What follows belongs to an exercise in optimizing a design on an open flow for small area and a short achievable clock period; a production flow would make more cautious choices. Only simulation tests tie the RTL to the original design; equivalence was not proved. Some runs may be left out. An edit can pass the tests and still lose a function that they never use. No activity file was given, so power comes from the tool's default toggle rates.

==> flow/constraint.sdc <==
create_clock -name core_clock -period 5.0 [get_ports {clk}]
set_input_delay 1.0000 -clock core_clock [delete_from_list [all_inputs] [get_ports {clk}]]
set_output_delay 1.0000 -clock core_clock [all_outputs]
set_load 0.01 [all_outputs]
==> flow/run.sh <==
#!/bin/bash
# synth_recipe.tcl (not shown) runs the flow's synth.tcl, then flattens the netlist and writes it again
# the make line also repeats each setting of config.mk as NAME=value (left out here)
make -C /OpenROAD-flow-scripts/flow DESIGN_CONFIG=/design/flow/config.mk WORK_HOME=/design/flow/orfs CLKGATE_MAP_FILE= SYNTH_SCRIPT=/design/flow/synth_recipe.tcl finish
==> flow/config.mk <==
export PLATFORM = sky130hd
export DESIGN_NAME = mips_id_ex
export DESIGN_NICKNAME = mips_id_ex
export VERILOG_FILES = /design/flow/design.v
export SDC_FILE = /design/flow/constraint.sdc
export NUM_CORES = 4
export LEC_CHECK = 0
export ABC_AREA = 0
export CAP_MARGIN = 20
export CORE_MARGIN = 2
export CORE_UTILIZATION = 40
export SLEW_MARGIN = 20
==> flow/design.v <==
`timescale 1ns / 1ps
module decode(
    input wire          clk,
                        rst,
                        wb_reg_write,
    input wire [4:0]    wb_write_reg_location,
    input wire [31:0]   mem_wb_write_data,
                        if_id_instr,
                        if_id_npc,
    output wire [1:0]   id_ex_wb,
    output wire [2:0]   id_ex_mem,
    output wire [3:0]   id_ex_execute,
    output wire [31:0]  id_ex_npc,
                        id_ex_readdat1,
                        id_ex_readdat2,
                        id_ex_sign_ext,
    output wire [4:0]   id_ex_instr_bits_20_16,
                        id_ex_instr_bits_15_11
);
    wire [31:0] sign_ext_internal;
    wire [31:0] readdat1_internal;
    wire [31:0] readdat2_internal;
    wire [1:0] wb_internal;
    wire [2:0] mem_internal;
    wire [3:0] ex_internal;
    signExt sE0 (
        .immediate(if_id_instr[15:0]),
        .extended(sign_ext_internal)
    );
    regfile rf0 (
        .clk(clk),
        .rst(rst),
        .regwrite(wb_reg_write),
        .rs(if_id_instr[25:21]),
        .rt(if_id_instr[20:16]),
        .rd(wb_write_reg_location),
        .writedata(mem_wb_write_data),
        .A_readdat1(readdat1_internal),
        .B_readdat2(readdat2_internal)
    );
    control c0 (
        .clk(clk),
        .rst(rst),
        .opcode(if_id_instr[31:26]),
        .wb(wb_internal),
        .mem(mem_internal),
        .ex(ex_internal)
    ); 
    idExLatch iEL0 (
        .clk(clk),
        .rst(rst),
        .ctl_wb(wb_internal),
        .ctl_mem(mem_internal),
        .ctl_ex(ex_internal),
        .npc(if_id_npc),
        .readdat1(readdat1_internal),
        .readdat2(readdat2_internal),
        .sign_ext(sign_ext_internal),
        .instr_bits_20_16(if_id_instr[20:16]),
        .instr_bits_15_11(if_id_instr[15:11]),
        .wb_out(id_ex_wb),
        .mem_out(id_ex_mem),
        .ctl_out(id_ex_execute),
        .npc_out(id_ex_npc),
        .readdat1_out(id_ex_readdat1),
        .readdat2_out(id_ex_readdat2),
        .sign_ext_out(id_ex_sign_ext),
        .instr_bits_20_16_out(id_ex_instr_bits_20_16),
        .instr_bits_15_11_out(id_ex_instr_bits_15_11)
    );
endmodule
module signExt(
    input wire [15:0] immediate,
    output wire [31:0] extended
);
    assign extended = {{16{immediate[15]}}, immediate};
endmodule
`timescale 1ns / 1ps
module regfile(
    input wire clk, rst, regwrite, 
    input wire [4:0] rs, rt, rd,
    input wire [31:0] writedata,
    output reg [31:0] A_readdat1, B_readdat2   
);
    reg [31:0] REG [0:31];
    integer i;
    always @(posedge clk) begin
        if (rst) begin
            for (i = 0; i < 32; i = i + 1)
                REG[i] <= 32'b0;
        end
        else if (regwrite) begin
            REG[rd] <= writedata;
        end
    end
    always @(*) begin
        if (rst) begin
            A_readdat1 = 32'b0;
            B_readdat2 = 32'b0;
        end
        else begin
            A_readdat1 = REG[rs];
            B_readdat2 = REG[rt];
        end
    end
endmodule
module control(
    input wire clk, rst,
    input wire [5:0] opcode,
    output reg [1:0] wb,
    output reg [2:0] mem,
    output reg [3:0] ex
);
    parameter RTYPE = 6'b000000;
    parameter LW = 6'b100011;  
    parameter SW = 6'b101011;  
    parameter BEQ = 6'b000100;  
    parameter NOP = 6'b100000;  
    always @(*) begin
        case (opcode)
            RTYPE: begin
                wb = 2'b10;
                mem = 3'b000;
                ex = 4'b1100;
            end
            LW: begin
                wb = 2'b11;
                mem = 3'b010;
                ex = 4'b0001;
            end
            SW: begin
                wb = 2'b00;
                mem = 3'b001;
                ex = 4'b0001;
            end
            BEQ: begin
                wb = 2'b00;
                mem = 3'b100;
                ex = 4'b0010;
            end
            default: begin 
                wb = 2'b0;
                mem = 3'b0;
                ex = 4'b0;
            end
        endcase
    end
endmodule
module idExLatch(
    input wire clk, rst,
    input wire [1:0] ctl_wb,
    input wire [2:0] ctl_mem,
    input wire [3:0] ctl_ex,
    input wire [31:0] npc, readdat1, readdat2, sign_ext, 
    input wire [4:0] instr_bits_20_16, instr_bits_15_11, 
    output reg [1:0] wb_out, 
    output reg [2:0] mem_out,
    output reg [3:0] ctl_out,
    output reg [31:0] npc_out, readdat1_out, readdat2_out, sign_ext_out, 
    output reg [4:0] instr_bits_20_16_out, instr_bits_15_11_out
);
    always @(posedge clk) begin
        if (rst) begin
            wb_out <= 2'b00;
            mem_out <= 3'b000;
            ctl_out <= 4'b0000;
            npc_out <= 32'b0;
            readdat1_out <= 32'b0;
            readdat2_out <= 32'b0;
            sign_ext_out <= 32'b0;
            instr_bits_20_16_out <= 5'b00000;
            instr_bits_15_11_out <= 5'b00000;
        end
        else begin
            wb_out <= ctl_wb;
            mem_out <= ctl_mem;
            ctl_out <= ctl_ex;
            npc_out <= npc;
            readdat1_out <= readdat1;
            readdat2_out <= readdat2;
            sign_ext_out <= sign_ext;
            instr_bits_20_16_out <= instr_bits_20_16;
            instr_bits_15_11_out <= instr_bits_15_11;
        end
    end    
endmodule
`timescale 1ns / 1ps
module execute(
    input  wire        clk,
    input  wire        reset,
    input  wire [1:0]  wb_ctl,
    input  wire [2:0]  m_ctl,
    input  wire        regdst,
    input  wire        alusrc,
    input  wire [1:0]  aluop,
    input  wire [31:0] npcout,
    input  wire [31:0] rdata1,
    input  wire [31:0] rdata2,
    input  wire [31:0] s_extendout,
    input  wire [4:0]  instrout_2016,
    input  wire [4:0]  instrout_1511,
    input  wire [5:0]  funct,
    output wire [1:0]  wb_ctlout,
    output wire        branch,
    output wire        memread,
    output wire        memwrite,
    output wire [31:0] EX_MEM_NPC,
    output wire        zero,
    output wire [31:0] alu_result,
    output wire [31:0] rdata2out,
    output wire [4:0]  five_bit_muxout
);
wire [31:0] shifted_imm;
wire [31:0] adder_out;
wire [31:0] b_input;
wire [31:0] aluout;
wire [4:0]  reg_mux_out;
wire [2:0]  alu_ctrl;
wire        aluzero;
assign shifted_imm = s_extendout << 2;
adder adder3 (
    .add_in1(npcout),
    .add_in2(shifted_imm),
    .add_out(adder_out)
);
bottom_mux bottom_mux3 (
    .a(instrout_1511),
    .b(instrout_2016),
    .sel(regdst),
    .y(reg_mux_out)
);
alu_control alu_control3 (
    .funct(funct),
    .aluop(aluop),
    .select(alu_ctrl)
);
top_mux top_mux3 (
    .a(s_extendout),
    .b(rdata2),
    .sel(alusrc),
    .y(b_input)
);
alu alu3 (
    .a(rdata1),
    .b(b_input),
    .control(alu_ctrl),
    .result(aluout),
    .zero(aluzero)
);
ex_mem ex_mem3 (
    .clk(clk),
    .reset(reset),
    .ctlwb_in(wb_ctl),
    .ctlm_in(m_ctl),
    .adder_in(adder_out),
    .zero_in(aluzero),
    .alu_in(aluout),
    .rdata2_in(rdata2),
    .mux_in(reg_mux_out),
    .ctlwb_out(wb_ctlout),
    .branch(branch),
    .memread(memread),
    .memwrite(memwrite),
    .add_result(EX_MEM_NPC),
    .zero(zero),
    .alu_result(alu_result),
    .rdata2_out(rdata2out),
    .five_bit_muxout(five_bit_muxout)
);
endmodule
module adder(
    input wire [31:0] add_in1,
    input wire [31:0] add_in2,
    output wire [31:0] add_out
    );
    assign add_out = add_in1 + add_in2;
endmodule
module bottom_mux(
    input  wire [4:0] a,   
    input  wire [4:0] b,   
    input  wire sel,
    output wire [4:0] y    
);
    assign y = sel ? a : b;
endmodule
module alu_control(
    input  wire [5:0] funct,
    input  wire [1:0] aluop,
    output reg  [2:0] select
);
    localparam Rtype  = 2'b10;     
    localparam LW_SW  = 2'b00;     
    localparam BEQ    = 2'b01;     
    localparam UNKNOWN= 2'b11;     
    localparam ALU_AND = 3'b000;
    localparam ALU_OR  = 3'b001;
    localparam ALU_ADD = 3'b010;
    localparam ALU_SUB = 3'b110;
    localparam ALU_SLT = 3'b111;
    localparam ALU_X   = 3'b011;    
    localparam FUNCT_ADD = 6'b100000;
    localparam FUNCT_SUB = 6'b100010;
    localparam FUNCT_AND = 6'b100100;
    localparam FUNCT_OR  = 6'b100101;
    localparam FUNCT_SLT = 6'b101010;
    always @(*) begin
        case (aluop)
            Rtype: begin
                case (funct)
                    FUNCT_ADD: select = ALU_ADD;
                    FUNCT_SUB: select = ALU_SUB;
                    FUNCT_AND: select = ALU_AND;
                    FUNCT_OR:  select = ALU_OR;
                    FUNCT_SLT: select = ALU_SLT;
                    default:    select = ALU_X;
                endcase
            end
            LW_SW: select = ALU_ADD;
            BEQ:   select = ALU_SUB;
            UNKNOWN: select = ALU_X;
            default: select = ALU_X;
        endcase
    end
endmodule
module top_mux(
    input  wire [31:0] a,   
    input  wire [31:0] b,   
    input  wire sel,
    output wire [31:0] y      
);
    assign y = sel ? a : b;
endmodule
module alu(
    input  wire [31:0] a,
    input  wire [31:0] b,
    input  wire [2:0]  control,
    output reg  [31:0] result,
    output wire        zero
);
    localparam ALU_AND = 3'b000;
    localparam ALU_OR  = 3'b001;
    localparam ALU_ADD = 3'b010;
    localparam ALU_X   = 3'b011;      
    localparam ALU_SUB = 3'b110;
    localparam ALU_SLT = 3'b111;
    always @(*) begin
        case (control)
            ALU_AND: result = a & b;
            ALU_OR:  result = a | b;
            ALU_ADD: result = a + b;
            ALU_SUB: result = a - b;
            ALU_SLT: result = ($signed(a) < $signed(b)) ? 32'd1 : 32'd0;
            default: result = 32'd0;
        endcase
    end
    assign zero = (result == 32'd0);
endmodule
module ex_mem(
    input  wire        clk,
    input  wire        reset,
    input  wire [1:0]  ctlwb_in,
    input  wire [2:0]  ctlm_in,
    input  wire [31:0] adder_in,
    input  wire        zero_in,
    input  wire [31:0] alu_in,
    input  wire [31:0] rdata2_in,
    input  wire [4:0]  mux_in,
    output reg [1:0]   ctlwb_out,
    output reg         branch,
    output reg         memread,
    output reg         memwrite,
    output reg [31:0]  add_result,
    output reg         zero,
    output reg [31:0]  alu_result,
    output reg [31:0]  rdata2_out,
    output reg [4:0]   five_bit_muxout
);
    always @(posedge clk) begin
        if (reset) begin
            ctlwb_out      <= 0;
            branch         <= 0;
            memread        <= 0;
            memwrite       <= 0;
            add_result     <= 0;
            zero           <= 0;
            alu_result     <= 0;
            rdata2_out     <= 0;
            five_bit_muxout<= 0;
        end 
        else begin
            ctlwb_out      <= ctlwb_in;
            branch         <= ctlm_in[2];
            memread        <= ctlm_in[1];
            memwrite       <= ctlm_in[0];
            add_result     <= adder_in;
            zero           <= zero_in;
            alu_result     <= alu_in;
            rdata2_out     <= rdata2_in;
            five_bit_muxout<= mux_in;
        end
    end
endmodule
`timescale 1ns / 1ps
module mips_id_ex(
    input  wire        clk,
    input  wire        rst,
    input  wire        wb_reg_write,
    input  wire [4:0]  wb_write_reg_location,
    input  wire [31:0] mem_wb_write_data,
    input  wire [31:0] if_id_instr,
    input  wire [31:0] if_id_npc,
    output wire [1:0]  ex_mem_wb,
    output wire        ex_mem_branch,
    output wire        ex_mem_memread,
    output wire        ex_mem_memwrite,
    output wire [31:0] ex_mem_npc,
    output wire        ex_mem_zero,
    output wire [31:0] ex_mem_alu_result,
    output wire [31:0] ex_mem_rdata2,
    output wire [4:0]  ex_mem_write_reg
);
    wire [1:0]  id_ex_wb;
    wire [2:0]  id_ex_mem;
    wire [3:0]  id_ex_execute;
    wire [31:0] id_ex_npc, id_ex_readdat1, id_ex_readdat2, id_ex_sign_ext;
    wire [4:0]  id_ex_instr_bits_20_16, id_ex_instr_bits_15_11;
    decode id0 (
        .clk(clk),
        .rst(rst),
        .wb_reg_write(wb_reg_write),
        .wb_write_reg_location(wb_write_reg_location),
        .mem_wb_write_data(mem_wb_write_data),
        .if_id_instr(if_id_instr),
        .if_id_npc(if_id_npc),
        .id_ex_wb(id_ex_wb),
        .id_ex_mem(id_ex_mem),
        .id_ex_execute(id_ex_execute),
        .id_ex_npc(id_ex_npc),
        .id_ex_readdat1(id_ex_readdat1),
        .id_ex_readdat2(id_ex_readdat2),
        .id_ex_sign_ext(id_ex_sign_ext),
        .id_ex_instr_bits_20_16(id_ex_instr_bits_20_16),
        .id_ex_instr_bits_15_11(id_ex_instr_bits_15_11)
    );
    execute ex0 (
        .clk(clk),
        .reset(rst),
        .wb_ctl(id_ex_wb),
        .m_ctl(id_ex_mem),
        .regdst(id_ex_execute[3]),
        .alusrc(id_ex_execute[0]),
        .aluop(id_ex_execute[2:1]),
        .npcout(id_ex_npc),
        .rdata1(id_ex_readdat1),
        .rdata2(id_ex_readdat2),
        .s_extendout(id_ex_sign_ext),
        .instrout_2016(id_ex_instr_bits_20_16),
        .instrout_1511(id_ex_instr_bits_15_11),
        .funct(id_ex_sign_ext[5:0]),
        .wb_ctlout(ex_mem_wb),
        .branch(ex_mem_branch),
        .memread(ex_mem_memread),
        .memwrite(ex_mem_memwrite),
        .EX_MEM_NPC(ex_mem_npc),
        .zero(ex_mem_zero),
        .alu_result(ex_mem_alu_result),
        .rdata2out(ex_mem_rdata2),
        .five_bit_muxout(ex_mem_write_reg)
    );
endmodule
Fig. 1: run 1, met1 routing
Bar = 100 microns.
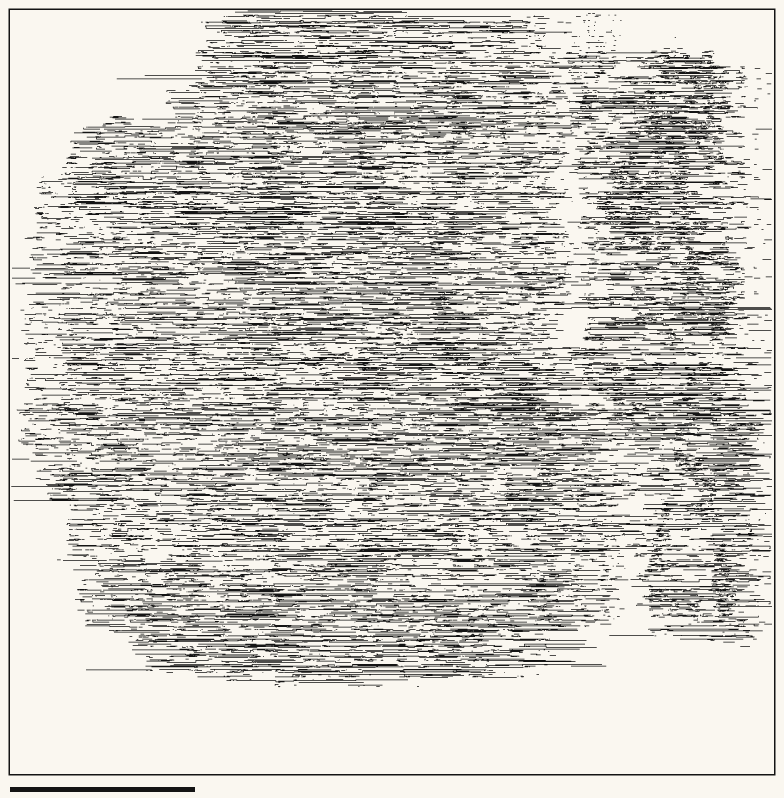
main direction: horizontal
longest straight run: 100 microns
share of all routed wire: 41%
wire length on this layer: 92.1 mm

Fig. 2: run 1, M2 wires
Bar = 100 microns.
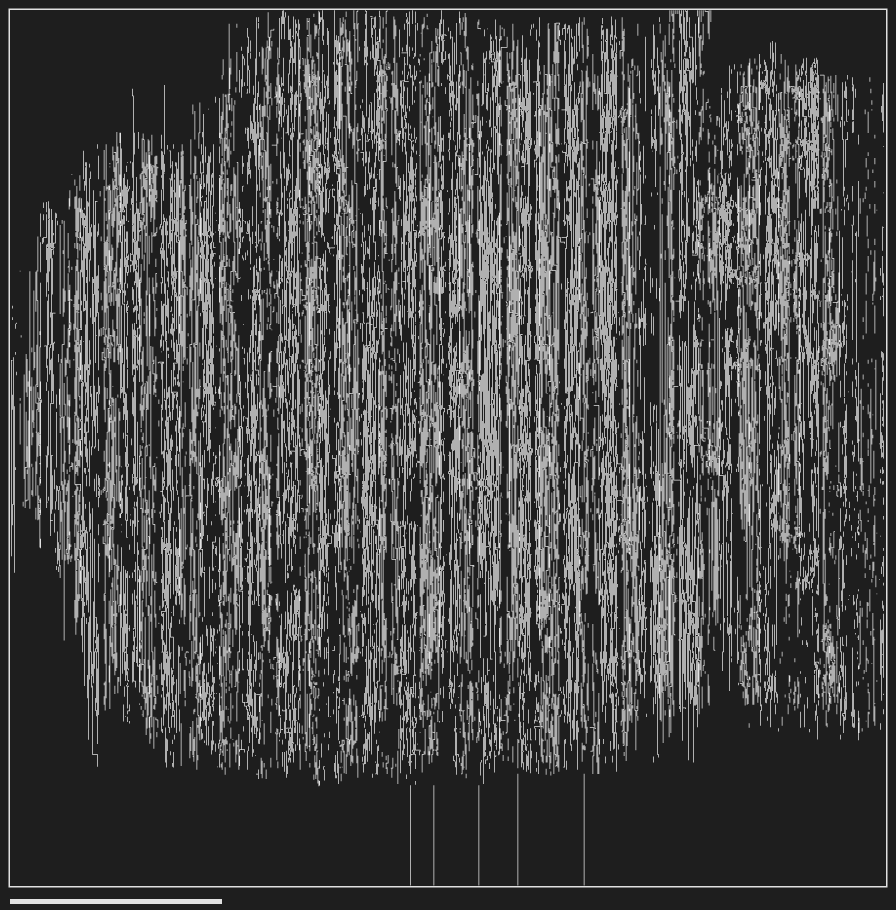
nets with wire on the layer: 4,214
longest straight run: 160 microns
wire length on this layer: 104 mm
main direction: vertical
share of all routed wire: 46%

==> summary.md, run 1 <==
| Metric | Value |
|---|---|
| Fraction of layout cells with a size suffix above 1 | `0.227` |
| Overall fraction of global-route tracks in use | `0.265` |
| Relative slew slack | `0.252` |
| Number of cells after detailed placement | `6,909` |
| Layer with the highest usage after global routing | `met2` |
| Clock network fraction of design power | `0.388` |
| Overflow after GRT | `0` |
| Simple logic cell fraction of the synthesized area | `0.138` |
| Peak VDD IR | `0.377 mV` |
| Sink of the worst hold path | `ex0.ex_mem3.add_result[1]` |
| Sum of buffers and inverters on the critical path | `1` |
| Worst Path Max Fanout | `17` |
| Register ranked first by flip-flop count | `id0.rf0.REG` |
| Xor/xnor cell area share of the yosys netlist | `0.00327` |
| Layout sequential cell count | `1,253` |
| Internal power summed over all cells | `19.8 mW` |
| Number of levels in the clock H-tree | `4` |
| Synth Area in Adders | `0.0248` |
| Slew of the pin with the lowest slew margin | `1.12 ns` |
| Total number of multi-input combinational cells | `2,928` |
| Number of enable-type register cells in the synthesized netlist | `1,024` |
| Met2 wirelength from detailed routing | `104 mm` |
| Worst clock skew on the final layout | `0.0246 ns` |
| Worst hold slack | `0.438 ns` |
| Most instantiated flip-flop cell in the synthesis netlist | `sky130_fd_sc_hd__edfxtp_1` |
| Proportion of synthesized flip-flops having asynchronous set or reset | `0` |
| Share of cell area taken by multi-input logic gates | `0.389` |
| Final setup TNS | `0 ns` |
| Seq area share | `0.457` |
| Dominant delay contributor by cell family on the critical path | `compound AO/OA/AOI/OAI gates` |
| Clock latency on the worst-skew pair | `0.80 ns` |
| Antenna violations before repair | `34` |
| Drt via density | `6.04` |
| Switching Share | `0.271` |
| Final setup fails | `0` |
| Standard-cell row count | `150` |
| Place WS | `0.301 ns` |
| Worst R2R Path Depth | `14` |
| Syn nets | `4,988` |
| Highest metal layer with signal wires | `met5` |
| Met1 track demand over resource in global routing | `0.375` |
| Count of nets left with antenna violations after detail routing | `0` |
| TritonCTS clock tree | `built` |
| Number of non-filler instances in the completed layout | `7,170` |
| Area share of the largest cell type after synthesis | `0.459` |
| Reg2reg setup slack | `0.40 ns` |
| Maximum number of pins on one net before global-route repair | `79` |
| Required time at the endpoint of the critical path | `5.72 ns` |
| Multi-input gate area in the final layout | `30,100 sq um` |
| Number of buffers added for setup after CTS | `0` |
| DRC marker count from the first detailed-route iteration | `6,056` |
| Main combinational cell family by area after synthesis | `multiplexers` |
| Final routed DRC violation total | `0` |
| Cell-by-cell listing of the critical path | `buf_12 > mux2i_1 > ha_1 > nand2b_1 > a221oi_1 > o311ai_1 > a2111oi_2 > a21oi_1 > a21bo_2 > o22ai_1 > nand3_1 > a2111oi_0 > nand4_1 > nor2_1` |
| Height of the chip | `413 microns` |
| Count of unique library cells instantiated by Yosys | `90` |
| Count of clock-net buffers in the final layout | `168` |
| Critical path launch point | `id0.iEL0.ctl_out[0]` |
| Share of power burned in registers | `0.450` |
| Number of diodes added for antenna fixing | `9` |
| Fraction of area in clock buffers and inverters | `0.0596` |
| CTS root buf | `sky130_fd_sc_hd__clkbuf_16` |
| Dominant kind of cell by area | `registers` |
| Cell at the slowest stage of the critical path | `sky130_fd_sc_hd__a2111oi_0` |
| Leakage power figure | `27.3 nW` |
| Proportion of synthesized chip area in sequential cells | `0.528` |
| Width of the die | `413 microns` |
| Fraction of cell area in non-clock buffers | `0.0519` |
| Total design power | `27.2 mW` |
| Critical path class | `flop to flop` |
| DRT met1 WL | `92.1 mm` |
| Max Clock Freq | `217 MHz` |
| Data arrival time of the worst path | `5.32 ns` |
| Highest-count cells in the layout ignoring fill and taps | `sky130_fd_sc_hd__and2_1, sky130_fd_sc_hd__edfxtp_1, sky130_fd_sc_hd__mux4_2` |
| Commonest cells post-synth | `sky130_fd_sc_hd__and2_1, sky130_fd_sc_hd__edfxtp_1, sky130_fd_sc_hd__mux4_2, sky130_fd_sc_hd__clkbuf_1, sky130_fd_sc_hd__nor2_1` |
| Sw Pwr | `7.36 mW` |
| Synth Cell Area | `66,900 sq um` |
| Layout filler cell count | `14.5k` |
| Number of pins exceeding their max-slew limit in the final report | `0` |
| Post-synthesis to final-layout area growth | `15.5%` |
| Post-detailed-route wirelength per cell | `31.6 microns` |
| Part of the total power dissipated in combinational logic | `0.162` |
| Cells taking the most area after synthesis | `sky130_fd_sc_hd__edfxtp_1, sky130_fd_sc_hd__mux4_2, sky130_fd_sc_hd__and2_1` |
| Max-Cap Viols | `0` |
| Utilization of the core after routing | `0.464` |
| Count of cells along the worst hold path | `1` |
| Total CTS buffers | `140` |
| Crit path time final | `4.60 ns` |
| Port Buf Inserts | `210` |
| Fraction of the mapped netlist area in compound gates | `0.0446` |
| Critical R2R Capture | `ex0.ex_mem3.zero` |
| Mapped Avg Cell Area | `14.1 sq um` |
| Total met3 wirelength after detailed routing | `24.5 mm` |
| CP Depth | `14` |
| Starting density of the core | `0.402` |
| Clock transition at path regs | `0.06 ns` |
| Cell area after layout | `77,300 sq um` |
| Clock Power | `10.5 mW` |
| Met2 Resource Use GR | `0.409` |
| Setup repair after global routing missed its margin | `false` |
| DP HPWL | `142 mm` |
| Number of buffers outside the clock class in the layout | `386` |
| Drt first pass iters | `6` |
| R2r startpoint | `id0.iEL0.ctl_out[0]` |
| Number of well-tap cells placed | `2,204` |
| Capturing element type of the critical path | `flop` |
| Post-CTS sizing | `0` |
| Sequential logic power | `12.2 mW` |
| Core Box Area | `167,000 sq um` |
| Share of the cycle needed by the critical path after routing | `0.920` |
| Hold crit path type | `flop to flop` |
| Number of flip-flops in the largest register | `1,024` |
| Number of non-clock inverters | `139` |
| Power per Cell Area | `351 nW/um^2` |
| Storage element area | `35,300 sq um` |
| Top Ports | `211` |
| Vias in the first global route | `43.0k` |
| Syn Inst Count | `4,753` |
| Instance area at placement | `72,700 sq um` |
| Startpoint kind of the worst setup timing path | `flop` |
| Number of synthesis warnings | `6` |
| Top power group | `sequential cells` |
| Longest Clk Path Bufs | `3` |
| Hold-fix buffers, CTS | `0` |
| Largest area contributor in the synthesized netlist | `sky130_fd_sc_hd__edfxtp_1` |
| Final-stage net count | `5,083` |
| Routability-driven placement congestion ratio | `0.896` |
| Final hold violations | `0` |
| Mux contribution to synthesized area | `0.229` |
| Seq cells post-synth | `1,253` |
| Overall die area | `171,000 sq um` |
| Max stage delay on crit path | `0.60 ns` |
| Wire length of the first global-routing pass | `320 mm` |
| Comb. pwr | `4.41 mW` |
| Most repeated cell in the gate-level netlist after synthesis | `sky130_fd_sc_hd__and2_1` |
| Sink count of the clock tree | `1,253` |
| Hold wc startpoint | `id0.iEL0.npc_out[1]` |
| Worst Setup Slack, final | `0.398 ns` |
| Leading cell type in the layout, fill and taps excluded | `sky130_fd_sc_hd__and2_1` |
| Worst setup endpoint | `ex0.ex_mem3.zero` |
| Run status | `complete, no violations` |
Fig. 3: run 1, metal 3
Bar = 100 microns. Cells faint in the background.
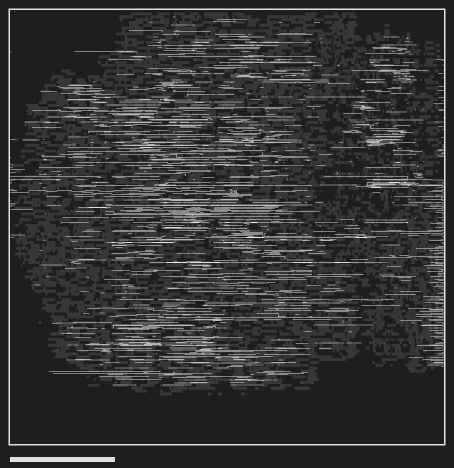
nets with wire on the layer: 616
wire length on this layer: 24.5 mm
wirelength, routed: 227 mm
total vias in the final route: 43.3k
GR met3 Demand/Resource: 0.0588

Fig. 4: run 1, metal 4
Bar = 100 microns. Cells faint in the background.
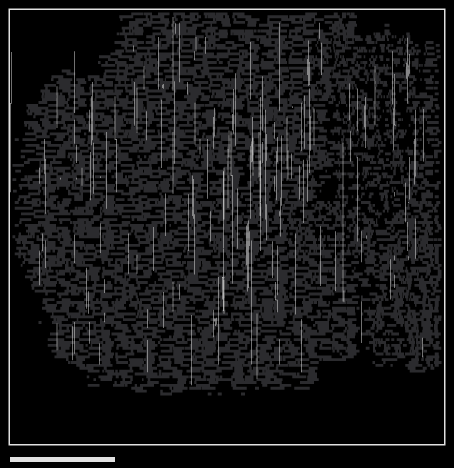
main direction: vertical
wire length on this layer: 6,660 microns

Fig. 5: run 1, worst path highlighted
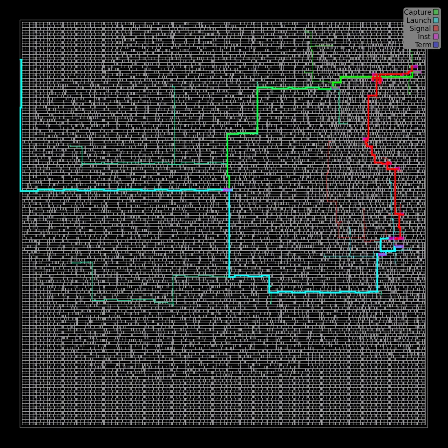

==> run 2: a larger rewrite; changed files in full <==
==> flow/design.v <==
`timescale 1ns / 1ps
module decode(
    input  wire        clk,
    input  wire        rst,
    input  wire        wb_reg_write,
    input  wire [4:0]  wb_write_reg_location,
    input  wire [31:0] mem_wb_write_data,
    input  wire [31:0] if_id_instr,
    input  wire [31:0] if_id_npc,
    output reg  [1:0]  id_ex_wb,
    output reg  [2:0]  id_ex_mem,
    output reg  [5:0]  id_ex_alu,
    output reg  [31:0] id_ex_npc,
    output reg  [31:0] id_ex_rs_val,
    output reg  [31:0] id_ex_rt_val,
    output reg  [15:0] id_ex_imm,
    output reg  [4:0]  id_ex_write_reg,
    output reg         id_ex_cleared
);
    wire [5:0] opcode = if_id_instr[31:26];
    wire [4:0] rs     = if_id_instr[25:21];
    wire [4:0] rt     = if_id_instr[20:16];
    wire [4:0] rd     = if_id_instr[15:11];
    wire [5:0] funct  = if_id_instr[5:0];
    wire [31:0] rs_val, rt_val;
    regfile rf0 (
        .clk(clk),
        .rst(rst),
        .we(wb_reg_write),
        .waddr(wb_write_reg_location),
        .wdata(mem_wb_write_data),
        .ra(rs),
        .rb(rt),
        .rdata_a(rs_val),
        .rdata_b(rt_val)
    );
    wire is_r   = (opcode == 6'b000000);
    wire is_lw  = (opcode == 6'b100011);
    wire is_sw  = (opcode == 6'b101011);
    wire is_beq = (opcode == 6'b000100);
    wire f_add = (funct == 6'b100000);
    wire f_sub = (funct == 6'b100010);
    wire f_and = (funct == 6'b100100);
    wire f_or  = (funct == 6'b100101);
    wire f_slt = (funct == 6'b101010);
    wire alusrc  = is_lw | is_sw;
    wire sel_slt = is_r & f_slt;
    wire sel_and = is_r & f_and;
    wire sel_or  = is_r & f_or;
    wire sel_sum = is_r ? (f_add | f_sub) : 1'b1;
    wire inv_b   = is_beq | (is_r & (f_sub | f_slt));
    always @(posedge clk) begin
        id_ex_cleared   <= rst;
        id_ex_wb        <= {is_r | is_lw, is_lw};
        id_ex_mem       <= {is_beq, is_lw, is_sw};
        id_ex_alu       <= {alusrc, inv_b, sel_sum, sel_slt, sel_and, sel_or};
        id_ex_npc       <= if_id_npc;
        id_ex_rs_val    <= rs_val;
        id_ex_rt_val    <= rt_val;
        id_ex_imm       <= if_id_instr[15:0];
        id_ex_write_reg <= is_r ? rd : rt;
    end
endmodule
module regfile(
    input  wire        clk,
    input  wire        rst,
    input  wire        we,
    input  wire [4:0]  waddr,
    input  wire [31:0] wdata,
    input  wire [4:0]  ra,
    input  wire [4:0]  rb,
    output reg  [31:0] rdata_a,
    output reg  [31:0] rdata_b
);
    reg [31:0] regs [0:31];
    reg [31:0] valid;
    integer i;
    genvar w;
    generate
        for (w = 0; w < 32; w = w + 1) begin : word
            wire wen = we & (waddr == w);
            always @(posedge clk)
                if (wen) regs[w] <= wdata;
            always @(posedge clk)
                valid[w] <= ~rst & (valid[w] | wen);
        end
    endgenerate
    always @(*) begin
        rdata_a = 32'b0;
        rdata_b = 32'b0;
        for (i = 0; i < 32; i = i + 1) begin
            rdata_a = rdata_a | (regs[i] & {32{valid[i] & (ra == i)}});
            rdata_b = rdata_b | (regs[i] & {32{valid[i] & (rb == i)}});
        end
    end
endmodule
`timescale 1ns / 1ps
module execute(
    input  wire        clk,
    input  wire        rst,
    input  wire        cleared,
    input  wire [1:0]  wb_ctl,
    input  wire [2:0]  m_ctl,
    input  wire [5:0]  alu_ctl,
    input  wire [31:0] npc,
    input  wire [31:0] rs_val,
    input  wire [31:0] rt_val,
    input  wire [15:0] imm,
    input  wire [4:0]  write_reg,
    output reg  [1:0]  ex_mem_wb,
    output reg         ex_mem_branch,
    output reg         ex_mem_memread,
    output reg         ex_mem_memwrite,
    output reg  [31:0] ex_mem_npc,
    output reg         ex_mem_zero,
    output reg  [31:0] ex_mem_alu_result,
    output reg  [31:0] ex_mem_rdata2,
    output reg  [4:0]  ex_mem_write_reg
);
    wire alusrc  = alu_ctl[5];
    wire inv_b   = alu_ctl[4];
    wire sel_sum = alu_ctl[3];
    wire sel_slt = alu_ctl[2];
    wire sel_and = alu_ctl[1];
    wire sel_or  = alu_ctl[0];
    wire [31:0] sext = {{16{imm[15]}}, imm};
    wire [31:0] a    = rs_val;
    wire [31:0] b    = alusrc ? sext : rt_val;
    wire [31:0] bx   = b ^ {32{inv_b}};
    wire [31:0] sum = a + bx + {31'b0, inv_b};
    wire [31:0] cin_z = {a[30:0] | bx[30:0], inv_b};
    wire sum_zero = &(~(a ^ bx ^ cin_z));
    wire lt = (a[31] ^ bx[31]) ? sum[31] : a[31];
    wire [31:0] and_ab = a & b;
    wire [31:0] or_ab  = a | b;
    wire [31:0] result = ({32{sel_sum}} & sum)
                       | {31'b0, sel_slt & lt}
                       | ({32{sel_and}} & and_ab)
                       | ({32{sel_or}}  & or_ab);
    wire zero = sel_sum ? sum_zero :
                sel_slt ? ~lt :
                sel_and ? ~|and_ab :
                sel_or  ? ~|or_ab : 1'b1;
    wire [31:0] target = npc + {sext[29:0], 2'b00};
    wire kill = rst | cleared;
    always @(posedge clk) begin
        if (kill) begin
            ex_mem_wb         <= 2'b00;
            ex_mem_branch     <= 1'b0;
            ex_mem_memread    <= 1'b0;
            ex_mem_memwrite   <= 1'b0;
            ex_mem_npc        <= 32'b0;
            ex_mem_alu_result <= 32'b0;
            ex_mem_rdata2     <= 32'b0;
            ex_mem_write_reg  <= 5'b0;
        end
        else begin
            ex_mem_wb         <= wb_ctl;
            ex_mem_branch     <= m_ctl[2];
            ex_mem_memread    <= m_ctl[1];
            ex_mem_memwrite   <= m_ctl[0];
            ex_mem_npc        <= target;
            ex_mem_alu_result <= result;
            ex_mem_rdata2     <= rt_val;
            ex_mem_write_reg  <= write_reg;
        end
        ex_mem_zero <= ~rst & (cleared | zero);
    end
endmodule
`timescale 1ns / 1ps
module mips_id_ex(
    input  wire        clk,
    input  wire        rst,
    input  wire        wb_reg_write,
    input  wire [4:0]  wb_write_reg_location,
    input  wire [31:0] mem_wb_write_data,
    input  wire [31:0] if_id_instr,
    input  wire [31:0] if_id_npc,
    output wire [1:0]  ex_mem_wb,
    output wire        ex_mem_branch,
    output wire        ex_mem_memread,
    output wire        ex_mem_memwrite,
    output wire [31:0] ex_mem_npc,
    output wire        ex_mem_zero,
    output wire [31:0] ex_mem_alu_result,
    output wire [31:0] ex_mem_rdata2,
    output wire [4:0]  ex_mem_write_reg
);
    wire [1:0]  id_ex_wb;
    wire [2:0]  id_ex_mem;
    wire [5:0]  id_ex_alu;
    wire [31:0] id_ex_npc, id_ex_rs_val, id_ex_rt_val;
    wire [15:0] id_ex_imm;
    wire [4:0]  id_ex_write_reg;
    wire        id_ex_cleared;
    decode id0 (
        .clk(clk),
        .rst(rst),
        .wb_reg_write(wb_reg_write),
        .wb_write_reg_location(wb_write_reg_location),
        .mem_wb_write_data(mem_wb_write_data),
        .if_id_instr(if_id_instr),
        .if_id_npc(if_id_npc),
        .id_ex_wb(id_ex_wb),
        .id_ex_mem(id_ex_mem),
        .id_ex_alu(id_ex_alu),
        .id_ex_npc(id_ex_npc),
        .id_ex_rs_val(id_ex_rs_val),
        .id_ex_rt_val(id_ex_rt_val),
        .id_ex_imm(id_ex_imm),
        .id_ex_write_reg(id_ex_write_reg),
        .id_ex_cleared(id_ex_cleared)
    );
    execute ex0 (
        .clk(clk),
        .rst(rst),
        .cleared(id_ex_cleared),
        .wb_ctl(id_ex_wb),
        .m_ctl(id_ex_mem),
        .alu_ctl(id_ex_alu),
        .npc(id_ex_npc),
        .rs_val(id_ex_rs_val),
        .rt_val(id_ex_rt_val),
        .imm(id_ex_imm),
        .write_reg(id_ex_write_reg),
        .ex_mem_wb(ex_mem_wb),
        .ex_mem_branch(ex_mem_branch),
        .ex_mem_memread(ex_mem_memread),
        .ex_mem_memwrite(ex_mem_memwrite),
        .ex_mem_npc(ex_mem_npc),
        .ex_mem_zero(ex_mem_zero),
        .ex_mem_alu_result(ex_mem_alu_result),
        .ex_mem_rdata2(ex_mem_rdata2),
        .ex_mem_write_reg(ex_mem_write_reg)
    );
endmodule
Fig. 6: run 2, worst path highlighted
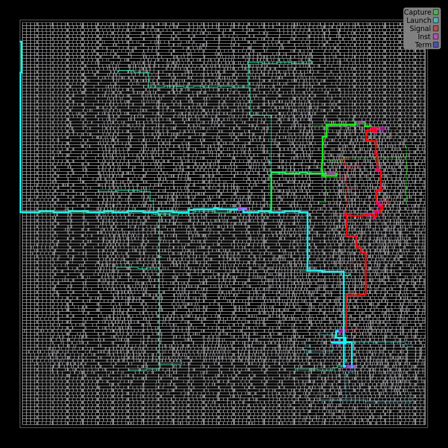
final setup TNS: 0 ns
Worst Setup Slack, final: 0.832 ns
crit path time final: 4.17 ns
utilization of the core after routing: 0.473
number of non-filler instances in the completed layout: 6,140

Fig. 7: run 2, metal 3
Bar = 100 microns. Cells faint in the background.
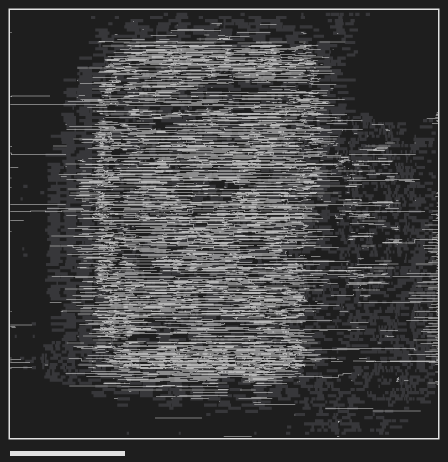
wire length on this layer: 47.4 mm
share of all routed wire: 18%
longest straight run: 181 microns
main direction: horizontal
nets with wire on the layer: 941
GR met3 Demand/Resource: 0.176
wirelength, routed: 259 mm

Fig. 8: run 2, met1 routing
Bar = 100 microns.
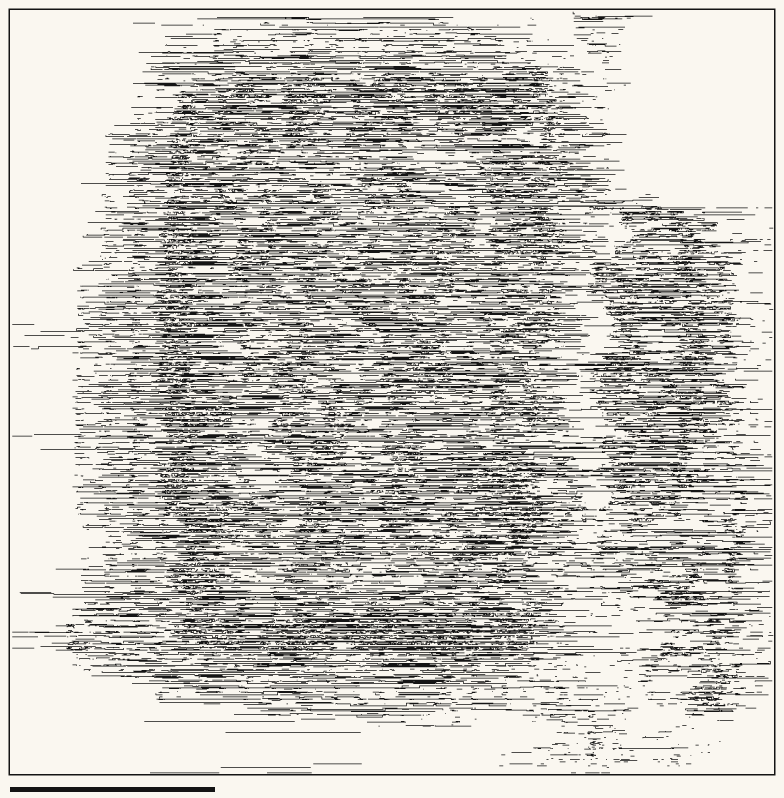
wire length on this layer: 87.4 mm
longest straight run: 104 microns

==> run 2 against run 1 <==
Still clean on timing, DRC and antenna. Global-route usage grew 10 points. Combinational power is 82% lower. Synthesized cell count fell by 15%. Register-to-register slack improved by 0.43 ns. Clock power is essentially flat. Critical path type unchanged.
==> summary.md, run 2 <==
| Metric | Value |
|---|---|
| Met2 wirelength from detailed routing | `104 mm` |
| Count of cells along the worst hold path | `1` |
| Layer with the highest usage after global routing | `met2` |
| Drt first pass iters | `10` |
| Share of cell area taken by multi-input logic gates | `0.265` |
| Cells taking the most area after synthesis | `sky130_fd_sc_hd__edfxtp_1, sky130_fd_sc_hd__dfxtp_1, sky130_fd_sc_hd__a22oi_1` |
| Final setup fails | `0` |
| CP Depth | `14` |
| Maximum number of pins on one net before global-route repair | `51` |
| Max-Cap Viols | `0` |
| Syn Inst Count | `4,023` |
| Critical path class | `flop to flop` |
| Leading cell type in the layout, fill and taps excluded | `sky130_fd_sc_hd__edfxtp_1` |
| Clock transition at path regs | `0.06 ns` |
| Height of the chip | `372 microns` |
| Total design power | `23.0 mW` |
| Proportion of synthesized chip area in sequential cells | `0.665` |
| Number of cells after detailed placement | `5,878` |
| Antenna violations before repair | `23` |
| Vias in the first global route | `41.4k` |
| Dominant kind of cell by area | `registers` |
| Switching Share | `0.219` |
| Most instantiated flip-flop cell in the synthesis netlist | `sky130_fd_sc_hd__edfxtp_1` |
| Layout filler cell count | `11.8k` |
| Leakage power figure | `21.6 nW` |
| Post-detailed-route wirelength per cell | `42.2 microns` |
| Clock Power | `10.4 mW` |
| Starting density of the core | `0.402` |
| Number of enable-type register cells in the synthesized netlist | `1,024` |
| Number of flip-flops in the largest register | `1,024` |
| CTS root buf | `sky130_fd_sc_hd__clkbuf_16` |
| Total number of multi-input combinational cells | `2,325` |
| TritonCTS clock tree | `built` |
| Standard-cell row count | `135` |
| Worst hold slack | `0.422 ns` |
| Port Buf Inserts | `210` |
| Worst R2R Path Depth | `14` |
| Xor/xnor cell area share of the yosys netlist | `0.0179` |
| Sum of buffers and inverters on the critical path | `1` |
| Clock latency on the worst-skew pair | `0.80 ns` |
| Hold crit path type | `flop to flop` |
| Share of the cycle needed by the critical path after routing | `0.834` |
| Hold-fix buffers, CTS | `0` |
| Total met3 wirelength after detailed routing | `47.4 mm` |
| Core Box Area | `135,000 sq um` |
| Top Ports | `211` |
| Drt via density | `7.32` |
| R2r startpoint | `id0.id_ex_alu[5]` |
| Peak VDD IR | `0.371 mV` |
| Total CTS buffers | `135` |
| Critical R2R Capture | `ex0.ex_mem_alu_result[30]` |
| Number of diodes added for antenna fixing | `12` |
| Count of nets left with antenna violations after detail routing | `0` |
| DP HPWL | `154 mm` |
| Main combinational cell family by area after synthesis | `compound AO/OA/AOI/OAI gates` |
| Routability-driven placement congestion ratio | `0.977` |
| Startpoint kind of the worst setup timing path | `flop` |
| Met1 track demand over resource in global routing | `0.456` |
| Instance area at placement | `59,500 sq um` |
| Synth Area in Adders | `0.0215` |
| DRC marker count from the first detailed-route iteration | `10.4k` |
| Final hold violations | `0` |
| Post-CTS sizing | `0` |
| Comb. pwr | `803 uW` |
| Critical path launch point | `id0.id_ex_alu[5]` |
| Worst clock skew on the final layout | `0.0369 ns` |
| Fraction of area in clock buffers and inverters | `0.0702` |
| Number of levels in the clock H-tree | `4` |
| Run status | `complete, no violations` |
| Commonest cells post-synth | `sky130_fd_sc_hd__edfxtp_1, sky130_fd_sc_hd__a22oi_1, sky130_fd_sc_hd__clkbuf_1, sky130_fd_sc_hd__dfxtp_1, sky130_fd_sc_hd__nor2_1` |
| Fraction of cell area in non-clock buffers | `0.0591` |
| Max Clock Freq | `240 MHz` |
| Dominant delay contributor by cell family on the critical path | `compound AO/OA/AOI/OAI gates` |
| Share of power burned in registers | `0.515` |
| Place WS | `0.858 ns` |
| Sw Pwr | `5.04 mW` |
| Longest Clk Path Bufs | `3` |
| Number of well-tap cells placed | `1,781` |
| Capturing element type of the critical path | `flop` |
| Reg2reg setup slack | `0.83 ns` |
| Simple logic cell fraction of the synthesized area | `0.0806` |
| Final-stage net count | `4,430` |
| Proportion of synthesized flip-flops having asynchronous set or reset | `0` |
| Storage element area | `36,100 sq um` |
| Setup repair after global routing missed its margin | `false` |
| Register ranked first by flip-flop count | `id0.rf0.regs` |
| Slew of the pin with the lowest slew margin | `1.35 ns` |
| Internal power summed over all cells | `18.0 mW` |
| Cell area after layout | `63,900 sq um` |
| Highest metal layer with signal wires | `met5` |
| Overall fraction of global-route tracks in use | `0.365` |
| Fraction of layout cells with a size suffix above 1 | `0.121` |
| Final routed DRC violation total | `0` |
| Cell-by-cell listing of the critical path | `nand2_1 > o21ai_0 > xor2_1 > inv_1 > ha_1 > nand2_1 > nor4_1 > o2111ai_1 > a21oi_1 > o2111ai_1 > nand2_1 > nand2_1 > mux2i_1 > a311o_1` |
| Mapped Avg Cell Area | `13.5 sq um` |
| DRT met1 WL | `87.4 mm` |
| Top power group | `sequential cells` |
| Worst setup endpoint | `ex0.ex_mem_alu_result[30]` |
| Fraction of the mapped netlist area in compound gates | `0.182` |
| Largest area contributor in the synthesized netlist | `sky130_fd_sc_hd__edfxtp_1` |
| Highest-count cells in the layout ignoring fill and taps | `sky130_fd_sc_hd__edfxtp_1, sky130_fd_sc_hd__a22oi_1, sky130_fd_sc_hd__dfxtp_1` |
| Synth Cell Area | `54,300 sq um` |
| Hold wc startpoint | `id0.id_ex_mem[2]` |
| Post-synthesis to final-layout area growth | `17.8%` |
| Seq cells post-synth | `1,290` |
| Area share of the largest cell type after synthesis | `0.567` |
| Width of the die | `372 microns` |
| Syn nets | `4,219` |
| Number of non-clock inverters | `94` |
| Overall die area | `139,000 sq um` |
| Number of synthesis warnings | `4` |
| Max stage delay on crit path | `0.65 ns` |
| Layout sequential cell count | `1,290` |
| Clock network fraction of design power | `0.450` |
| Part of the total power dissipated in combinational logic | `0.035` |
| Met2 Resource Use GR | `0.513` |
| Data arrival time of the worst path | `4.85 ns` |
| Sequential logic power | `11.9 mW` |
| Sink of the worst hold path | `ex0.ex_mem_branch` |
| Count of clock-net buffers in the final layout | `177` |
| Number of pins exceeding their max-slew limit in the final report | `0` |
| Wire length of the first global-routing pass | `345 mm` |
Fig. 9: run 2, M2 wires
Bar = 100 microns.
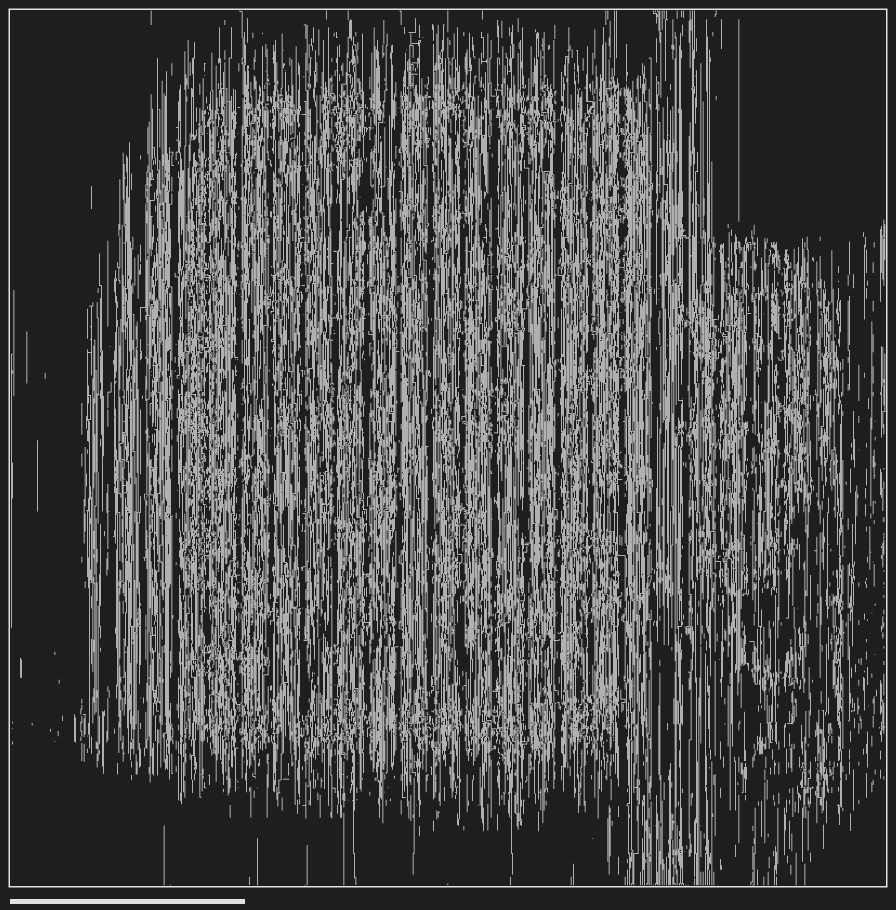

==> run 3, diff against run 2 <==
--- a/flow/config.mk
+++ b/flow/config.mk
@@ -6,7 +6,9 @@
 export NUM_CORES = 4
 export LEC_CHECK = 0
 export ABC_AREA = 0
+export ABC_CLOCK_PERIOD_IN_PS = 2500
 export CAP_MARGIN = 20
 export CORE_MARGIN = 2
 export CORE_UTILIZATION = 40
+export SETUP_SLACK_MARGIN = 2.0
 export SLEW_MARGIN = 20
Fig. 10: run 3, M2 wires
Bar = 100 microns.
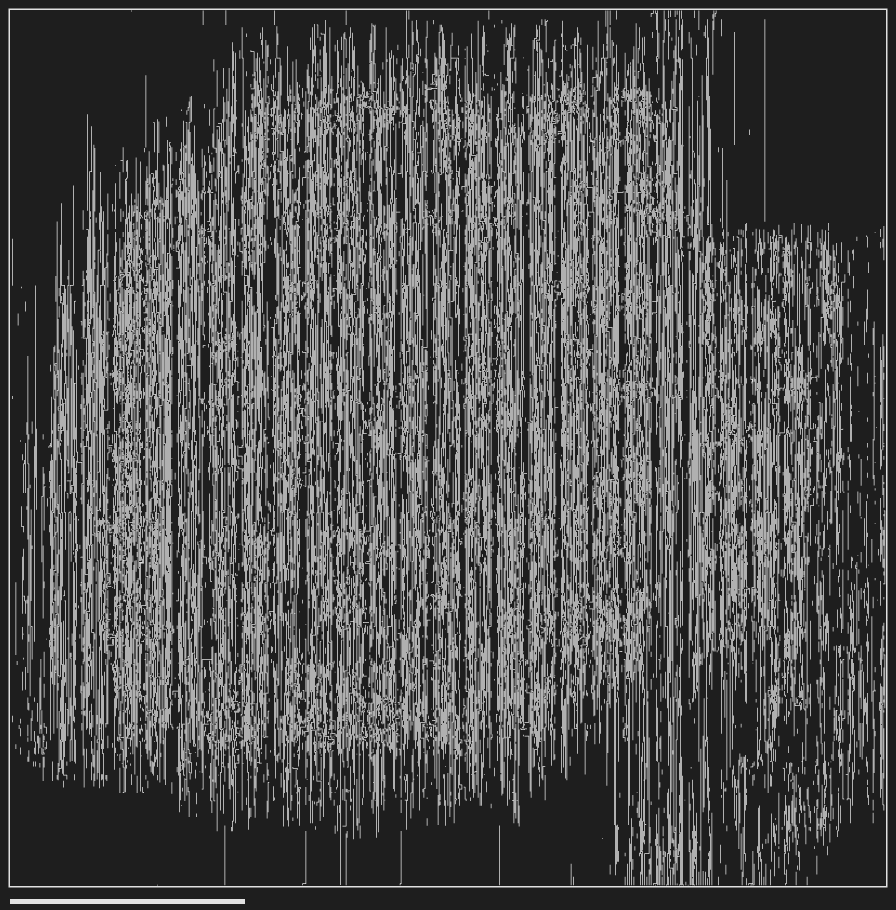
total vias in the final route: 45.6k
wirelength, routed: 274 mm
met2 Resource Use GR: 0.556

Fig. 11: run 3, metal 3
Bar = 100 microns. Cells faint in the background.
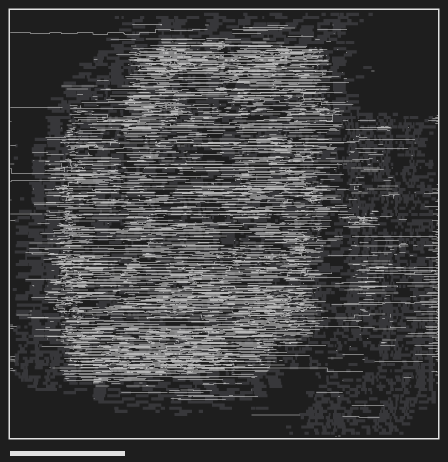
main direction: horizontal
nets with wire on the layer: 885
longest straight run: 198 microns

Fig. 12: run 3, metal 4
Bar = 100 microns. Cells faint in the background.
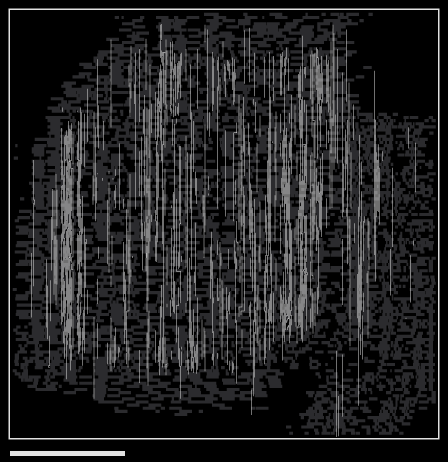
share of all routed wire: 8.2%
nets with wire on the layer: 285
wire length on this layer: 22.6 mm
main direction: vertical

==> run 3 against run 2 <==
Critical endpoint is now ex0.ex_mem_alu_result[28]. Critical path type unchanged. Largest power group unchanged. Critical path depth rose by 2. Clock power hardly changed. Total power increased by 1.7%. Core utilization up 1.9 points. Final cell count increased by 1.9%. Wire length rose by 5.7%. Design area increased by 4.1%. Worst hold slack got worse by 0.0074 ns.
==> summary.md, run 3 <==
| Metric | Value |
|---|---|
| Seq area share | `0.542` |
| Hold crit path type | `flop to flop` |
| CP Depth | `16` |
| Critical path class | `flop to flop` |
| Number of flip-flops in the largest register | `1,024` |
| Met1 track demand over resource in global routing | `0.477` |
| Hold-fix buffers, CTS | `0` |
| Syn Inst Count | `4,023` |
| Drt first pass iters | `10` |
| Cell area after layout | `66,600 sq um` |
| Critical path launch point | `id0.id_ex_alu[5]` |
| GR met3 Demand/Resource | `0.160` |
| Number of synthesis warnings | `4` |
| Number of levels in the clock H-tree | `4` |
| Number of buffers outside the clock class in the layout | `487` |
| Crit path time final | `3.44 ns` |
| DP HPWL | `163 mm` |
| Syn nets | `4,219` |
| Main combinational cell family by area after synthesis | `compound AO/OA/AOI/OAI gates` |
| Commonest cells post-synth | `sky130_fd_sc_hd__edfxtp_1, sky130_fd_sc_hd__a22oi_1, sky130_fd_sc_hd__clkbuf_1, sky130_fd_sc_hd__dfxtp_1, sky130_fd_sc_hd__nor2_1` |
| Mux contribution to synthesized area | `0.00454` |
| Critical R2R Capture | `ex0.ex_mem_alu_result[28]` |
| Layout sequential cell count | `1,290` |
| Number of buffers added for setup after CTS | `51` |
| Fraction of cell area in non-clock buffers | `0.0728` |
| Mapped Avg Cell Area | `13.5 sq um` |
| Fraction of area in clock buffers and inverters | `0.0705` |
| Relative slew slack | `0.198` |
| Sum of buffers and inverters on the critical path | `4` |
| Total design power | `23.4 mW` |
| Overall die area | `139,000 sq um` |
| Worst hold slack | `0.414 ns` |
| Total CTS buffers | `143` |
| Cells taking the most area after synthesis | `sky130_fd_sc_hd__edfxtp_1, sky130_fd_sc_hd__dfxtp_1, sky130_fd_sc_hd__a22oi_1` |
| Worst R2R Path Depth | `16` |
| Leakage power figure | `22.4 nW` |
| Port Buf Inserts | `210` |
| CTS root buf | `sky130_fd_sc_hd__clkbuf_16` |
| Part of the total power dissipated in combinational logic | `0.038` |
| Max Clock Freq | `291 MHz` |
| Utilization of the core after routing | `0.493` |
| Layout filler cell count | `11.7k` |
| Highest metal layer with signal wires | `met5` |
| Overall fraction of global-route tracks in use | `0.384` |
| Peak VDD IR | `0.264 mV` |
| Run status | `complete, no violations` |
| Cell-by-cell listing of the critical path | `buf_8 > buf_4 > mux2_4 > xor2_2 > inv_2 > ha_4 > a21o_1 > a221o_1 > a21oi_2 > o2bb2ai_2 > o2111ai_2 > nand2_2 > buf_6 > o31ai_4 > xor2_1 > o22ai_1` |
| Longest Clk Path Bufs | `3` |
| Count of clock-net buffers in the final layout | `192` |
| Number of non-clock inverters | `94` |
| Height of the chip | `372 microns` |
| Capturing element type of the critical path | `flop` |
| Sequential logic power | `11.9 mW` |
| Highest-count cells in the layout ignoring fill and taps | `sky130_fd_sc_hd__edfxtp_1, sky130_fd_sc_hd__a22oi_1, sky130_fd_sc_hd__dfxtp_1` |
| Count of nets left with antenna violations after detail routing | `0` |
| Post-detailed-route wirelength per cell | `43.8 microns` |
| TritonCTS clock tree | `built` |
| Most repeated cell in the gate-level netlist after synthesis | `sky130_fd_sc_hd__edfxtp_1` |
| Final setup TNS | `0 ns` |
| Standard-cell row count | `135` |
| Simple logic cell fraction of the synthesized area | `0.0806` |
| Top Ports | `211` |
| Fraction of layout cells with a size suffix above 1 | `0.174` |
| Synth Cell Area | `54,300 sq um` |
| Sink count of the clock tree | `1,290` |
| Count of cells along the worst hold path | `1` |
| Layer with the highest usage after global routing | `met2` |
| Number of enable-type register cells in the synthesized netlist | `1,024` |
| Largest area contributor in the synthesized netlist | `sky130_fd_sc_hd__edfxtp_1` |
| Sw Pwr | `5.21 mW` |
| Final routed DRC violation total | `0` |
| Comb. pwr | `891 uW` |
| Reg2reg setup slack | `1.56 ns` |
| Share of the cycle needed by the critical path after routing | `0.688` |
| Number of well-tap cells placed | `1,781` |
| Leading cell type in the layout, fill and taps excluded | `sky130_fd_sc_hd__edfxtp_1` |
| Overflow after GRT | `0` |
| Drt via density | `7.29` |
| Internal power summed over all cells | `18.2 mW` |
Fig. 13: run 3, worst path highlighted
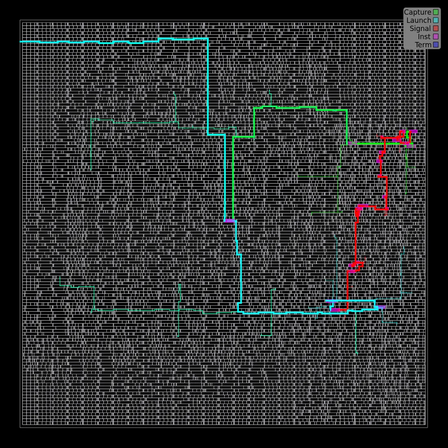

## Run 4: files that changed since run 3, shown whole
==> flow/design.v <==
`timescale 1ns / 1ps
module decode(
    input  wire        clk,
    input  wire        rst,
    input  wire        wb_reg_write,
    input  wire [4:0]  wb_write_reg_location,
    input  wire [31:0] mem_wb_write_data,
    input  wire [31:0] if_id_instr,
    input  wire [31:0] if_id_npc,
    output reg  [1:0]  id_ex_wb,
    output reg  [2:0]  id_ex_mem,
    output reg  [4:0]  id_ex_alu,
    output reg  [31:0] id_ex_target,
    output reg  [31:0] id_ex_rs_val,
    output reg  [31:0] id_ex_rt_val,
    output reg  [31:0] id_ex_b,
    output reg  [4:0]  id_ex_write_reg,
    output reg         id_ex_cleared
);
    wire [5:0]  opcode = if_id_instr[31:26];
    wire [4:0]  rs     = if_id_instr[25:21];
    wire [4:0]  rt     = if_id_instr[20:16];
    wire [4:0]  rd     = if_id_instr[15:11];
    wire [5:0]  funct  = if_id_instr[5:0];
    wire [31:0] sext   = {{16{if_id_instr[15]}}, if_id_instr[15:0]};
    wire [31:0] rs_val, rt_val;
    regfile rf0 (
        .clk(clk),
        .rst(rst),
        .we(wb_reg_write),
        .waddr(wb_write_reg_location),
        .wdata(mem_wb_write_data),
        .ra(rs),
        .rb(rt),
        .rdata_a(rs_val),
        .rdata_b(rt_val)
    );
    wire is_r   = (opcode == 6'b000000);
    wire is_lw  = (opcode == 6'b100011);
    wire is_sw  = (opcode == 6'b101011);
    wire is_beq = (opcode == 6'b000100);
    wire f_add = (funct == 6'b100000);
    wire f_sub = (funct == 6'b100010);
    wire f_and = (funct == 6'b100100);
    wire f_or  = (funct == 6'b100101);
    wire f_slt = (funct == 6'b101010);
    wire alusrc  = is_lw | is_sw;
    wire sel_slt = is_r & f_slt;
    wire sel_and = is_r & f_and;
    wire sel_or  = is_r & f_or;
    wire sel_sum = is_r ? (f_add | f_sub) : 1'b1;
    wire inv_b   = is_beq | (is_r & (f_sub | f_slt));
    wire [31:0] b = alusrc ? sext : rt_val;
    always @(posedge clk) begin
        id_ex_cleared   <= rst;
        id_ex_wb        <= {is_r | is_lw, is_lw};
        id_ex_mem       <= {is_beq, is_lw, is_sw};
        id_ex_alu       <= {inv_b, sel_sum, sel_slt, sel_and, sel_or};
        id_ex_target    <= if_id_npc + {sext[29:0], 2'b00};
        id_ex_rs_val    <= rs_val;
        id_ex_rt_val    <= rt_val;
        id_ex_b         <= b ^ {32{inv_b}};
        id_ex_write_reg <= is_r ? rd : rt;
    end
endmodule
module regfile(
    input  wire        clk,
    input  wire        rst,
    input  wire        we,
    input  wire [4:0]  waddr,
    input  wire [31:0] wdata,
    input  wire [4:0]  ra,
    input  wire [4:0]  rb,
    output reg  [31:0] rdata_a,
    output reg  [31:0] rdata_b
);
    reg [31:0] regs [0:31];
    reg [31:0] valid;
    integer i;
    genvar w;
    generate
        for (w = 0; w < 32; w = w + 1) begin : word
            wire wen = we & (waddr == w);
            always @(posedge clk)
                if (wen) regs[w] <= wdata;
            always @(posedge clk)
                valid[w] <= ~rst & (valid[w] | wen);
        end
    endgenerate
    always @(*) begin
        rdata_a = 32'b0;
        rdata_b = 32'b0;
        for (i = 0; i < 32; i = i + 1) begin
            rdata_a = rdata_a | (regs[i] & {32{valid[i] & (ra == i)}});
            rdata_b = rdata_b | (regs[i] & {32{valid[i] & (rb == i)}});
        end
    end
endmodule
`timescale 1ns / 1ps
module execute(
    input  wire        clk,
    input  wire        rst,
    input  wire        cleared,
    input  wire [1:0]  wb_ctl,
    input  wire [2:0]  m_ctl,
    input  wire [4:0]  alu_ctl,
    input  wire [31:0] target,
    input  wire [31:0] rs_val,
    input  wire [31:0] rt_val,
    input  wire [31:0] b,
    input  wire [4:0]  write_reg,
    output reg  [1:0]  ex_mem_wb,
    output reg         ex_mem_branch,
    output reg         ex_mem_memread,
    output reg         ex_mem_memwrite,
    output reg  [31:0] ex_mem_npc,
    output reg         ex_mem_zero,
    output reg  [31:0] ex_mem_alu_result,
    output reg  [31:0] ex_mem_rdata2,
    output reg  [4:0]  ex_mem_write_reg
);
    wire inv_b   = alu_ctl[4];
    wire sel_sum = alu_ctl[3];
    wire sel_slt = alu_ctl[2];
    wire sel_and = alu_ctl[1];
    wire sel_or  = alu_ctl[0];
    wire [31:0] a = rs_val;
    wire [32:0] sum33 = {a, 1'b1} + {b, inv_b};
    wire [31:0] sum   = sum33[32:1];
    wire [31:0] cin_z = {a[30:0] | b[30:0], inv_b};
    wire sum_zero = &(~(a ^ b ^ cin_z));
    wire lt = (a[31] ^ b[31]) ? sum[31] : a[31];
    wire [31:0] and_ab = a & b;
    wire [31:0] or_ab  = a | b;
    wire [31:0] result = ({32{sel_sum}} & sum)
                       | {31'b0, sel_slt & lt}
                       | ({32{sel_and}} & and_ab)
                       | ({32{sel_or}}  & or_ab);
    wire zero = sel_sum ? sum_zero :
                sel_slt ? ~lt :
                sel_and ? ~|and_ab :
                sel_or  ? ~|or_ab : 1'b1;
    wire kill = rst | cleared;
    always @(posedge clk) begin
        if (kill) begin
            ex_mem_wb         <= 2'b00;
            ex_mem_branch     <= 1'b0;
            ex_mem_memread    <= 1'b0;
            ex_mem_memwrite   <= 1'b0;
            ex_mem_npc        <= 32'b0;
            ex_mem_alu_result <= 32'b0;
            ex_mem_rdata2     <= 32'b0;
            ex_mem_write_reg  <= 5'b0;
        end
        else begin
            ex_mem_wb         <= wb_ctl;
            ex_mem_branch     <= m_ctl[2];
            ex_mem_memread    <= m_ctl[1];
            ex_mem_memwrite   <= m_ctl[0];
            ex_mem_npc        <= target;
            ex_mem_alu_result <= result;
            ex_mem_rdata2     <= rt_val;
            ex_mem_write_reg  <= write_reg;
        end
        ex_mem_zero <= ~rst & (cleared | zero);
    end
endmodule
`timescale 1ns / 1ps
module mips_id_ex(
    input  wire        clk,
    input  wire        rst,
    input  wire        wb_reg_write,
    input  wire [4:0]  wb_write_reg_location,
    input  wire [31:0] mem_wb_write_data,
    input  wire [31:0] if_id_instr,
    input  wire [31:0] if_id_npc,
    output wire [1:0]  ex_mem_wb,
    output wire        ex_mem_branch,
    output wire        ex_mem_memread,
    output wire        ex_mem_memwrite,
    output wire [31:0] ex_mem_npc,
    output wire        ex_mem_zero,
    output wire [31:0] ex_mem_alu_result,
    output wire [31:0] ex_mem_rdata2,
    output wire [4:0]  ex_mem_write_reg
);
    wire [1:0]  id_ex_wb;
    wire [2:0]  id_ex_mem;
    wire [4:0]  id_ex_alu;
    wire [31:0] id_ex_target, id_ex_rs_val, id_ex_rt_val, id_ex_b;
    wire [4:0]  id_ex_write_reg;
    wire        id_ex_cleared;
    decode id0 (
        .clk(clk),
        .rst(rst),
        .wb_reg_write(wb_reg_write),
        .wb_write_reg_location(wb_write_reg_location),
        .mem_wb_write_data(mem_wb_write_data),
        .if_id_instr(if_id_instr),
        .if_id_npc(if_id_npc),
        .id_ex_wb(id_ex_wb),
        .id_ex_mem(id_ex_mem),
        .id_ex_alu(id_ex_alu),
        .id_ex_target(id_ex_target),
        .id_ex_rs_val(id_ex_rs_val),
        .id_ex_rt_val(id_ex_rt_val),
        .id_ex_b(id_ex_b),
        .id_ex_write_reg(id_ex_write_reg),
        .id_ex_cleared(id_ex_cleared)
    );
    execute ex0 (
        .clk(clk),
        .rst(rst),
        .cleared(id_ex_cleared),
        .wb_ctl(id_ex_wb),
        .m_ctl(id_ex_mem),
        .alu_ctl(id_ex_alu),
        .target(id_ex_target),
        .rs_val(id_ex_rs_val),
        .rt_val(id_ex_rt_val),
        .b(id_ex_b),
        .write_reg(id_ex_write_reg),
        .ex_mem_wb(ex_mem_wb),
        .ex_mem_branch(ex_mem_branch),
        .ex_mem_memread(ex_mem_memread),
        .ex_mem_memwrite(ex_mem_memwrite),
        .ex_mem_npc(ex_mem_npc),
        .ex_mem_zero(ex_mem_zero),
        .ex_mem_alu_result(ex_mem_alu_result),
        .ex_mem_rdata2(ex_mem_rdata2),
        .ex_mem_write_reg(ex_mem_write_reg)
    );
endmodule
==> flow/config.mk <==
export PLATFORM = sky130hd
export DESIGN_NAME = mips_id_ex
export DESIGN_NICKNAME = mips_id_ex
export VERILOG_FILES = /design/flow/design.v
export SDC_FILE = /design/flow/constraint.sdc
export NUM_CORES = 4
export LEC_CHECK = 0
export ABC_AREA = 0
export CAP_MARGIN = 20
export CORE_MARGIN = 2
export CORE_UTILIZATION = 40
export SETUP_SLACK_MARGIN = 2.5
export SLEW_MARGIN = 20
Fig. 14: run 4, worst path highlighted
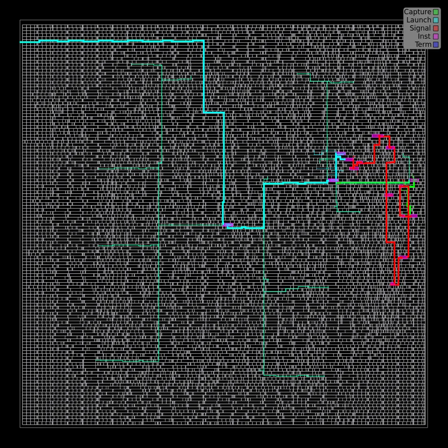
utilization of the core after routing: 0.524
number of non-filler instances in the completed layout: 6,483

Fig. 15: run 4, met1 routing
Bar = 100 microns.
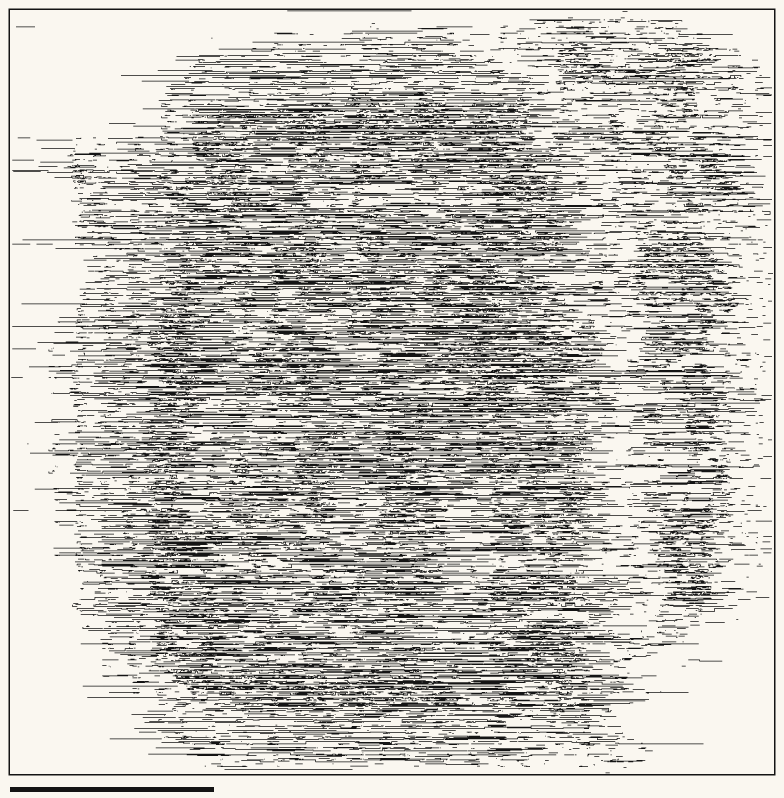
share of all routed wire: 34%
longest straight run: 105 microns

Fig. 16: run 4, M2 wires
Bar = 100 microns.
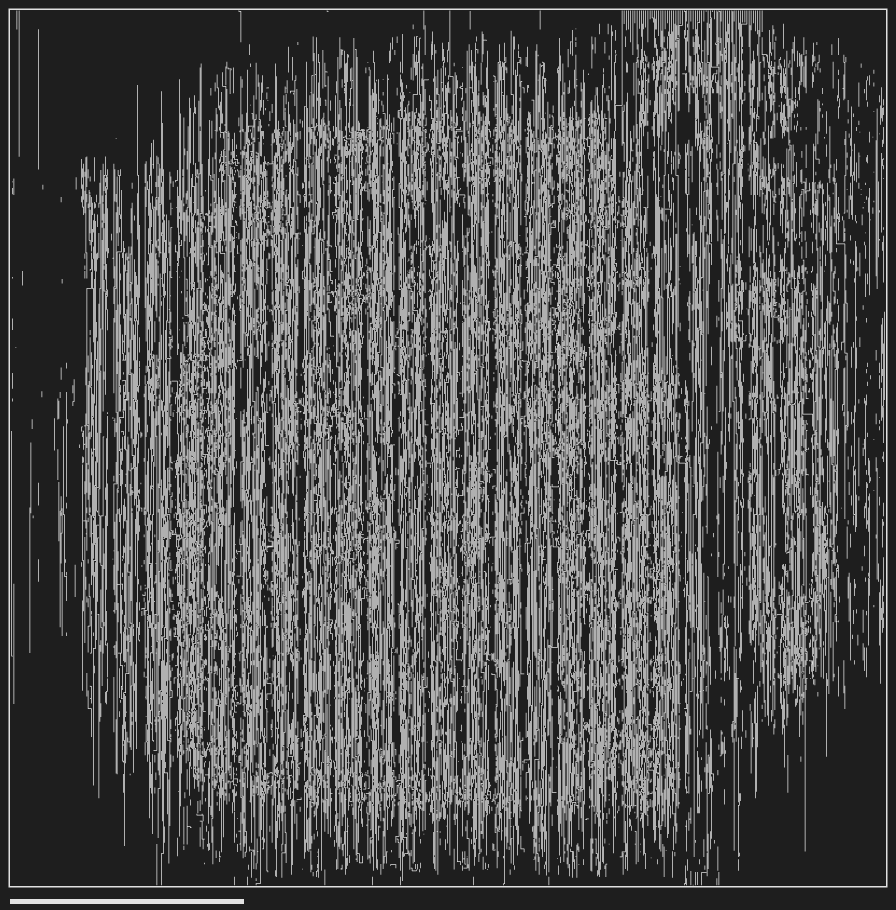
nets with wire on the layer: 4,137
wire length on this layer: 116 mm

==> run 4 against run 3 <==
Critical path depth fell by 7. Clock skew shrank 0.011 ns. Fmax grew 31%. Worst hold slack got worse by 0.0077 ns. Largest cell class unchanged. Wire length is 3.6% higher. Critical path type unchanged. Die area rose by 1.0%. Setup slack improved by 0.81 ns. Design area up 6.9%. Largest power group unchanged. Total power is 0.31% higher. Sequential cell count is 15 higher.
==> summary.md, run 4 <==
| Metric | Value |
|---|---|
| Run status | `complete, no violations` |
| Syn Inst Count | `4,015` |
| Final-stage net count | `4,774` |
| Seq area share | `0.512` |
| Top power group | `sequential cells` |
| CTS root buf | `sky130_fd_sc_hd__clkbuf_16` |
| Cell area after layout | `71,100 sq um` |
| R2r startpoint | `id0.id_ex_alu[4]` |
| Xor/xnor cell area share of the yosys netlist | `0.0177` |
| Cell-by-cell listing of the critical path | `fa_2 > a21oi_4 > o2bb2ai_4 > a31oi_4 > o31ai_4 > a2111o_1 > a211oi_4 > a31o_2 > a21oi_2` |
| Number of levels in the clock H-tree | `4` |
| Layer with the highest usage after global routing | `met2` |
| Number of pins exceeding their max-slew limit in the final report | `0` |
| Largest area contributor in the synthesized netlist | `sky130_fd_sc_hd__edfxtp_1` |
| Peak VDD IR | `0.233 mV` |
| Startpoint kind of the worst setup timing path | `flop` |
| Mapped Avg Cell Area | `13.7 sq um` |
| Setup repair after global routing missed its margin | `true` |
| Hold wc startpoint | `if_id_instr[0]` |
| Worst Setup Slack, final | `2.38 ns` |
| Worst Path Max Fanout | `3` |
| Syn nets | `4,214` |
| Sink count of the clock tree | `1,305` |
| Total vias in the final route | `46.8k` |
| Storage element area | `36,400 sq um` |
| Synth Cell Area | `54,800 sq um` |
| Count of unique library cells instantiated by Yosys | `74` |
| Multi-input gate area in the final layout | `20,200 sq um` |
| Met2 Resource Use GR | `0.555` |
| Worst setup endpoint | `ex0.ex_mem_zero` |
| Clock transition at path regs | `0.07 ns` |
| Clock network fraction of design power | `0.443` |
| Number of flip-flops in the largest register | `1,024` |
| Cell at the slowest stage of the critical path | `sky130_fd_sc_hd__a2111o_1` |
| Port Buf Inserts | `210` |
| Sequential logic power | `12.0 mW` |
| Main combinational cell family by area after synthesis | `compound AO/OA/AOI/OAI gates` |
| Seq cells post-synth | `1,305` |
| Final hold violations | `0` |
| Number of buffers added for setup after CTS | `187` |
| Place WS | `0.618 ns` |
| Width of the die | `374 microns` |
| Commonest cells post-synth | `sky130_fd_sc_hd__edfxtp_1, sky130_fd_sc_hd__a22oi_1, sky130_fd_sc_hd__dfxtp_1, sky130_fd_sc_hd__clkbuf_1, sky130_fd_sc_hd__a22o_1` |
| Max-Cap Viols | `0` |
| Drt first pass iters | `8` |
| Worst hold slack | `0.407 ns` |
| Share of power burned in registers | `0.512` |
| Data arrival time of the worst path | `3.29 ns` |
| Layout sequential cell count | `1,305` |
| Standard-cell row count | `135` |
| Number of synthesis warnings | `4` |
| Final setup fails | `0` |
| Post-CTS sizing | `478` |
| Proportion of synthesized chip area in sequential cells | `0.663` |
| Max Clock Freq | `381 MHz` |
| Vias in the first global route | `43.4k` |
| CP Depth | `9` |
| Sink of the worst hold path | `id0.id_ex_target[2]` |
| Drt via density | `7.23` |
| Highest metal layer with signal wires | `met5` |
| Share of cell area taken by multi-input logic gates | `0.284` |
| Fraction of layout cells with a size suffix above 1 | `0.296` |
| Sw Pwr | `5.33 mW` |
| Comb. pwr | `1.05 mW` |
| Final routed DRC violation total | `0` |
| Leading cell type in the layout, fill and taps excluded | `sky130_fd_sc_hd__edfxtp_1` |
| TritonCTS clock tree | `built` |
| Switching Share | `0.227` |
| DRT met1 WL | `96.6 mm` |
| Number of enable-type register cells in the synthesized netlist | `1,024` |
| Final setup TNS | `0 ns` |
| Overflow after GRT | `0` |
| Critical path launch point | `id0.id_ex_alu[4]` |
| Dominant kind of cell by area | `registers` |
| Number of non-clock inverters | `98` |
| Total met3 wirelength after detailed routing | `48.0 mm` |
| Register ranked first by flip-flop count | `id0.rf0.regs` |
| Fraction of the mapped netlist area in compound gates | `0.180` |
| Crit path time final | `2.62 ns` |
| Most instantiated flip-flop cell in the synthesis netlist | `sky130_fd_sc_hd__edfxtp_1` |
| Total number of multi-input combinational cells | `2,305` |
| Share of the cycle needed by the critical path after routing | `0.525` |
| Simple logic cell fraction of the synthesized area | `0.0805` |
| Clock latency on the worst-skew pair | `0.82 ns` |
| Required time at the endpoint of the critical path | `5.67 ns` |
| Routability-driven placement congestion ratio | `0.991` |
| Part of the total power dissipated in combinational logic | `0.045` |
| DRC marker count from the first detailed-route iteration | `9,944` |
| Clock Power | `10.4 mW` |
| Wirelength, routed | `284 mm` |
| Mux contribution to synthesized area | `0.00420` |
| Number of diodes added for antenna fixing | `13` |
| Reg2reg setup slack | `2.38 ns` |
| Hold-fix buffers, CTS | `0` |
| Layout filler cell count | `11.3k` |
| Count of cells along the worst hold path | `2` |
| Longest Clk Path Bufs | `3` |
| Critical R2R Capture | `ex0.ex_mem_zero` |
| Count of nets left with antenna violations after detail routing | `0` |
| Capturing element type of the critical path | `flop` |
| Worst R2R Path Depth | `9` |
| Instance area at placement | `62,000 sq um` |
| Most repeated cell in the gate-level netlist after synthesis | `sky130_fd_sc_hd__edfxtp_1` |
| Antenna violations before repair | `24` |
| Synth Area in Adders | `0.0219` |
| Post-detailed-route wirelength per cell | `43.8 microns` |
| Critical path class | `flop to flop` |
| DP HPWL | `167 mm` |
| Slew of the pin with the lowest slew margin | `1.25 ns` |
| Wire length of the first global-routing pass | `371 mm` |
| Max stage delay on crit path | `0.45 ns` |
| Relative slew slack | `0.163` |
| Number of well-tap cells placed | `1,781` |
| Starting density of the core | `0.404` |
| Number of buffers outside the clock class in the layout | `726` |
| Dominant delay contributor by cell family on the critical path | `compound AO/OA/AOI/OAI gates` |
| Met2 wirelength from detailed routing | `116 mm` |
| Height of the chip | `374 microns` |
| Met1 track demand over resource in global routing | `0.476` |
| Number of cells after detailed placement | `5,918` |
| Maximum number of pins on one net before global-route repair | `37` |
| Leakage power figure | `24.7 nW` |
| Total design power | `23.5 mW` |
| GR met3 Demand/Resource | `0.174` |
| Sum of buffers and inverters on the critical path | `0` |
| Top Ports | `211` |
| Overall die area | `140,000 sq um` |
| Internal power summed over all cells | `18.1 mW` |
| Proportion of synthesized flip-flops having asynchronous set or reset | `0` |
| Fraction of cell area in non-clock buffers | `0.104` |
| Core Box Area | `136,000 sq um` |
| Fraction of area in clock buffers and inverters | `0.0634` |
| Cells taking the most area after synthesis | `sky130_fd_sc_hd__edfxtp_1, sky130_fd_sc_hd__dfxtp_1, sky130_fd_sc_hd__a22oi_1` |
| Total CTS buffers | `139` |
| Hold crit path type | `input port to flop` |
| Worst clock skew on the final layout | `0.0382 ns` |
| Area share of the largest cell type after synthesis | `0.561` |
| Count of clock-net buffers in the final layout | `173` |
| Overall fraction of global-route tracks in use | `0.387` |
| Highest-count cells in the layout ignoring fill and taps | `sky130_fd_sc_hd__edfxtp_1, sky130_fd_sc_hd__a22oi_1, sky130_fd_sc_hd__buf_4` |
| Post-synthesis to final-layout area growth | `29.7%` |
| Power per Cell Area | `330 nW/um^2` |
Fig. 17: run 4, metal 4
Bar = 100 microns. Cells faint in the background.
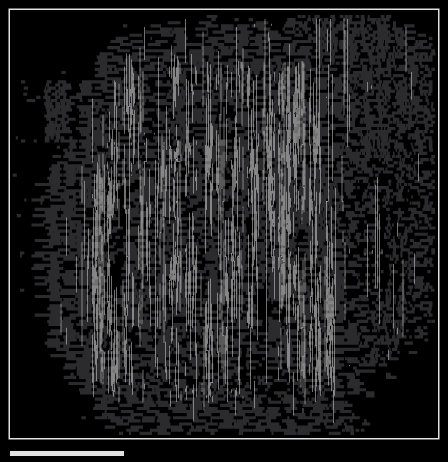

==> run 5, diff against run 4 <==
--- a/flow/config.mk
+++ b/flow/config.mk
@@ -9,5 +9,5 @@
 export CAP_MARGIN = 20
 export CORE_MARGIN = 2
 export CORE_UTILIZATION = 40
-export SETUP_SLACK_MARGIN = 2.5
+export SETUP_SLACK_MARGIN = 3.0
 export SLEW_MARGIN = 20
Fig. 18: run 5, metal 4
Bar = 100 microns. Cells faint in the background.
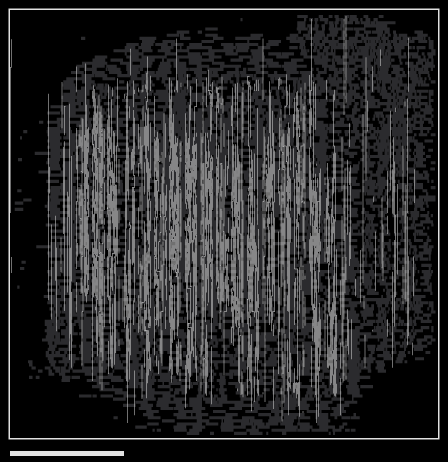
total vias in the final route: 50.2k
wirelength, routed: 302 mm

Fig. 19: run 5, M2 wires
Bar = 100 microns.
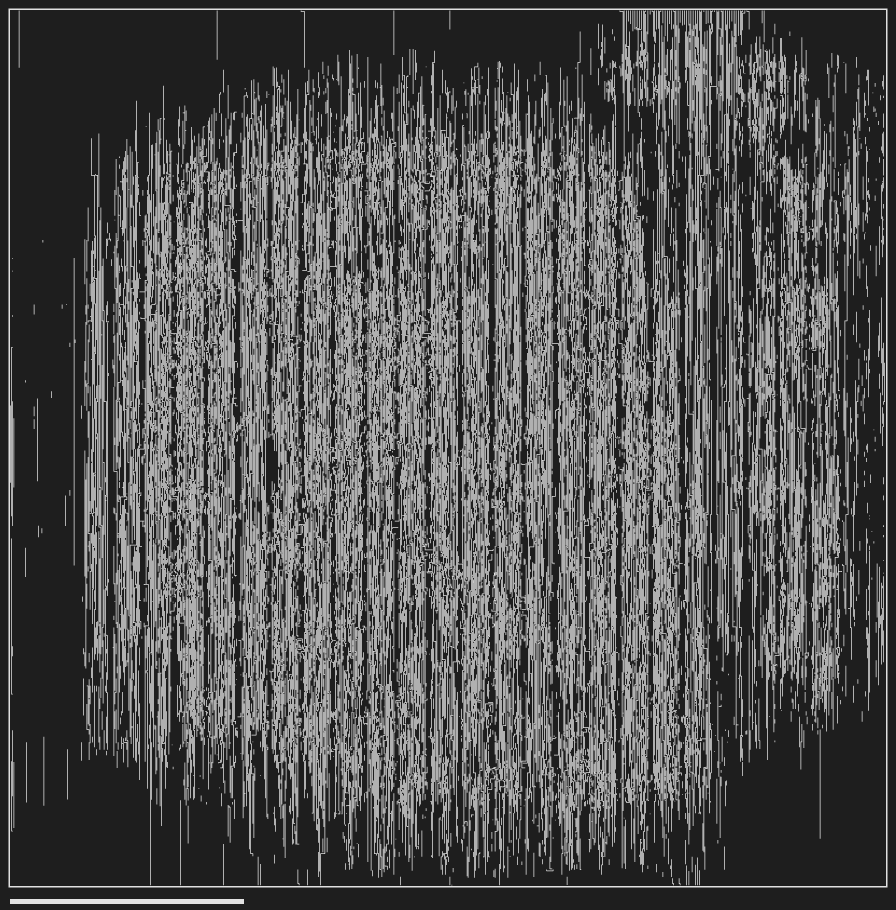
met2 Resource Use GR: 0.573

==> run 5 against run 4 <==
Global-route usage rose by 2.3 points. Total power rose by 1.8%. Design area rose by 8.2%. Non-clock buffer count rose by 298. Die area did not move. Final cell count rose by 4.9%. Critical endpoint unchanged.
==> summary.md, run 5 <==
| Metric | Value |
|---|---|
| Clock latency on the worst-skew pair | `0.83 ns` |
| Number of well-tap cells placed | `1,781` |
| Place WS | `0.389 ns` |
| Leading cell type in the layout, fill and taps excluded | `sky130_fd_sc_hd__edfxtp_1` |
| Run status | `complete, no violations` |
| Longest Clk Path Bufs | `3` |
| Xor/xnor cell area share of the yosys netlist | `0.0177` |
| Total CTS buffers | `140` |
| DP HPWL | `161 mm` |
| Sum of buffers and inverters on the critical path | `1` |
| Fraction of cell area in non-clock buffers | `0.149` |
| Worst Path Max Fanout | `4` |
| Clock transition at path regs | `0.06 ns` |
| Post-detailed-route wirelength per cell | `44.3 microns` |
| Post-CTS sizing | `1,392` |
| Height of the chip | `374 microns` |
| Clock Power | `10.6 mW` |
| Final routed DRC violation total | `0` |
| Final setup TNS | `0 ns` |
| Number of non-filler instances in the completed layout | `6,802` |
| Reg2reg setup slack | `2.34 ns` |
| Fraction of layout cells with a size suffix above 1 | `0.418` |
| Storage element area | `36,500 sq um` |
| Top power group | `sequential cells` |
| Number of non-clock inverters | `98` |
| Dominant kind of cell by area | `registers` |
| Drt first pass iters | `10` |
| Main combinational cell family by area after synthesis | `compound AO/OA/AOI/OAI gates` |
| Highest-count cells in the layout ignoring fill and taps | `sky130_fd_sc_hd__edfxtp_1, sky130_fd_sc_hd__buf_4, sky130_fd_sc_hd__a22oi_1` |
| Overall fraction of global-route tracks in use | `0.411` |
| Proportion of synthesized flip-flops having asynchronous set or reset | `0` |
| Crit path time final | `2.66 ns` |
| Max-Cap Viols | `0` |
| Register ranked first by flip-flop count | `id0.rf0.regs` |
| Hold wc startpoint | `if_id_instr[0]` |
| Number of levels in the clock H-tree | `4` |
| Antenna violations before repair | `33` |
| DRC marker count from the first detailed-route iteration | `10.0k` |
| Number of diodes added for antenna fixing | `19` |
| Worst setup endpoint | `ex0.ex_mem_zero` |
| Layout filler cell count | `10.6k` |
| Max stage delay on crit path | `0.45 ns` |
| Total design power | `23.9 mW` |
| Met1 track demand over resource in global routing | `0.472` |
| Final setup fails | `0` |
| Area share of the largest cell type after synthesis | `0.561` |
| Final hold violations | `0` |
| Largest area contributor in the synthesized netlist | `sky130_fd_sc_hd__edfxtp_1` |
| Worst clock skew on the final layout | `0.0357 ns` |
| Power per Cell Area | `310 nW/um^2` |
| Post-synthesis to final-layout area growth | `40.3%` |
| Hold-fix buffers, CTS | `0` |
| Top Ports | `211` |
| Synth Cell Area | `54,800 sq um` |
| Worst Setup Slack, final | `2.34 ns` |
| Share of the cycle needed by the critical path after routing | `0.532` |
| Fraction of area in clock buffers and inverters | `0.0599` |
| Wire length of the first global-routing pass | `393 mm` |
| Comb. pwr | `1.21 mW` |
| Overall die area | `140,000 sq um` |
| Width of the die | `374 microns` |
| Commonest cells post-synth | `sky130_fd_sc_hd__edfxtp_1, sky130_fd_sc_hd__a22oi_1, sky130_fd_sc_hd__dfxtp_1, sky130_fd_sc_hd__clkbuf_1, sky130_fd_sc_hd__a22o_1` |
| Internal power summed over all cells | `18.4 mW` |
| Seq area share | `0.475` |
| GR met3 Demand/Resource | `0.222` |
| Critical path class | `flop to flop` |
| Proportion of synthesized chip area in sequential cells | `0.663` |
| Overflow after GRT | `0` |
| Switching Share | `0.228` |
| Share of cell area taken by multi-input logic gates | `0.282` |
| Required time at the endpoint of the critical path | `5.66 ns` |
| Drt via density | `7.38` |
| TritonCTS clock tree | `built` |
| DRT met1 WL | `95.9 mm` |
| Syn nets | `4,214` |
| Number of flip-flops in the largest register | `1,024` |
| Final-stage net count | `5,089` |
| Sink count of the clock tree | `1,305` |
| Layer with the highest usage after global routing | `met2` |
| Cell area after layout | `76,900 sq um` |
| Peak VDD IR | `0.368 mV` |
| Clock network fraction of design power | `0.446` |
| Part of the total power dissipated in combinational logic | `0.051` |
| Number of enable-type register cells in the synthesized netlist | `1,024` |
| Highest metal layer with signal wires | `met5` |
| CP Depth | `10` |
| Critical path launch point | `id0.id_ex_rs_val[19]` |
| Count of clock-net buffers in the final layout | `166` |
| Most instantiated flip-flop cell in the synthesis netlist | `sky130_fd_sc_hd__edfxtp_1` |
| Worst R2R Path Depth | `10` |
| Number of cells after detailed placement | `5,893` |
| Startpoint kind of the worst setup timing path | `flop` |
| Data arrival time of the worst path | `3.32 ns` |
| Routability-driven placement congestion ratio | `1.00` |
| Worst hold slack | `0.394 ns` |
| Sw Pwr | `5.45 mW` |
| Total number of multi-input combinational cells | `2,321` |
| Leakage power figure | `26.9 nW` |
| Number of pins exceeding their max-slew limit in the final report | `0` |
| Sink of the worst hold path | `id0.id_ex_target[2]` |
| Fraction of the mapped netlist area in compound gates | `0.180` |
| Cell-by-cell listing of the critical path | `inv_2 > ha_4 > and3_4 > a221o_1 > o21ai_2 > nand2_1 > a2111o_1 > a211oi_4 > a31o_2 > a21oi_2` |
| Critical R2R Capture | `ex0.ex_mem_zero` |
| Synth Area in Adders | `0.0219` |
| Cell at the slowest stage of the critical path | `sky130_fd_sc_hd__dfxtp_4` |
| Setup repair after global routing missed its margin | `true` |
| Number of buffers added for setup after CTS | `455` |
| Count of unique library cells instantiated by Yosys | `74` |
| Cells taking the most area after synthesis | `sky130_fd_sc_hd__edfxtp_1, sky130_fd_sc_hd__dfxtp_1, sky130_fd_sc_hd__a22oi_1` |
| Most repeated cell in the gate-level netlist after synthesis | `sky130_fd_sc_hd__edfxtp_1` |
| Met2 wirelength from detailed routing | `119 mm` |
| Number of buffers outside the clock class in the layout | `1,024` |
| Dominant delay contributor by cell family on the critical path | `compound AO/OA/AOI/OAI gates` |
| Slew of the pin with the lowest slew margin | `1.19 ns` |
| Capturing element type of the critical path | `flop` |
| Count of cells along the worst hold path | `2` |
| Share of power burned in registers | `0.503` |
| Multi-input gate area in the final layout | `21,700 sq um` |
| Vias in the first global route | `46.4k` |
| Seq cells post-synth | `1,305` |
| Hold crit path type | `input port to flop` |
| Instance area at placement | `62,200 sq um` |
| Port Buf Inserts | `210` |
| Layout sequential cell count | `1,305` |
| Core Box Area | `136,000 sq um` |
| Mapped Avg Cell Area | `13.7 sq um` |
| Count of nets left with antenna violations after detail routing | `0` |
| Number of synthesis warnings | `4` |
| Relative slew slack | `0.202` |
| Simple logic cell fraction of the synthesized area | `0.0805` |
| Starting density of the core | `0.404` |
| Utilization of the core after routing | `0.566` |
| Sequential logic power | `12.0 mW` |
| Standard-cell row count | `135` |
| Mux contribution to synthesized area | `0.00420` |
| Maximum number of pins on one net before global-route repair | `38` |
| Syn Inst Count | `4,015` |
| Max Clock Freq | `376 MHz` |
| Total met3 wirelength after detailed routing | `54.0 mm` |
| CTS root buf | `sky130_fd_sc_hd__clkbuf_16` |
| R2r startpoint | `id0.id_ex_rs_val[19]` |
Fig. 20: run 5, metal 3
Bar = 100 microns. Cells faint in the background.
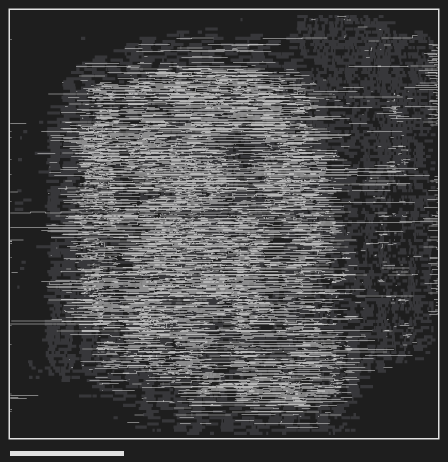
main direction: horizontal
nets with wire on the layer: 1,285
share of all routed wire: 18%
wire length on this layer: 54.0 mm

Fig. 21: run 5, met1 routing
Bar = 100 microns.
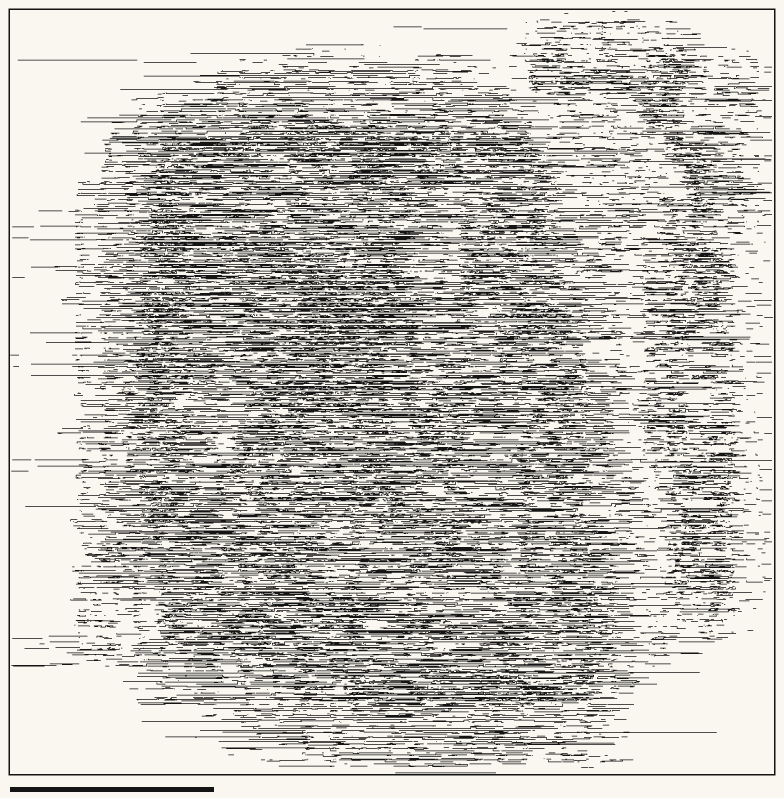

==> run 6, diff against run 5 <==
--- a/flow/config.mk
+++ b/flow/config.mk
@@ -5,9 +5,9 @@
 export SDC_FILE = /design/flow/constraint.sdc
 export NUM_CORES = 4
 export LEC_CHECK = 0
-export ABC_AREA = 0
+export ABC_AREA = 1
 export CAP_MARGIN = 20
 export CORE_MARGIN = 2
 export CORE_UTILIZATION = 40
-export SETUP_SLACK_MARGIN = 3.0
+export SETUP_SLACK_MARGIN = 2.7
 export SLEW_MARGIN = 20
Fig. 22: run 6, met1 routing
Bar = 100 microns.
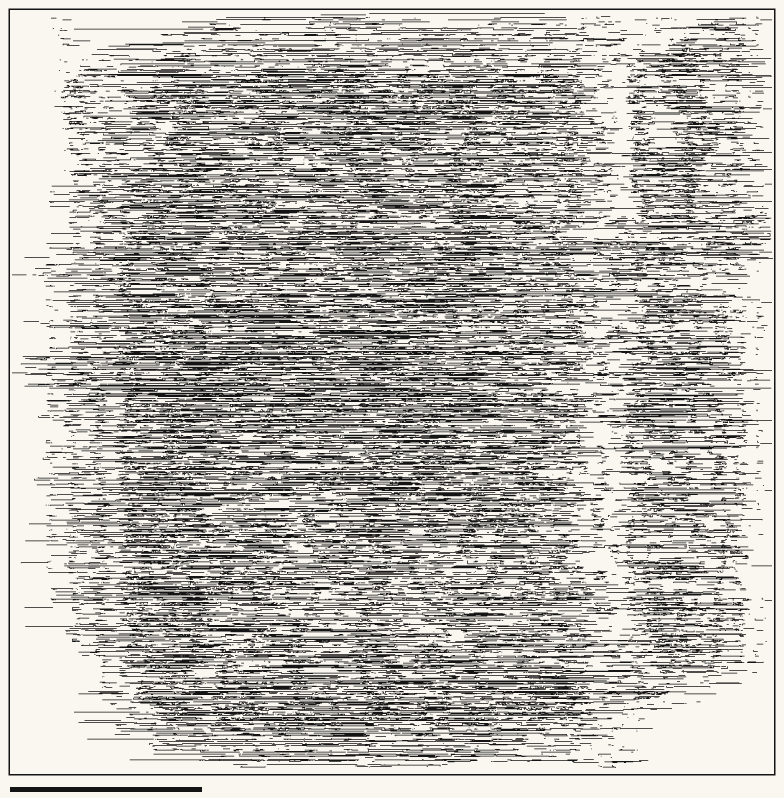
longest straight run: 162 microns
wire length on this layer: 125 mm
share of all routed wire: 34%
nets with wire on the layer: 7,211

Fig. 23: run 6, worst path highlighted
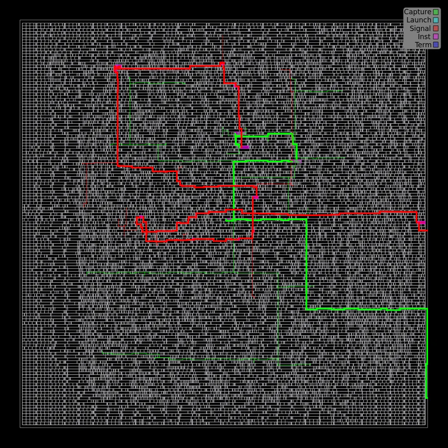
crit path time final: 2.37 ns
utilization of the core after routing: 0.503
number of non-filler instances in the completed layout: 9,754

==> run 6 against run 5 <==
Still clean. Fmax rose by 12%. Wire length rose by 21%. Via count rose by 24%.
==> summary.md, run 6 <==
| Metric | Value |
|---|---|
| Highest-count cells in the layout ignoring fill and taps | `sky130_fd_sc_hd__nand2_1, sky130_fd_sc_hd__edfxtp_1, sky130_fd_sc_hd__nand3_1` |
| Routability-driven placement congestion ratio | `1.07` |
| Drt via density | `6.35` |
| Count of clock-net buffers in the final layout | `186` |
| Reg2reg setup slack | `2.65 ns` |
| Proportion of synthesized chip area in sequential cells | `0.588` |
| Synth Area in Adders | `0.0194` |
| Leading cell type in the layout, fill and taps excluded | `sky130_fd_sc_hd__nand2_1` |
| Post-synthesis to final-layout area growth | `25.0%` |
| Number of flip-flops in the largest register | `1,024` |
| Number of diodes added for antenna fixing | `45` |
| Height of the chip | `397 microns` |
| Worst setup endpoint | `id0.id_ex_b[2]` |
| Setup repair after global routing missed its margin | `true` |
| Clock network fraction of design power | `0.460` |
| Number of levels in the clock H-tree | `4` |
| Cell occurring most often along the worst timing path | `sky130_fd_sc_hd__nand2_1` |
| Mux contribution to synthesized area | `0` |
| Starting density of the core | `0.402` |
| Fraction of cell area in non-clock buffers | `0.0907` |
| Width of the die | `397 microns` |
| Count of unique library cells instantiated by Yosys | `43` |
| Met2 wirelength from detailed routing | `144 mm` |
| GR met3 Demand/Resource | `0.213` |
| Sum of buffers and inverters on the critical path | `4` |
| Total met3 wirelength after detailed routing | `63.1 mm` |
| Overall die area | `158,000 sq um` |
| Seq area share | `0.471` |
| Sink of the worst hold path | `ex0.ex_mem_rdata2[5]` |
| Hold-fix buffers, CTS | `0` |
| Met1 track demand over resource in global routing | `0.547` |
| Clock Power | `11.4 mW` |
| DP HPWL | `230 mm` |
| R2r startpoint | `id0.rf0.valid[1]` |
| Area share of the largest cell type after synthesis | `0.497` |
| Overall fraction of global-route tracks in use | `0.448` |
| Final-stage net count | `7,739` |
| Place WS | `0.805 ns` |
| Comb. pwr | `1.36 mW` |
| Sw Pwr | `5.84 mW` |
| Leakage power figure | `32.2 nW` |
| Final hold violations | `0` |
| Clock latency on the worst-skew pair | `0.84 ns` |
| Layout sequential cell count | `1,305` |
| Post-detailed-route wirelength per cell | `37.5 microns` |
| CTS root buf | `sky130_fd_sc_hd__clkbuf_16` |
| Number of non-clock inverters | `718` |
| Number of pins exceeding their max-slew limit in the final report | `0` |
| Final routed DRC violation total | `0` |
| Capturing element type of the critical path | `flop` |
| Peak VDD IR | `0.391 mV` |
| Standard-cell row count | `144` |
| Part of the total power dissipated in combinational logic | `0.055` |
| Number of enable-type register cells in the synthesized netlist | `1,024` |
| Required time at the endpoint of the critical path | `5.75 ns` |
| Final setup fails | `0` |
| Relative slew slack | `0.231` |
| Simple logic cell fraction of the synthesized area | `0.260` |
| Worst R2R Path Depth | `13` |
| Number of buffers outside the clock class in the layout | `667` |
| Max Clock Freq | `423 MHz` |
| Wirelength, routed | `366 mm` |
| Total CTS buffers | `146` |
| Top power group | `sequential cells` |
| Antenna violations before repair | `37` |
| Worst Setup Slack, final | `2.63 ns` |
| Instance area at placement | `69,100 sq um` |
| Number of synthesis warnings | `4` |
| Max stage delay on crit path | `0.25 ns` |
| Maximum number of pins on one net before global-route repair | `44` |
| Hold wc startpoint | `id0.id_ex_rt_val[5]` |
| Layout filler cell count | `14.4k` |
| Switching Share | `0.236` |
| DRT met1 WL | `125 mm` |
| CP Depth | `14` |
| Final setup TNS | `0 ns` |
| Number of cells after detailed placement | `9,285` |
| Multi-input gate area in the final layout | `23,400 sq um` |
| Hold crit path type | `flop to flop` |
| Critical path launch point | `if_id_instr[20]` |
| Number of buffers added for setup after CTS | `106` |
| Post-CTS sizing | `807` |
| Run status | `complete, no violations` |
| Share of the cycle needed by the critical path after routing | `0.473` |
| Vias in the first global route | `55.7k` |
| Dominant kind of cell by area | `registers` |
| Port Buf Inserts | `210` |
| DRC marker count from the first detailed-route iteration | `12.5k` |
| Longest Clk Path Bufs | `3` |
| Core Box Area | `154,000 sq um` |
| Xor/xnor cell area share of the yosys netlist | `0.00467` |
| Dominant delay contributor by cell family on the critical path | `simple AND/OR/NAND/NOR gates` |
| Sink count of the clock tree | `1,305` |
| Total number of multi-input combinational cells | `4,702` |
| Main combinational cell family by area after synthesis | `simple AND/OR/NAND/NOR gates` |
| Critical path class | `input port to flop` |
| Most repeated cell in the gate-level netlist after synthesis | `sky130_fd_sc_hd__nand2_1` |
| Storage element area | `36,500 sq um` |
| Slew of the pin with the lowest slew margin | `1.15 ns` |
| Worst clock skew on the final layout | `0.0407 ns` |
| Syn nets | `7,182` |
| Cell at the slowest stage of the critical path | `sky130_fd_sc_hd__buf_8` |
| TritonCTS clock tree | `built` |
| Cell-by-cell listing of the critical path | `buf_12 > buf_4 > nand2_1 > inv_1 > nand2_1 > buf_8 > o21ai_0 > nor2_1 > nand2_1 > nor2_4 > nand2_1 > nand2_1 > nand3_1 > nand2_1` |
| Syn Inst Count | `6,983` |
| Overflow after GRT | `0` |
| Total design power | `24.7 mW` |
| Worst hold slack | `0.399 ns` |
| Worst Path Max Fanout | `15` |
| Fraction of the mapped netlist area in compound gates | `0.0661` |
| Share of cell area taken by multi-input logic gates | `0.303` |
| Max-Cap Viols | `0` |
| Total vias in the final route | `62.0k` |
| Sequential logic power | `12.0 mW` |
| Synth Cell Area | `61,900 sq um` |
| Largest area contributor in the synthesized netlist | `sky130_fd_sc_hd__edfxtp_1` |
| Register ranked first by flip-flop count | `id0.rf0.regs` |
| Met2 Resource Use GR | `0.622` |
| Internal power summed over all cells | `18.9 mW` |
| Top Ports | `211` |
| Layer with the highest usage after global routing | `met2` |
| Count of nets left with antenna violations after detail routing | `0` |
| Cell area after layout | `77,400 sq um` |
| Drt first pass iters | `12` |
| Wire length of the first global-routing pass | `475 mm` |
| Startpoint kind of the worst setup timing path | `input port` |
| Most instantiated flip-flop cell in the synthesis netlist | `sky130_fd_sc_hd__edfxtp_1` |
| Highest metal layer with signal wires | `met5` |
| Number of well-tap cells placed | `2,044` |
| Proportion of synthesized flip-flops having asynchronous set or reset | `0` |
| Commonest cells post-synth | `sky130_fd_sc_hd__nand2_1, sky130_fd_sc_hd__edfxtp_1, sky130_fd_sc_hd__nor2_1, sky130_fd_sc_hd__nand3_1, sky130_fd_sc_hd__inv_1` |
| Share of power burned in registers | `0.485` |
| Cells taking the most area after synthesis | `sky130_fd_sc_hd__edfxtp_1, sky130_fd_sc_hd__nand2_1, sky130_fd_sc_hd__dfxtp_1` |
| Mapped Avg Cell Area | `8.86 sq um` |
| Clock transition at path regs | `0.06 ns` |
| Power per Cell Area | `320 nW/um^2` |
| Data arrival time of the worst path | `3.12 ns` |
| Fraction of area in clock buffers and inverters | `0.0643` |
| Seq cells post-synth | `1,305` |
| Critical R2R Capture | `id0.id_ex_b[23]` |
| Count of cells along the worst hold path | `2` |
| Fraction of layout cells with a size suffix above 1 | `0.162` |
Fig. 24: run 6, metal 3
Bar = 100 microns. Cells faint in the background.
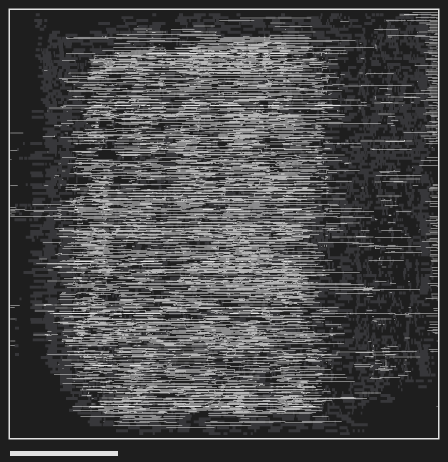
wire length on this layer: 63.1 mm
main direction: horizontal

Fig. 25: run 6, metal 4
Bar = 100 microns. Cells faint in the background.
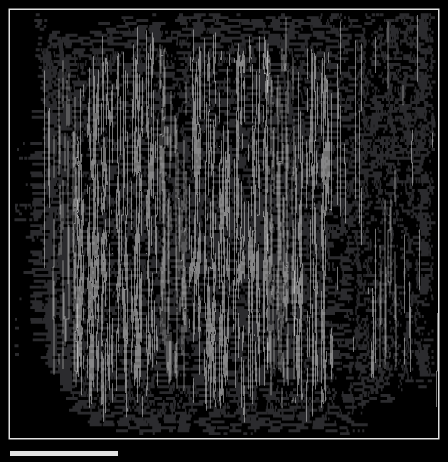

## Run 7: files that changed since run 6, shown whole
==> flow/design.v <==
`timescale 1ns / 1ps
module decode(
    input  wire        clk,
    input  wire        rst,
    input  wire        wb_reg_write,
    input  wire [4:0]  wb_write_reg_location,
    input  wire [31:0] mem_wb_write_data,
    input  wire [31:0] if_id_instr,
    input  wire [31:0] if_id_npc,
    output wire [1:0]  id_ex_wb,
    output wire [2:0]  id_ex_mem,
    output reg  [4:0]  id_ex_alu,
    output reg  [31:0] id_ex_target,
    output reg  [31:0] id_ex_rs_val,
    output reg  [31:0] id_ex_rt_val,
    output reg  [31:0] id_ex_b,
    output reg  [4:0]  id_ex_write_reg,
    output reg         id_ex_cleared
);
    wire [5:0]  opcode = if_id_instr[31:26];
    wire [4:0]  rs     = if_id_instr[25:21];
    wire [4:0]  rt     = if_id_instr[20:16];
    wire [4:0]  rd     = if_id_instr[15:11];
    wire [5:0]  funct  = if_id_instr[5:0];
    wire [31:0] sext   = {{16{if_id_instr[15]}}, if_id_instr[15:0]};
    wire [31:0] rs_val, rt_val;
    regfile rf0 (
        .clk(clk),
        .rst(rst),
        .we(wb_reg_write),
        .waddr(wb_write_reg_location),
        .wdata(mem_wb_write_data),
        .ra(rs),
        .rb(rt),
        .rdata_a(rs_val),
        .rdata_b(rt_val)
    );
    wire is_r   = (opcode == 6'b000000);
    wire is_lw  = (opcode == 6'b100011);
    wire is_sw  = (opcode == 6'b101011);
    wire is_beq = (opcode == 6'b000100);
    wire f_add = (funct == 6'b100000);
    wire f_sub = (funct == 6'b100010);
    wire f_and = (funct == 6'b100100);
    wire f_or  = (funct == 6'b100101);
    wire f_slt = (funct == 6'b101010);
    wire alusrc  = is_lw | is_sw;
    wire sel_slt = is_r & f_slt;
    wire sel_and = is_r & f_and;
    wire sel_or  = is_r & f_or;
    wire sel_sum = is_r ? (f_add | f_sub) : 1'b1;
    wire inv_b   = is_beq | (is_r & (f_sub | f_slt));
    wire [31:0] b = alusrc ? sext : rt_val;
    reg id_ex_regwrite, id_ex_lw, id_ex_beq, id_ex_sw;
    assign id_ex_wb  = {id_ex_regwrite, id_ex_lw};
    assign id_ex_mem = {id_ex_beq, id_ex_lw, id_ex_sw};
    always @(posedge clk) begin
        id_ex_cleared   <= rst;
        id_ex_regwrite  <= is_r | is_lw;
        id_ex_lw        <= is_lw;
        id_ex_beq       <= is_beq;
        id_ex_sw        <= is_sw;
        id_ex_alu       <= {inv_b, sel_sum, sel_slt, sel_and, sel_or};
        id_ex_target    <= if_id_npc + {sext[29:0], 2'b00};
        id_ex_rs_val    <= rs_val;
        id_ex_rt_val    <= rt_val;
        id_ex_b         <= b ^ {32{inv_b}};
        id_ex_write_reg <= is_r ? rd : rt;
    end
endmodule
module regfile(
    input  wire        clk,
    input  wire        rst,
    input  wire        we,
    input  wire [4:0]  waddr,
    input  wire [31:0] wdata,
    input  wire [4:0]  ra,
    input  wire [4:0]  rb,
    output wire [31:0] rdata_a,
    output wire [31:0] rdata_b
);
    reg [31:0] regs [0:31];
    reg [31:0] valid;
    wire [31:0] sel_a, sel_b;
    wire [1023:0] flat;
    genvar w;
    generate
        for (w = 0; w < 32; w = w + 1) begin : word
            wire wen = we & (waddr == w);
            always @(posedge clk)
                if (wen) regs[w] <= wdata;
            always @(posedge clk)
                valid[w] <= ~rst & (valid[w] | wen);
            assign sel_a[w] = valid[w] & (ra == w);
            assign sel_b[w] = valid[w] & (rb == w);
            assign flat[32*w +: 32] = regs[w];
        end
    endgenerate
    rf_read_port pa (.sel(sel_a), .regs(flat), .data(rdata_a));
    rf_read_port pb (.sel(sel_b), .regs(flat), .data(rdata_b));
endmodule
module rf_read_port(
    input  wire [31:0]   sel,
    input  wire [1023:0] regs,
    output wire [31:0]   data
);
    genvar i, j;
    generate
        for (i = 0; i < 32; i = i + 1) begin : bitn
            wire [10:0] n1;
            wire [2:0]  n2;
            wire        n3a, n3b;
            for (j = 0; j < 10; j = j + 1) begin : trio
                rf_aoi222 g1 (.a1(sel[3*j]),   .a2(regs[32*(3*j) + i]),
                              .b1(sel[3*j+1]), .b2(regs[32*(3*j+1) + i]),
                              .c1(sel[3*j+2]), .c2(regs[32*(3*j+2) + i]),
                              .y(n1[j]));
            end
            rf_aoi22 g1l (.a1(sel[30]), .a2(regs[32*30 + i]),
                          .b1(sel[31]), .b2(regs[32*31 + i]),
                          .y(n1[10]));
            rf_nand4 g2a (.a(n1[0]), .b(n1[1]), .c(n1[2]), .d(n1[3]), .y(n2[0]));
            rf_nand4 g2b (.a(n1[4]), .b(n1[5]), .c(n1[6]), .d(n1[7]), .y(n2[1]));
            rf_nand3 g2c (.a(n1[8]), .b(n1[9]), .c(n1[10]), .y(n2[2]));
            rf_nor2  g3a (.a(n2[0]), .b(n2[1]), .y(n3a));
            rf_inv   g3b (.a(n2[2]), .y(n3b));
            rf_nand2 g4  (.a(n3a), .b(n3b), .y(data[i]));
        end
    endgenerate
endmodule
module rf_aoi222(input wire a1, a2, b1, b2, c1, c2, output wire y);
    assign y = ~((a1 & a2) | (b1 & b2) | (c1 & c2));
endmodule
module rf_aoi22(input wire a1, a2, b1, b2, output wire y);
    assign y = ~((a1 & a2) | (b1 & b2));
endmodule
module rf_nand4(input wire a, b, c, d, output wire y);
    assign y = ~(a & b & c & d);
endmodule
module rf_nand3(input wire a, b, c, output wire y);
    assign y = ~(a & b & c);
endmodule
module rf_nor2(input wire a, b, output wire y);
    assign y = ~(a | b);
endmodule
module rf_inv(input wire a, output wire y);
    assign y = ~a;
endmodule
module rf_nand2(input wire a, b, output wire y);
    assign y = ~(a & b);
endmodule
`timescale 1ns / 1ps
module execute(
    input  wire        clk,
    input  wire        rst,
    input  wire        cleared,
    input  wire [1:0]  wb_ctl,
    input  wire [2:0]  m_ctl,
    input  wire [4:0]  alu_ctl,
    input  wire [31:0] target,
    input  wire [31:0] rs_val,
    input  wire [31:0] rt_val,
    input  wire [31:0] b,
    input  wire [4:0]  write_reg,
    output wire [1:0]  ex_mem_wb,
    output wire        ex_mem_branch,
    output wire        ex_mem_memread,
    output wire        ex_mem_memwrite,
    output reg  [31:0] ex_mem_npc,
    output reg         ex_mem_zero,
    output reg  [31:0] ex_mem_alu_result,
    output reg  [31:0] ex_mem_rdata2,
    output reg  [4:0]  ex_mem_write_reg
);
    wire inv_b   = alu_ctl[4];
    wire sel_sum = alu_ctl[3];
    wire sel_slt = alu_ctl[2];
    wire sel_and = alu_ctl[1];
    wire sel_or  = alu_ctl[0];
    wire [31:0] a = rs_val;
    wire [31:0] sum;
    ex_adder add0 (.a(a), .b(b), .cin(inv_b), .sum(sum));
    wire [31:0] cin_z = {a[30:0] | b[30:0], inv_b};
    wire sum_zero = &(~(a ^ b ^ cin_z));
    wire lt = (a[31] ^ b[31]) ? sum[31] : a[31];
    wire [31:0] and_ab = a & b;
    wire [31:0] or_ab  = a | b;
    wire [31:0] result = ({32{sel_sum}} & sum)
                       | {31'b0, sel_slt & lt}
                       | ({32{sel_and}} & and_ab)
                       | ({32{sel_or}}  & or_ab);
    wire zero = sel_sum ? sum_zero :
                sel_slt ? ~lt :
                sel_and ? ~|and_ab :
                sel_or  ? ~|or_ab : 1'b1;
    wire kill = rst | cleared;
    reg ex_mem_regwrite, ex_mem_lw, ex_mem_br, ex_mem_sw;
    assign ex_mem_wb       = {ex_mem_regwrite, ex_mem_lw};
    assign ex_mem_branch   = ex_mem_br;
    assign ex_mem_memread  = ex_mem_lw;
    assign ex_mem_memwrite = ex_mem_sw;
    always @(posedge clk) begin
        if (kill) begin
            ex_mem_regwrite   <= 1'b0;
            ex_mem_lw         <= 1'b0;
            ex_mem_br         <= 1'b0;
            ex_mem_sw         <= 1'b0;
            ex_mem_npc        <= 32'b0;
            ex_mem_alu_result <= 32'b0;
            ex_mem_rdata2     <= 32'b0;
            ex_mem_write_reg  <= 5'b0;
        end
        else begin
            ex_mem_regwrite   <= wb_ctl[1];
            ex_mem_lw         <= wb_ctl[0];
            ex_mem_br         <= m_ctl[2];
            ex_mem_sw         <= m_ctl[0];
            ex_mem_npc        <= target;
            ex_mem_alu_result <= result;
            ex_mem_rdata2     <= rt_val;
            ex_mem_write_reg  <= write_reg;
        end
        ex_mem_zero <= ~rst & (cleared | zero);
    end
endmodule
module ex_adder(
    input  wire [31:0] a,
    input  wire [31:0] b,
    input  wire        cin,
    output wire [31:0] sum
);
    wire [31:0] gl [0:5];
    wire [31:0] tl [0:5];
    genvar l, k;
    generate
        ex_inv n0 (.a(cin), .y(gl[0][0]));
        assign tl[0][0] = 1'b1;
        for (k = 1; k < 32; k = k + 1) begin : l0
            ex_nand2 gn (.a(a[k-1]), .b(b[k-1]), .y(gl[0][k]));
            ex_nor2  tn (.a(a[k-1]), .b(b[k-1]), .y(tl[0][k]));
        end
        for (l = 1; l <= 5; l = l + 1) begin : lvl
            localparam integer D = 1 << (l - 1);
            for (k = 0; k < 32; k = k + 1) begin : node
                if (k < D) begin : done
                    ex_inv pass (.a(gl[l-1][k]), .y(gl[l][k]));
                    assign tl[l][k] = 1'b0;
                end
                else if (l % 2 == 1) begin : odd
                    ex_o21ai g (.a1(tl[l-1][k]), .a2(gl[l-1][k-D]), .b1(gl[l-1][k]),
                                .y(gl[l][k]));
                    if (k >= 2 * D) begin : t
                        ex_nor2 tt (.a(tl[l-1][k]), .b(tl[l-1][k-D]), .y(tl[l][k]));
                    end
                    else begin : tnone
                        assign tl[l][k] = 1'b0;
                    end
                end
                else begin : even
                    ex_a21oi g (.a1(tl[l-1][k]), .a2(gl[l-1][k-D]), .b1(gl[l-1][k]),
                                .y(gl[l][k]));
                    if (k >= 2 * D) begin : t
                        ex_nand2 tt (.a(tl[l-1][k]), .b(tl[l-1][k-D]), .y(tl[l][k]));
                    end
                    else begin : tnone
                        assign tl[l][k] = 1'b1;
                    end
                end
            end
        end
        for (k = 0; k < 32; k = k + 1) begin : s
            wire x;
            ex_xor2 hx (.a(a[k]), .b(b[k]), .y(x));
            ex_xor2 sx (.a(x), .b(gl[5][k]), .y(sum[k]));
        end
    endgenerate
endmodule
module ex_inv(input wire a, output wire y);
    assign y = ~a;
endmodule
module ex_nand2(input wire a, b, output wire y);
    assign y = ~(a & b);
endmodule
module ex_nor2(input wire a, b, output wire y);
    assign y = ~(a | b);
endmodule
module ex_o21ai(input wire a1, a2, b1, output wire y);
    assign y = ~((a1 | a2) & b1);
endmodule
module ex_a21oi(input wire a1, a2, b1, output wire y);
    assign y = ~((a1 & a2) | b1);
endmodule
module ex_xor2(input wire a, b, output wire y);
    assign y = a ^ b;
endmodule
`timescale 1ns / 1ps
module mips_id_ex(
    input  wire        clk,
    input  wire        rst,
    input  wire        wb_reg_write,
    input  wire [4:0]  wb_write_reg_location,
    input  wire [31:0] mem_wb_write_data,
    input  wire [31:0] if_id_instr,
    input  wire [31:0] if_id_npc,
    output wire [1:0]  ex_mem_wb,
    output wire        ex_mem_branch,
    output wire        ex_mem_memread,
    output wire        ex_mem_memwrite,
    output wire [31:0] ex_mem_npc,
    output wire        ex_mem_zero,
    output wire [31:0] ex_mem_alu_result,
    output wire [31:0] ex_mem_rdata2,
    output wire [4:0]  ex_mem_write_reg
);
    wire [1:0]  id_ex_wb;
    wire [2:0]  id_ex_mem;
    wire [4:0]  id_ex_alu;
    wire [31:0] id_ex_target, id_ex_rs_val, id_ex_rt_val, id_ex_b;
    wire [4:0]  id_ex_write_reg;
    wire        id_ex_cleared;
    decode id0 (
        .clk(clk),
        .rst(rst),
        .wb_reg_write(wb_reg_write),
        .wb_write_reg_location(wb_write_reg_location),
        .mem_wb_write_data(mem_wb_write_data),
        .if_id_instr(if_id_instr),
        .if_id_npc(if_id_npc),
        .id_ex_wb(id_ex_wb),
        .id_ex_mem(id_ex_mem),
        .id_ex_alu(id_ex_alu),
        .id_ex_target(id_ex_target),
        .id_ex_rs_val(id_ex_rs_val),
        .id_ex_rt_val(id_ex_rt_val),
        .id_ex_b(id_ex_b),
        .id_ex_write_reg(id_ex_write_reg),
        .id_ex_cleared(id_ex_cleared)
    );
    execute ex0 (
        .clk(clk),
        .rst(rst),
        .cleared(id_ex_cleared),
        .wb_ctl(id_ex_wb),
        .m_ctl(id_ex_mem),
        .alu_ctl(id_ex_alu),
        .target(id_ex_target),
        .rs_val(id_ex_rs_val),
        .rt_val(id_ex_rt_val),
        .b(id_ex_b),
        .write_reg(id_ex_write_reg),
        .ex_mem_wb(ex_mem_wb),
        .ex_mem_branch(ex_mem_branch),
        .ex_mem_memread(ex_mem_memread),
        .ex_mem_memwrite(ex_mem_memwrite),
        .ex_mem_npc(ex_mem_npc),
        .ex_mem_zero(ex_mem_zero),
        .ex_mem_alu_result(ex_mem_alu_result),
        .ex_mem_rdata2(ex_mem_rdata2),
        .ex_mem_write_reg(ex_mem_write_reg)
    );
endmodule
==> flow/config.mk <==
export PLATFORM = sky130hd
export DESIGN_NAME = mips_id_ex
export DESIGN_NICKNAME = mips_id_ex
export VERILOG_FILES = /design/flow/design.v
export SDC_FILE = /design/flow/constraint.sdc
export NUM_CORES = 4
export LEC_CHECK = 0
export ABC_AREA = 0
export CAP_MARGIN = 20
export CORE_MARGIN = 2
export CORE_UTILIZATION = 40
export SETUP_SLACK_MARGIN = 2.6
export SLEW_MARGIN = 20
export SYNTH_HIERARCHICAL = 1
export SYNTH_MINIMUM_KEEP_SIZE = 0
Fig. 26: run 7, metal 4
Bar = 100 microns. Cells faint in the background.
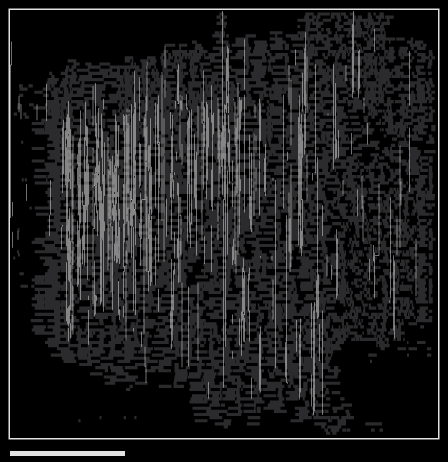
longest straight run: 203 microns
share of all routed wire: 7.6%
main direction: vertical
wire length on this layer: 16,700 microns
total vias in the final route: 42.9k
wirelength, routed: 221 mm

Fig. 27: run 7, metal 3
Bar = 100 microns. Cells faint in the background.
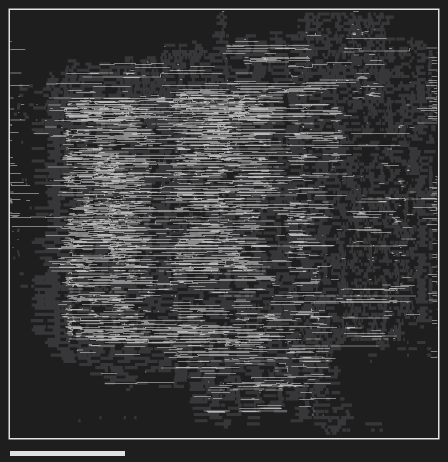
longest straight run: 153 microns
main direction: horizontal

Fig. 28: run 7, worst path highlighted
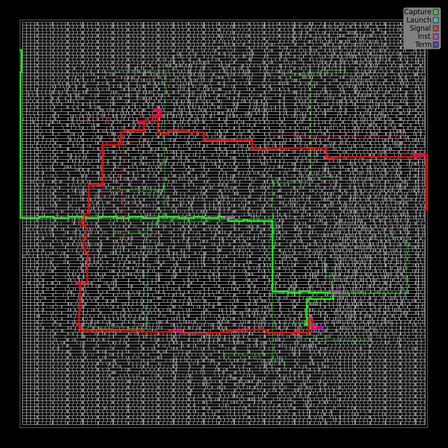
Worst Setup Slack, final: 2.25 ns
utilization of the core after routing: 0.501
number of non-filler instances in the completed layout: 6,241
crit path time final: 2.75 ns

==> run 7 against run 6 <==
Core utilization shrank 0.15 points. Wire length shrank 40%. Sequential power is essentially flat. Sequential share of layout area grew 6.7 points. Area after synthesis shrank 12%. Die area shrank 12%. Design area shrank 13%. Clock skew shrank 0.012 ns. Global-route usage shrank 14 points. Fmax shrank 14%. Clock power shrank 9.6%.
==> summary.md, run 7 <==
| Metric | Value |
|---|---|
| TritonCTS clock tree | `built` |
| Critical R2R Capture | `id0.id_ex_b[8]` |
| Total number of multi-input combinational cells | `2,210` |
| Storage element area | `36,400 sq um` |
| Met2 wirelength from detailed routing | `99.1 mm` |
| Capturing element type of the critical path | `flop` |
| Peak VDD IR | `0.214 mV` |
| Setup repair after global routing missed its margin | `true` |
| Wire length of the first global-routing pass | `298 mm` |
| Routability-driven placement congestion ratio | `0.935` |
| DRT met1 WL | `74.3 mm` |
| Total met3 wirelength after detailed routing | `30.8 mm` |
| Drt first pass iters | `13` |
| Max Clock Freq | `363 MHz` |
| Number of diodes added for antenna fixing | `8` |
| Top power group | `sequential cells` |
| Data arrival time of the worst path | `3.42 ns` |
| Number of cells after detailed placement | `5,792` |
| Maximum number of pins on one net before global-route repair | `58` |
| Share of cell area taken by multi-input logic gates | `0.278` |
| Register ranked first by flip-flop count | `id0.rf0.regs` |
| Hold crit path type | `flop to flop` |
| Post-synthesis to final-layout area growth | `24.9%` |
| Count of nets left with antenna violations after detail routing | `0` |
| Final routed DRC violation total | `0` |
| Slew of the pin with the lowest slew margin | `0.913 ns` |
| Sink count of the clock tree | `1,305` |
| Clock latency on the worst-skew pair | `0.79 ns` |
| Number of levels in the clock H-tree | `4` |
| Antenna violations before repair | `27` |
| Total design power | `23.5 mW` |
| Post-detailed-route wirelength per cell | `35.4 microns` |
| Multi-input gate area in the final layout | `18,800 sq um` |
| Fraction of layout cells with a size suffix above 1 | `0.235` |
| Power per Cell Area | `347 nW/um^2` |
| Startpoint kind of the worst setup timing path | `input port` |
| Number of buffers added for setup after CTS | `89` |
| DP HPWL | `121 mm` |
| Worst hold slack | `0.423 ns` |
| Highest-count cells in the layout ignoring fill and taps | `sky130_fd_sc_hd__edfxtp_1, sky130_fd_sc_hd__a222oi_1, sky130_fd_sc_hd__inv_1` |
| Worst R2R Path Depth | `8` |
| Leakage power figure | `23.5 nW` |
| Total CTS buffers | `140` |
| Post-CTS sizing | `540` |
| Longest Clk Path Bufs | `3` |
| Leading cell type in the layout, fill and taps excluded | `sky130_fd_sc_hd__edfxtp_1` |
| Instance area at placement | `59,600 sq um` |
| Layout filler cell count | `11.4k` |
| Overall fraction of global-route tracks in use | `0.305` |
| Clock network fraction of design power | `0.440` |
| Final setup TNS | `0 ns` |
| Clock Power | `10.3 mW` |
| Number of well-tap cells placed | `1,781` |
| Final-stage net count | `4,542` |
| Fraction of cell area in non-clock buffers | `0.0695` |
| Core Box Area | `135,000 sq um` |
| Number of synthesis warnings | `11` |
| Count of clock-net buffers in the final layout | `191` |
| Synth Cell Area | `54,200 sq um` |
| Switching Share | `0.218` |
| Fraction of area in clock buffers and inverters | `0.0670` |
| Critical path class | `input port to flop` |
| Cell at the slowest stage of the critical path | `sky130_fd_sc_hd__a222oi_1` |
| Part of the total power dissipated in combinational logic | `0.048` |
| Sw Pwr | `5.12 mW` |
| Comb. pwr | `1.12 mW` |
| Number of buffers outside the clock class in the layout | `450` |
| Hold-fix buffers, CTS | `0` |
| Max stage delay on crit path | `0.48 ns` |
| Met2 Resource Use GR | `0.483` |
| GR met3 Demand/Resource | `0.0861` |
| Overall die area | `138,000 sq um` |
| Dominant delay contributor by cell family on the critical path | `simple AND/OR/NAND/NOR gates` |
| Syn Inst Count | `3,762` |
| Width of the die | `372 microns` |
| Place WS | `0.683 ns` |
| Worst clock skew on the final layout | `0.0289 ns` |
| Final hold violations | `0` |
| Clock transition at path regs | `0.06 ns` |
| Port Buf Inserts | `210` |
| Count of cells along the worst hold path | `1` |
| Top Ports | `211` |
| Starting density of the core | `0.401` |
| R2r startpoint | `id0.rf0.valid[0]` |
| DRC marker count from the first detailed-route iteration | `10.2k` |
| Cell area after layout | `67,600 sq um` |
| Relative slew slack | `0.389` |
| Share of the cycle needed by the critical path after routing | `0.551` |
| Vias in the first global route | `40.2k` |
| Share of power burned in registers | `0.512` |
| Dominant kind of cell by area | `registers` |
| Reg2reg setup slack | `2.36 ns` |
| Mapped Avg Cell Area | `14.4 sq um` |
| Final setup fails | `0` |
| Highest metal layer with signal wires | `met5` |
| Number of pins exceeding their max-slew limit in the final report | `0` |
| Syn nets | `3,960` |
| Seq area share | `0.539` |
| Drt via density | `6.87` |
| CP Depth | `11` |
| Met1 track demand over resource in global routing | `0.371` |
| Required time at the endpoint of the critical path | `5.67 ns` |
| Sum of buffers and inverters on the critical path | `3` |
| Critical path launch point | `if_id_instr[18]` |
| Overflow after GRT | `0` |
| Number of non-clock inverters | `237` |
| Sequential logic power | `12.0 mW` |
| Layer with the highest usage after global routing | `met2` |
| Standard-cell row count | `135` |
| Height of the chip | `372 microns` |
| Sink of the worst hold path | `ex0.ex_mem_write_reg[3]` |
| Hold wc startpoint | `id0.id_ex_write_reg[3]` |
| Worst setup endpoint | `id0.id_ex_b[27]` |
| Internal power summed over all cells | `18.3 mW` |
| Run status | `complete, no violations` |
| Number of flip-flops in the largest register | `1,024` |
| Worst Path Max Fanout | `8` |
| Max-Cap Viols | `0` |
| CTS root buf | `sky130_fd_sc_hd__clkbuf_16` |
| Layout sequential cell count | `1,305` |
| Cell-by-cell listing of the critical path | `buf_16 > nor3b_4 > buf_12 > buf_8 > and3_4 > a222oi_1 > nand4_1 > nor2_4 > nand2_2 > a21oi_2 > xnor2_1` |

==> afterwards: timing with drivers on the ports <==
How much do the figures lean on ideal ports? The routed layouts below were timed once more, with nothing changed but the port constraints.
Step 1, drivers: a clkbuf_16 drives clk and a buf_2 each remaining input, both assumed.
Step 2, shift: input delay + t, output delay - t, t = (earliest + latest rising clock arrival at the registers) / 2. This alone moves slack from input paths to output paths.
Three values: ideal ports, drivers, drivers and shift; two values: the first two.
| run | t, ns | setup slack, ns | hold WS [ns] | worst setup path after step 2 | clock arrival spread, ns |
|---|---|---|---|---|---|
| run 1 | 0.861 | 0.398 / 0.398 / 0.398 | 0.438 / 0.438 / 0.438 | register to register | 0.035 / 0.036 |
| run 2 | 0.863 | 0.832 / 0.832 / 0.542 | 0.422 / 0.422 / 0.422 | input to register | 0.042 / 0.042 |
| run 3 | 0.867 | 1.562 / 1.562 / 1.008 | 0.414 / 0.414 / 0.414 | input to register | 0.050 / 0.049 |
| run 4 | 0.889 | 2.375 / 2.305 / 1.416 | 0.407 / 0.382 / 0.421 | input to register | 0.046 / 0.047 |
| run 5 | 0.887 | 2.341 / 2.213 / 1.326 | 0.394 / 0.360 / 0.421 | input to register | 0.047 / 0.047 |
| run 6 | 0.905 | 2.635 / 2.558 / 1.754 | 0.399 / 0.399 / 0.399 | input to register | 0.042 / 0.041 |
| run 7 | 0.851 | 2.246 / 2.174 / 1.322 | 0.423 / 0.423 / 0.423 | input to register | 0.033 / 0.033 |
After both steps every run listed still meets setup and hold. The setup slack of run 5, which loses most, moves by -0.128 ns with the drivers and by -1.015 ns with both steps.
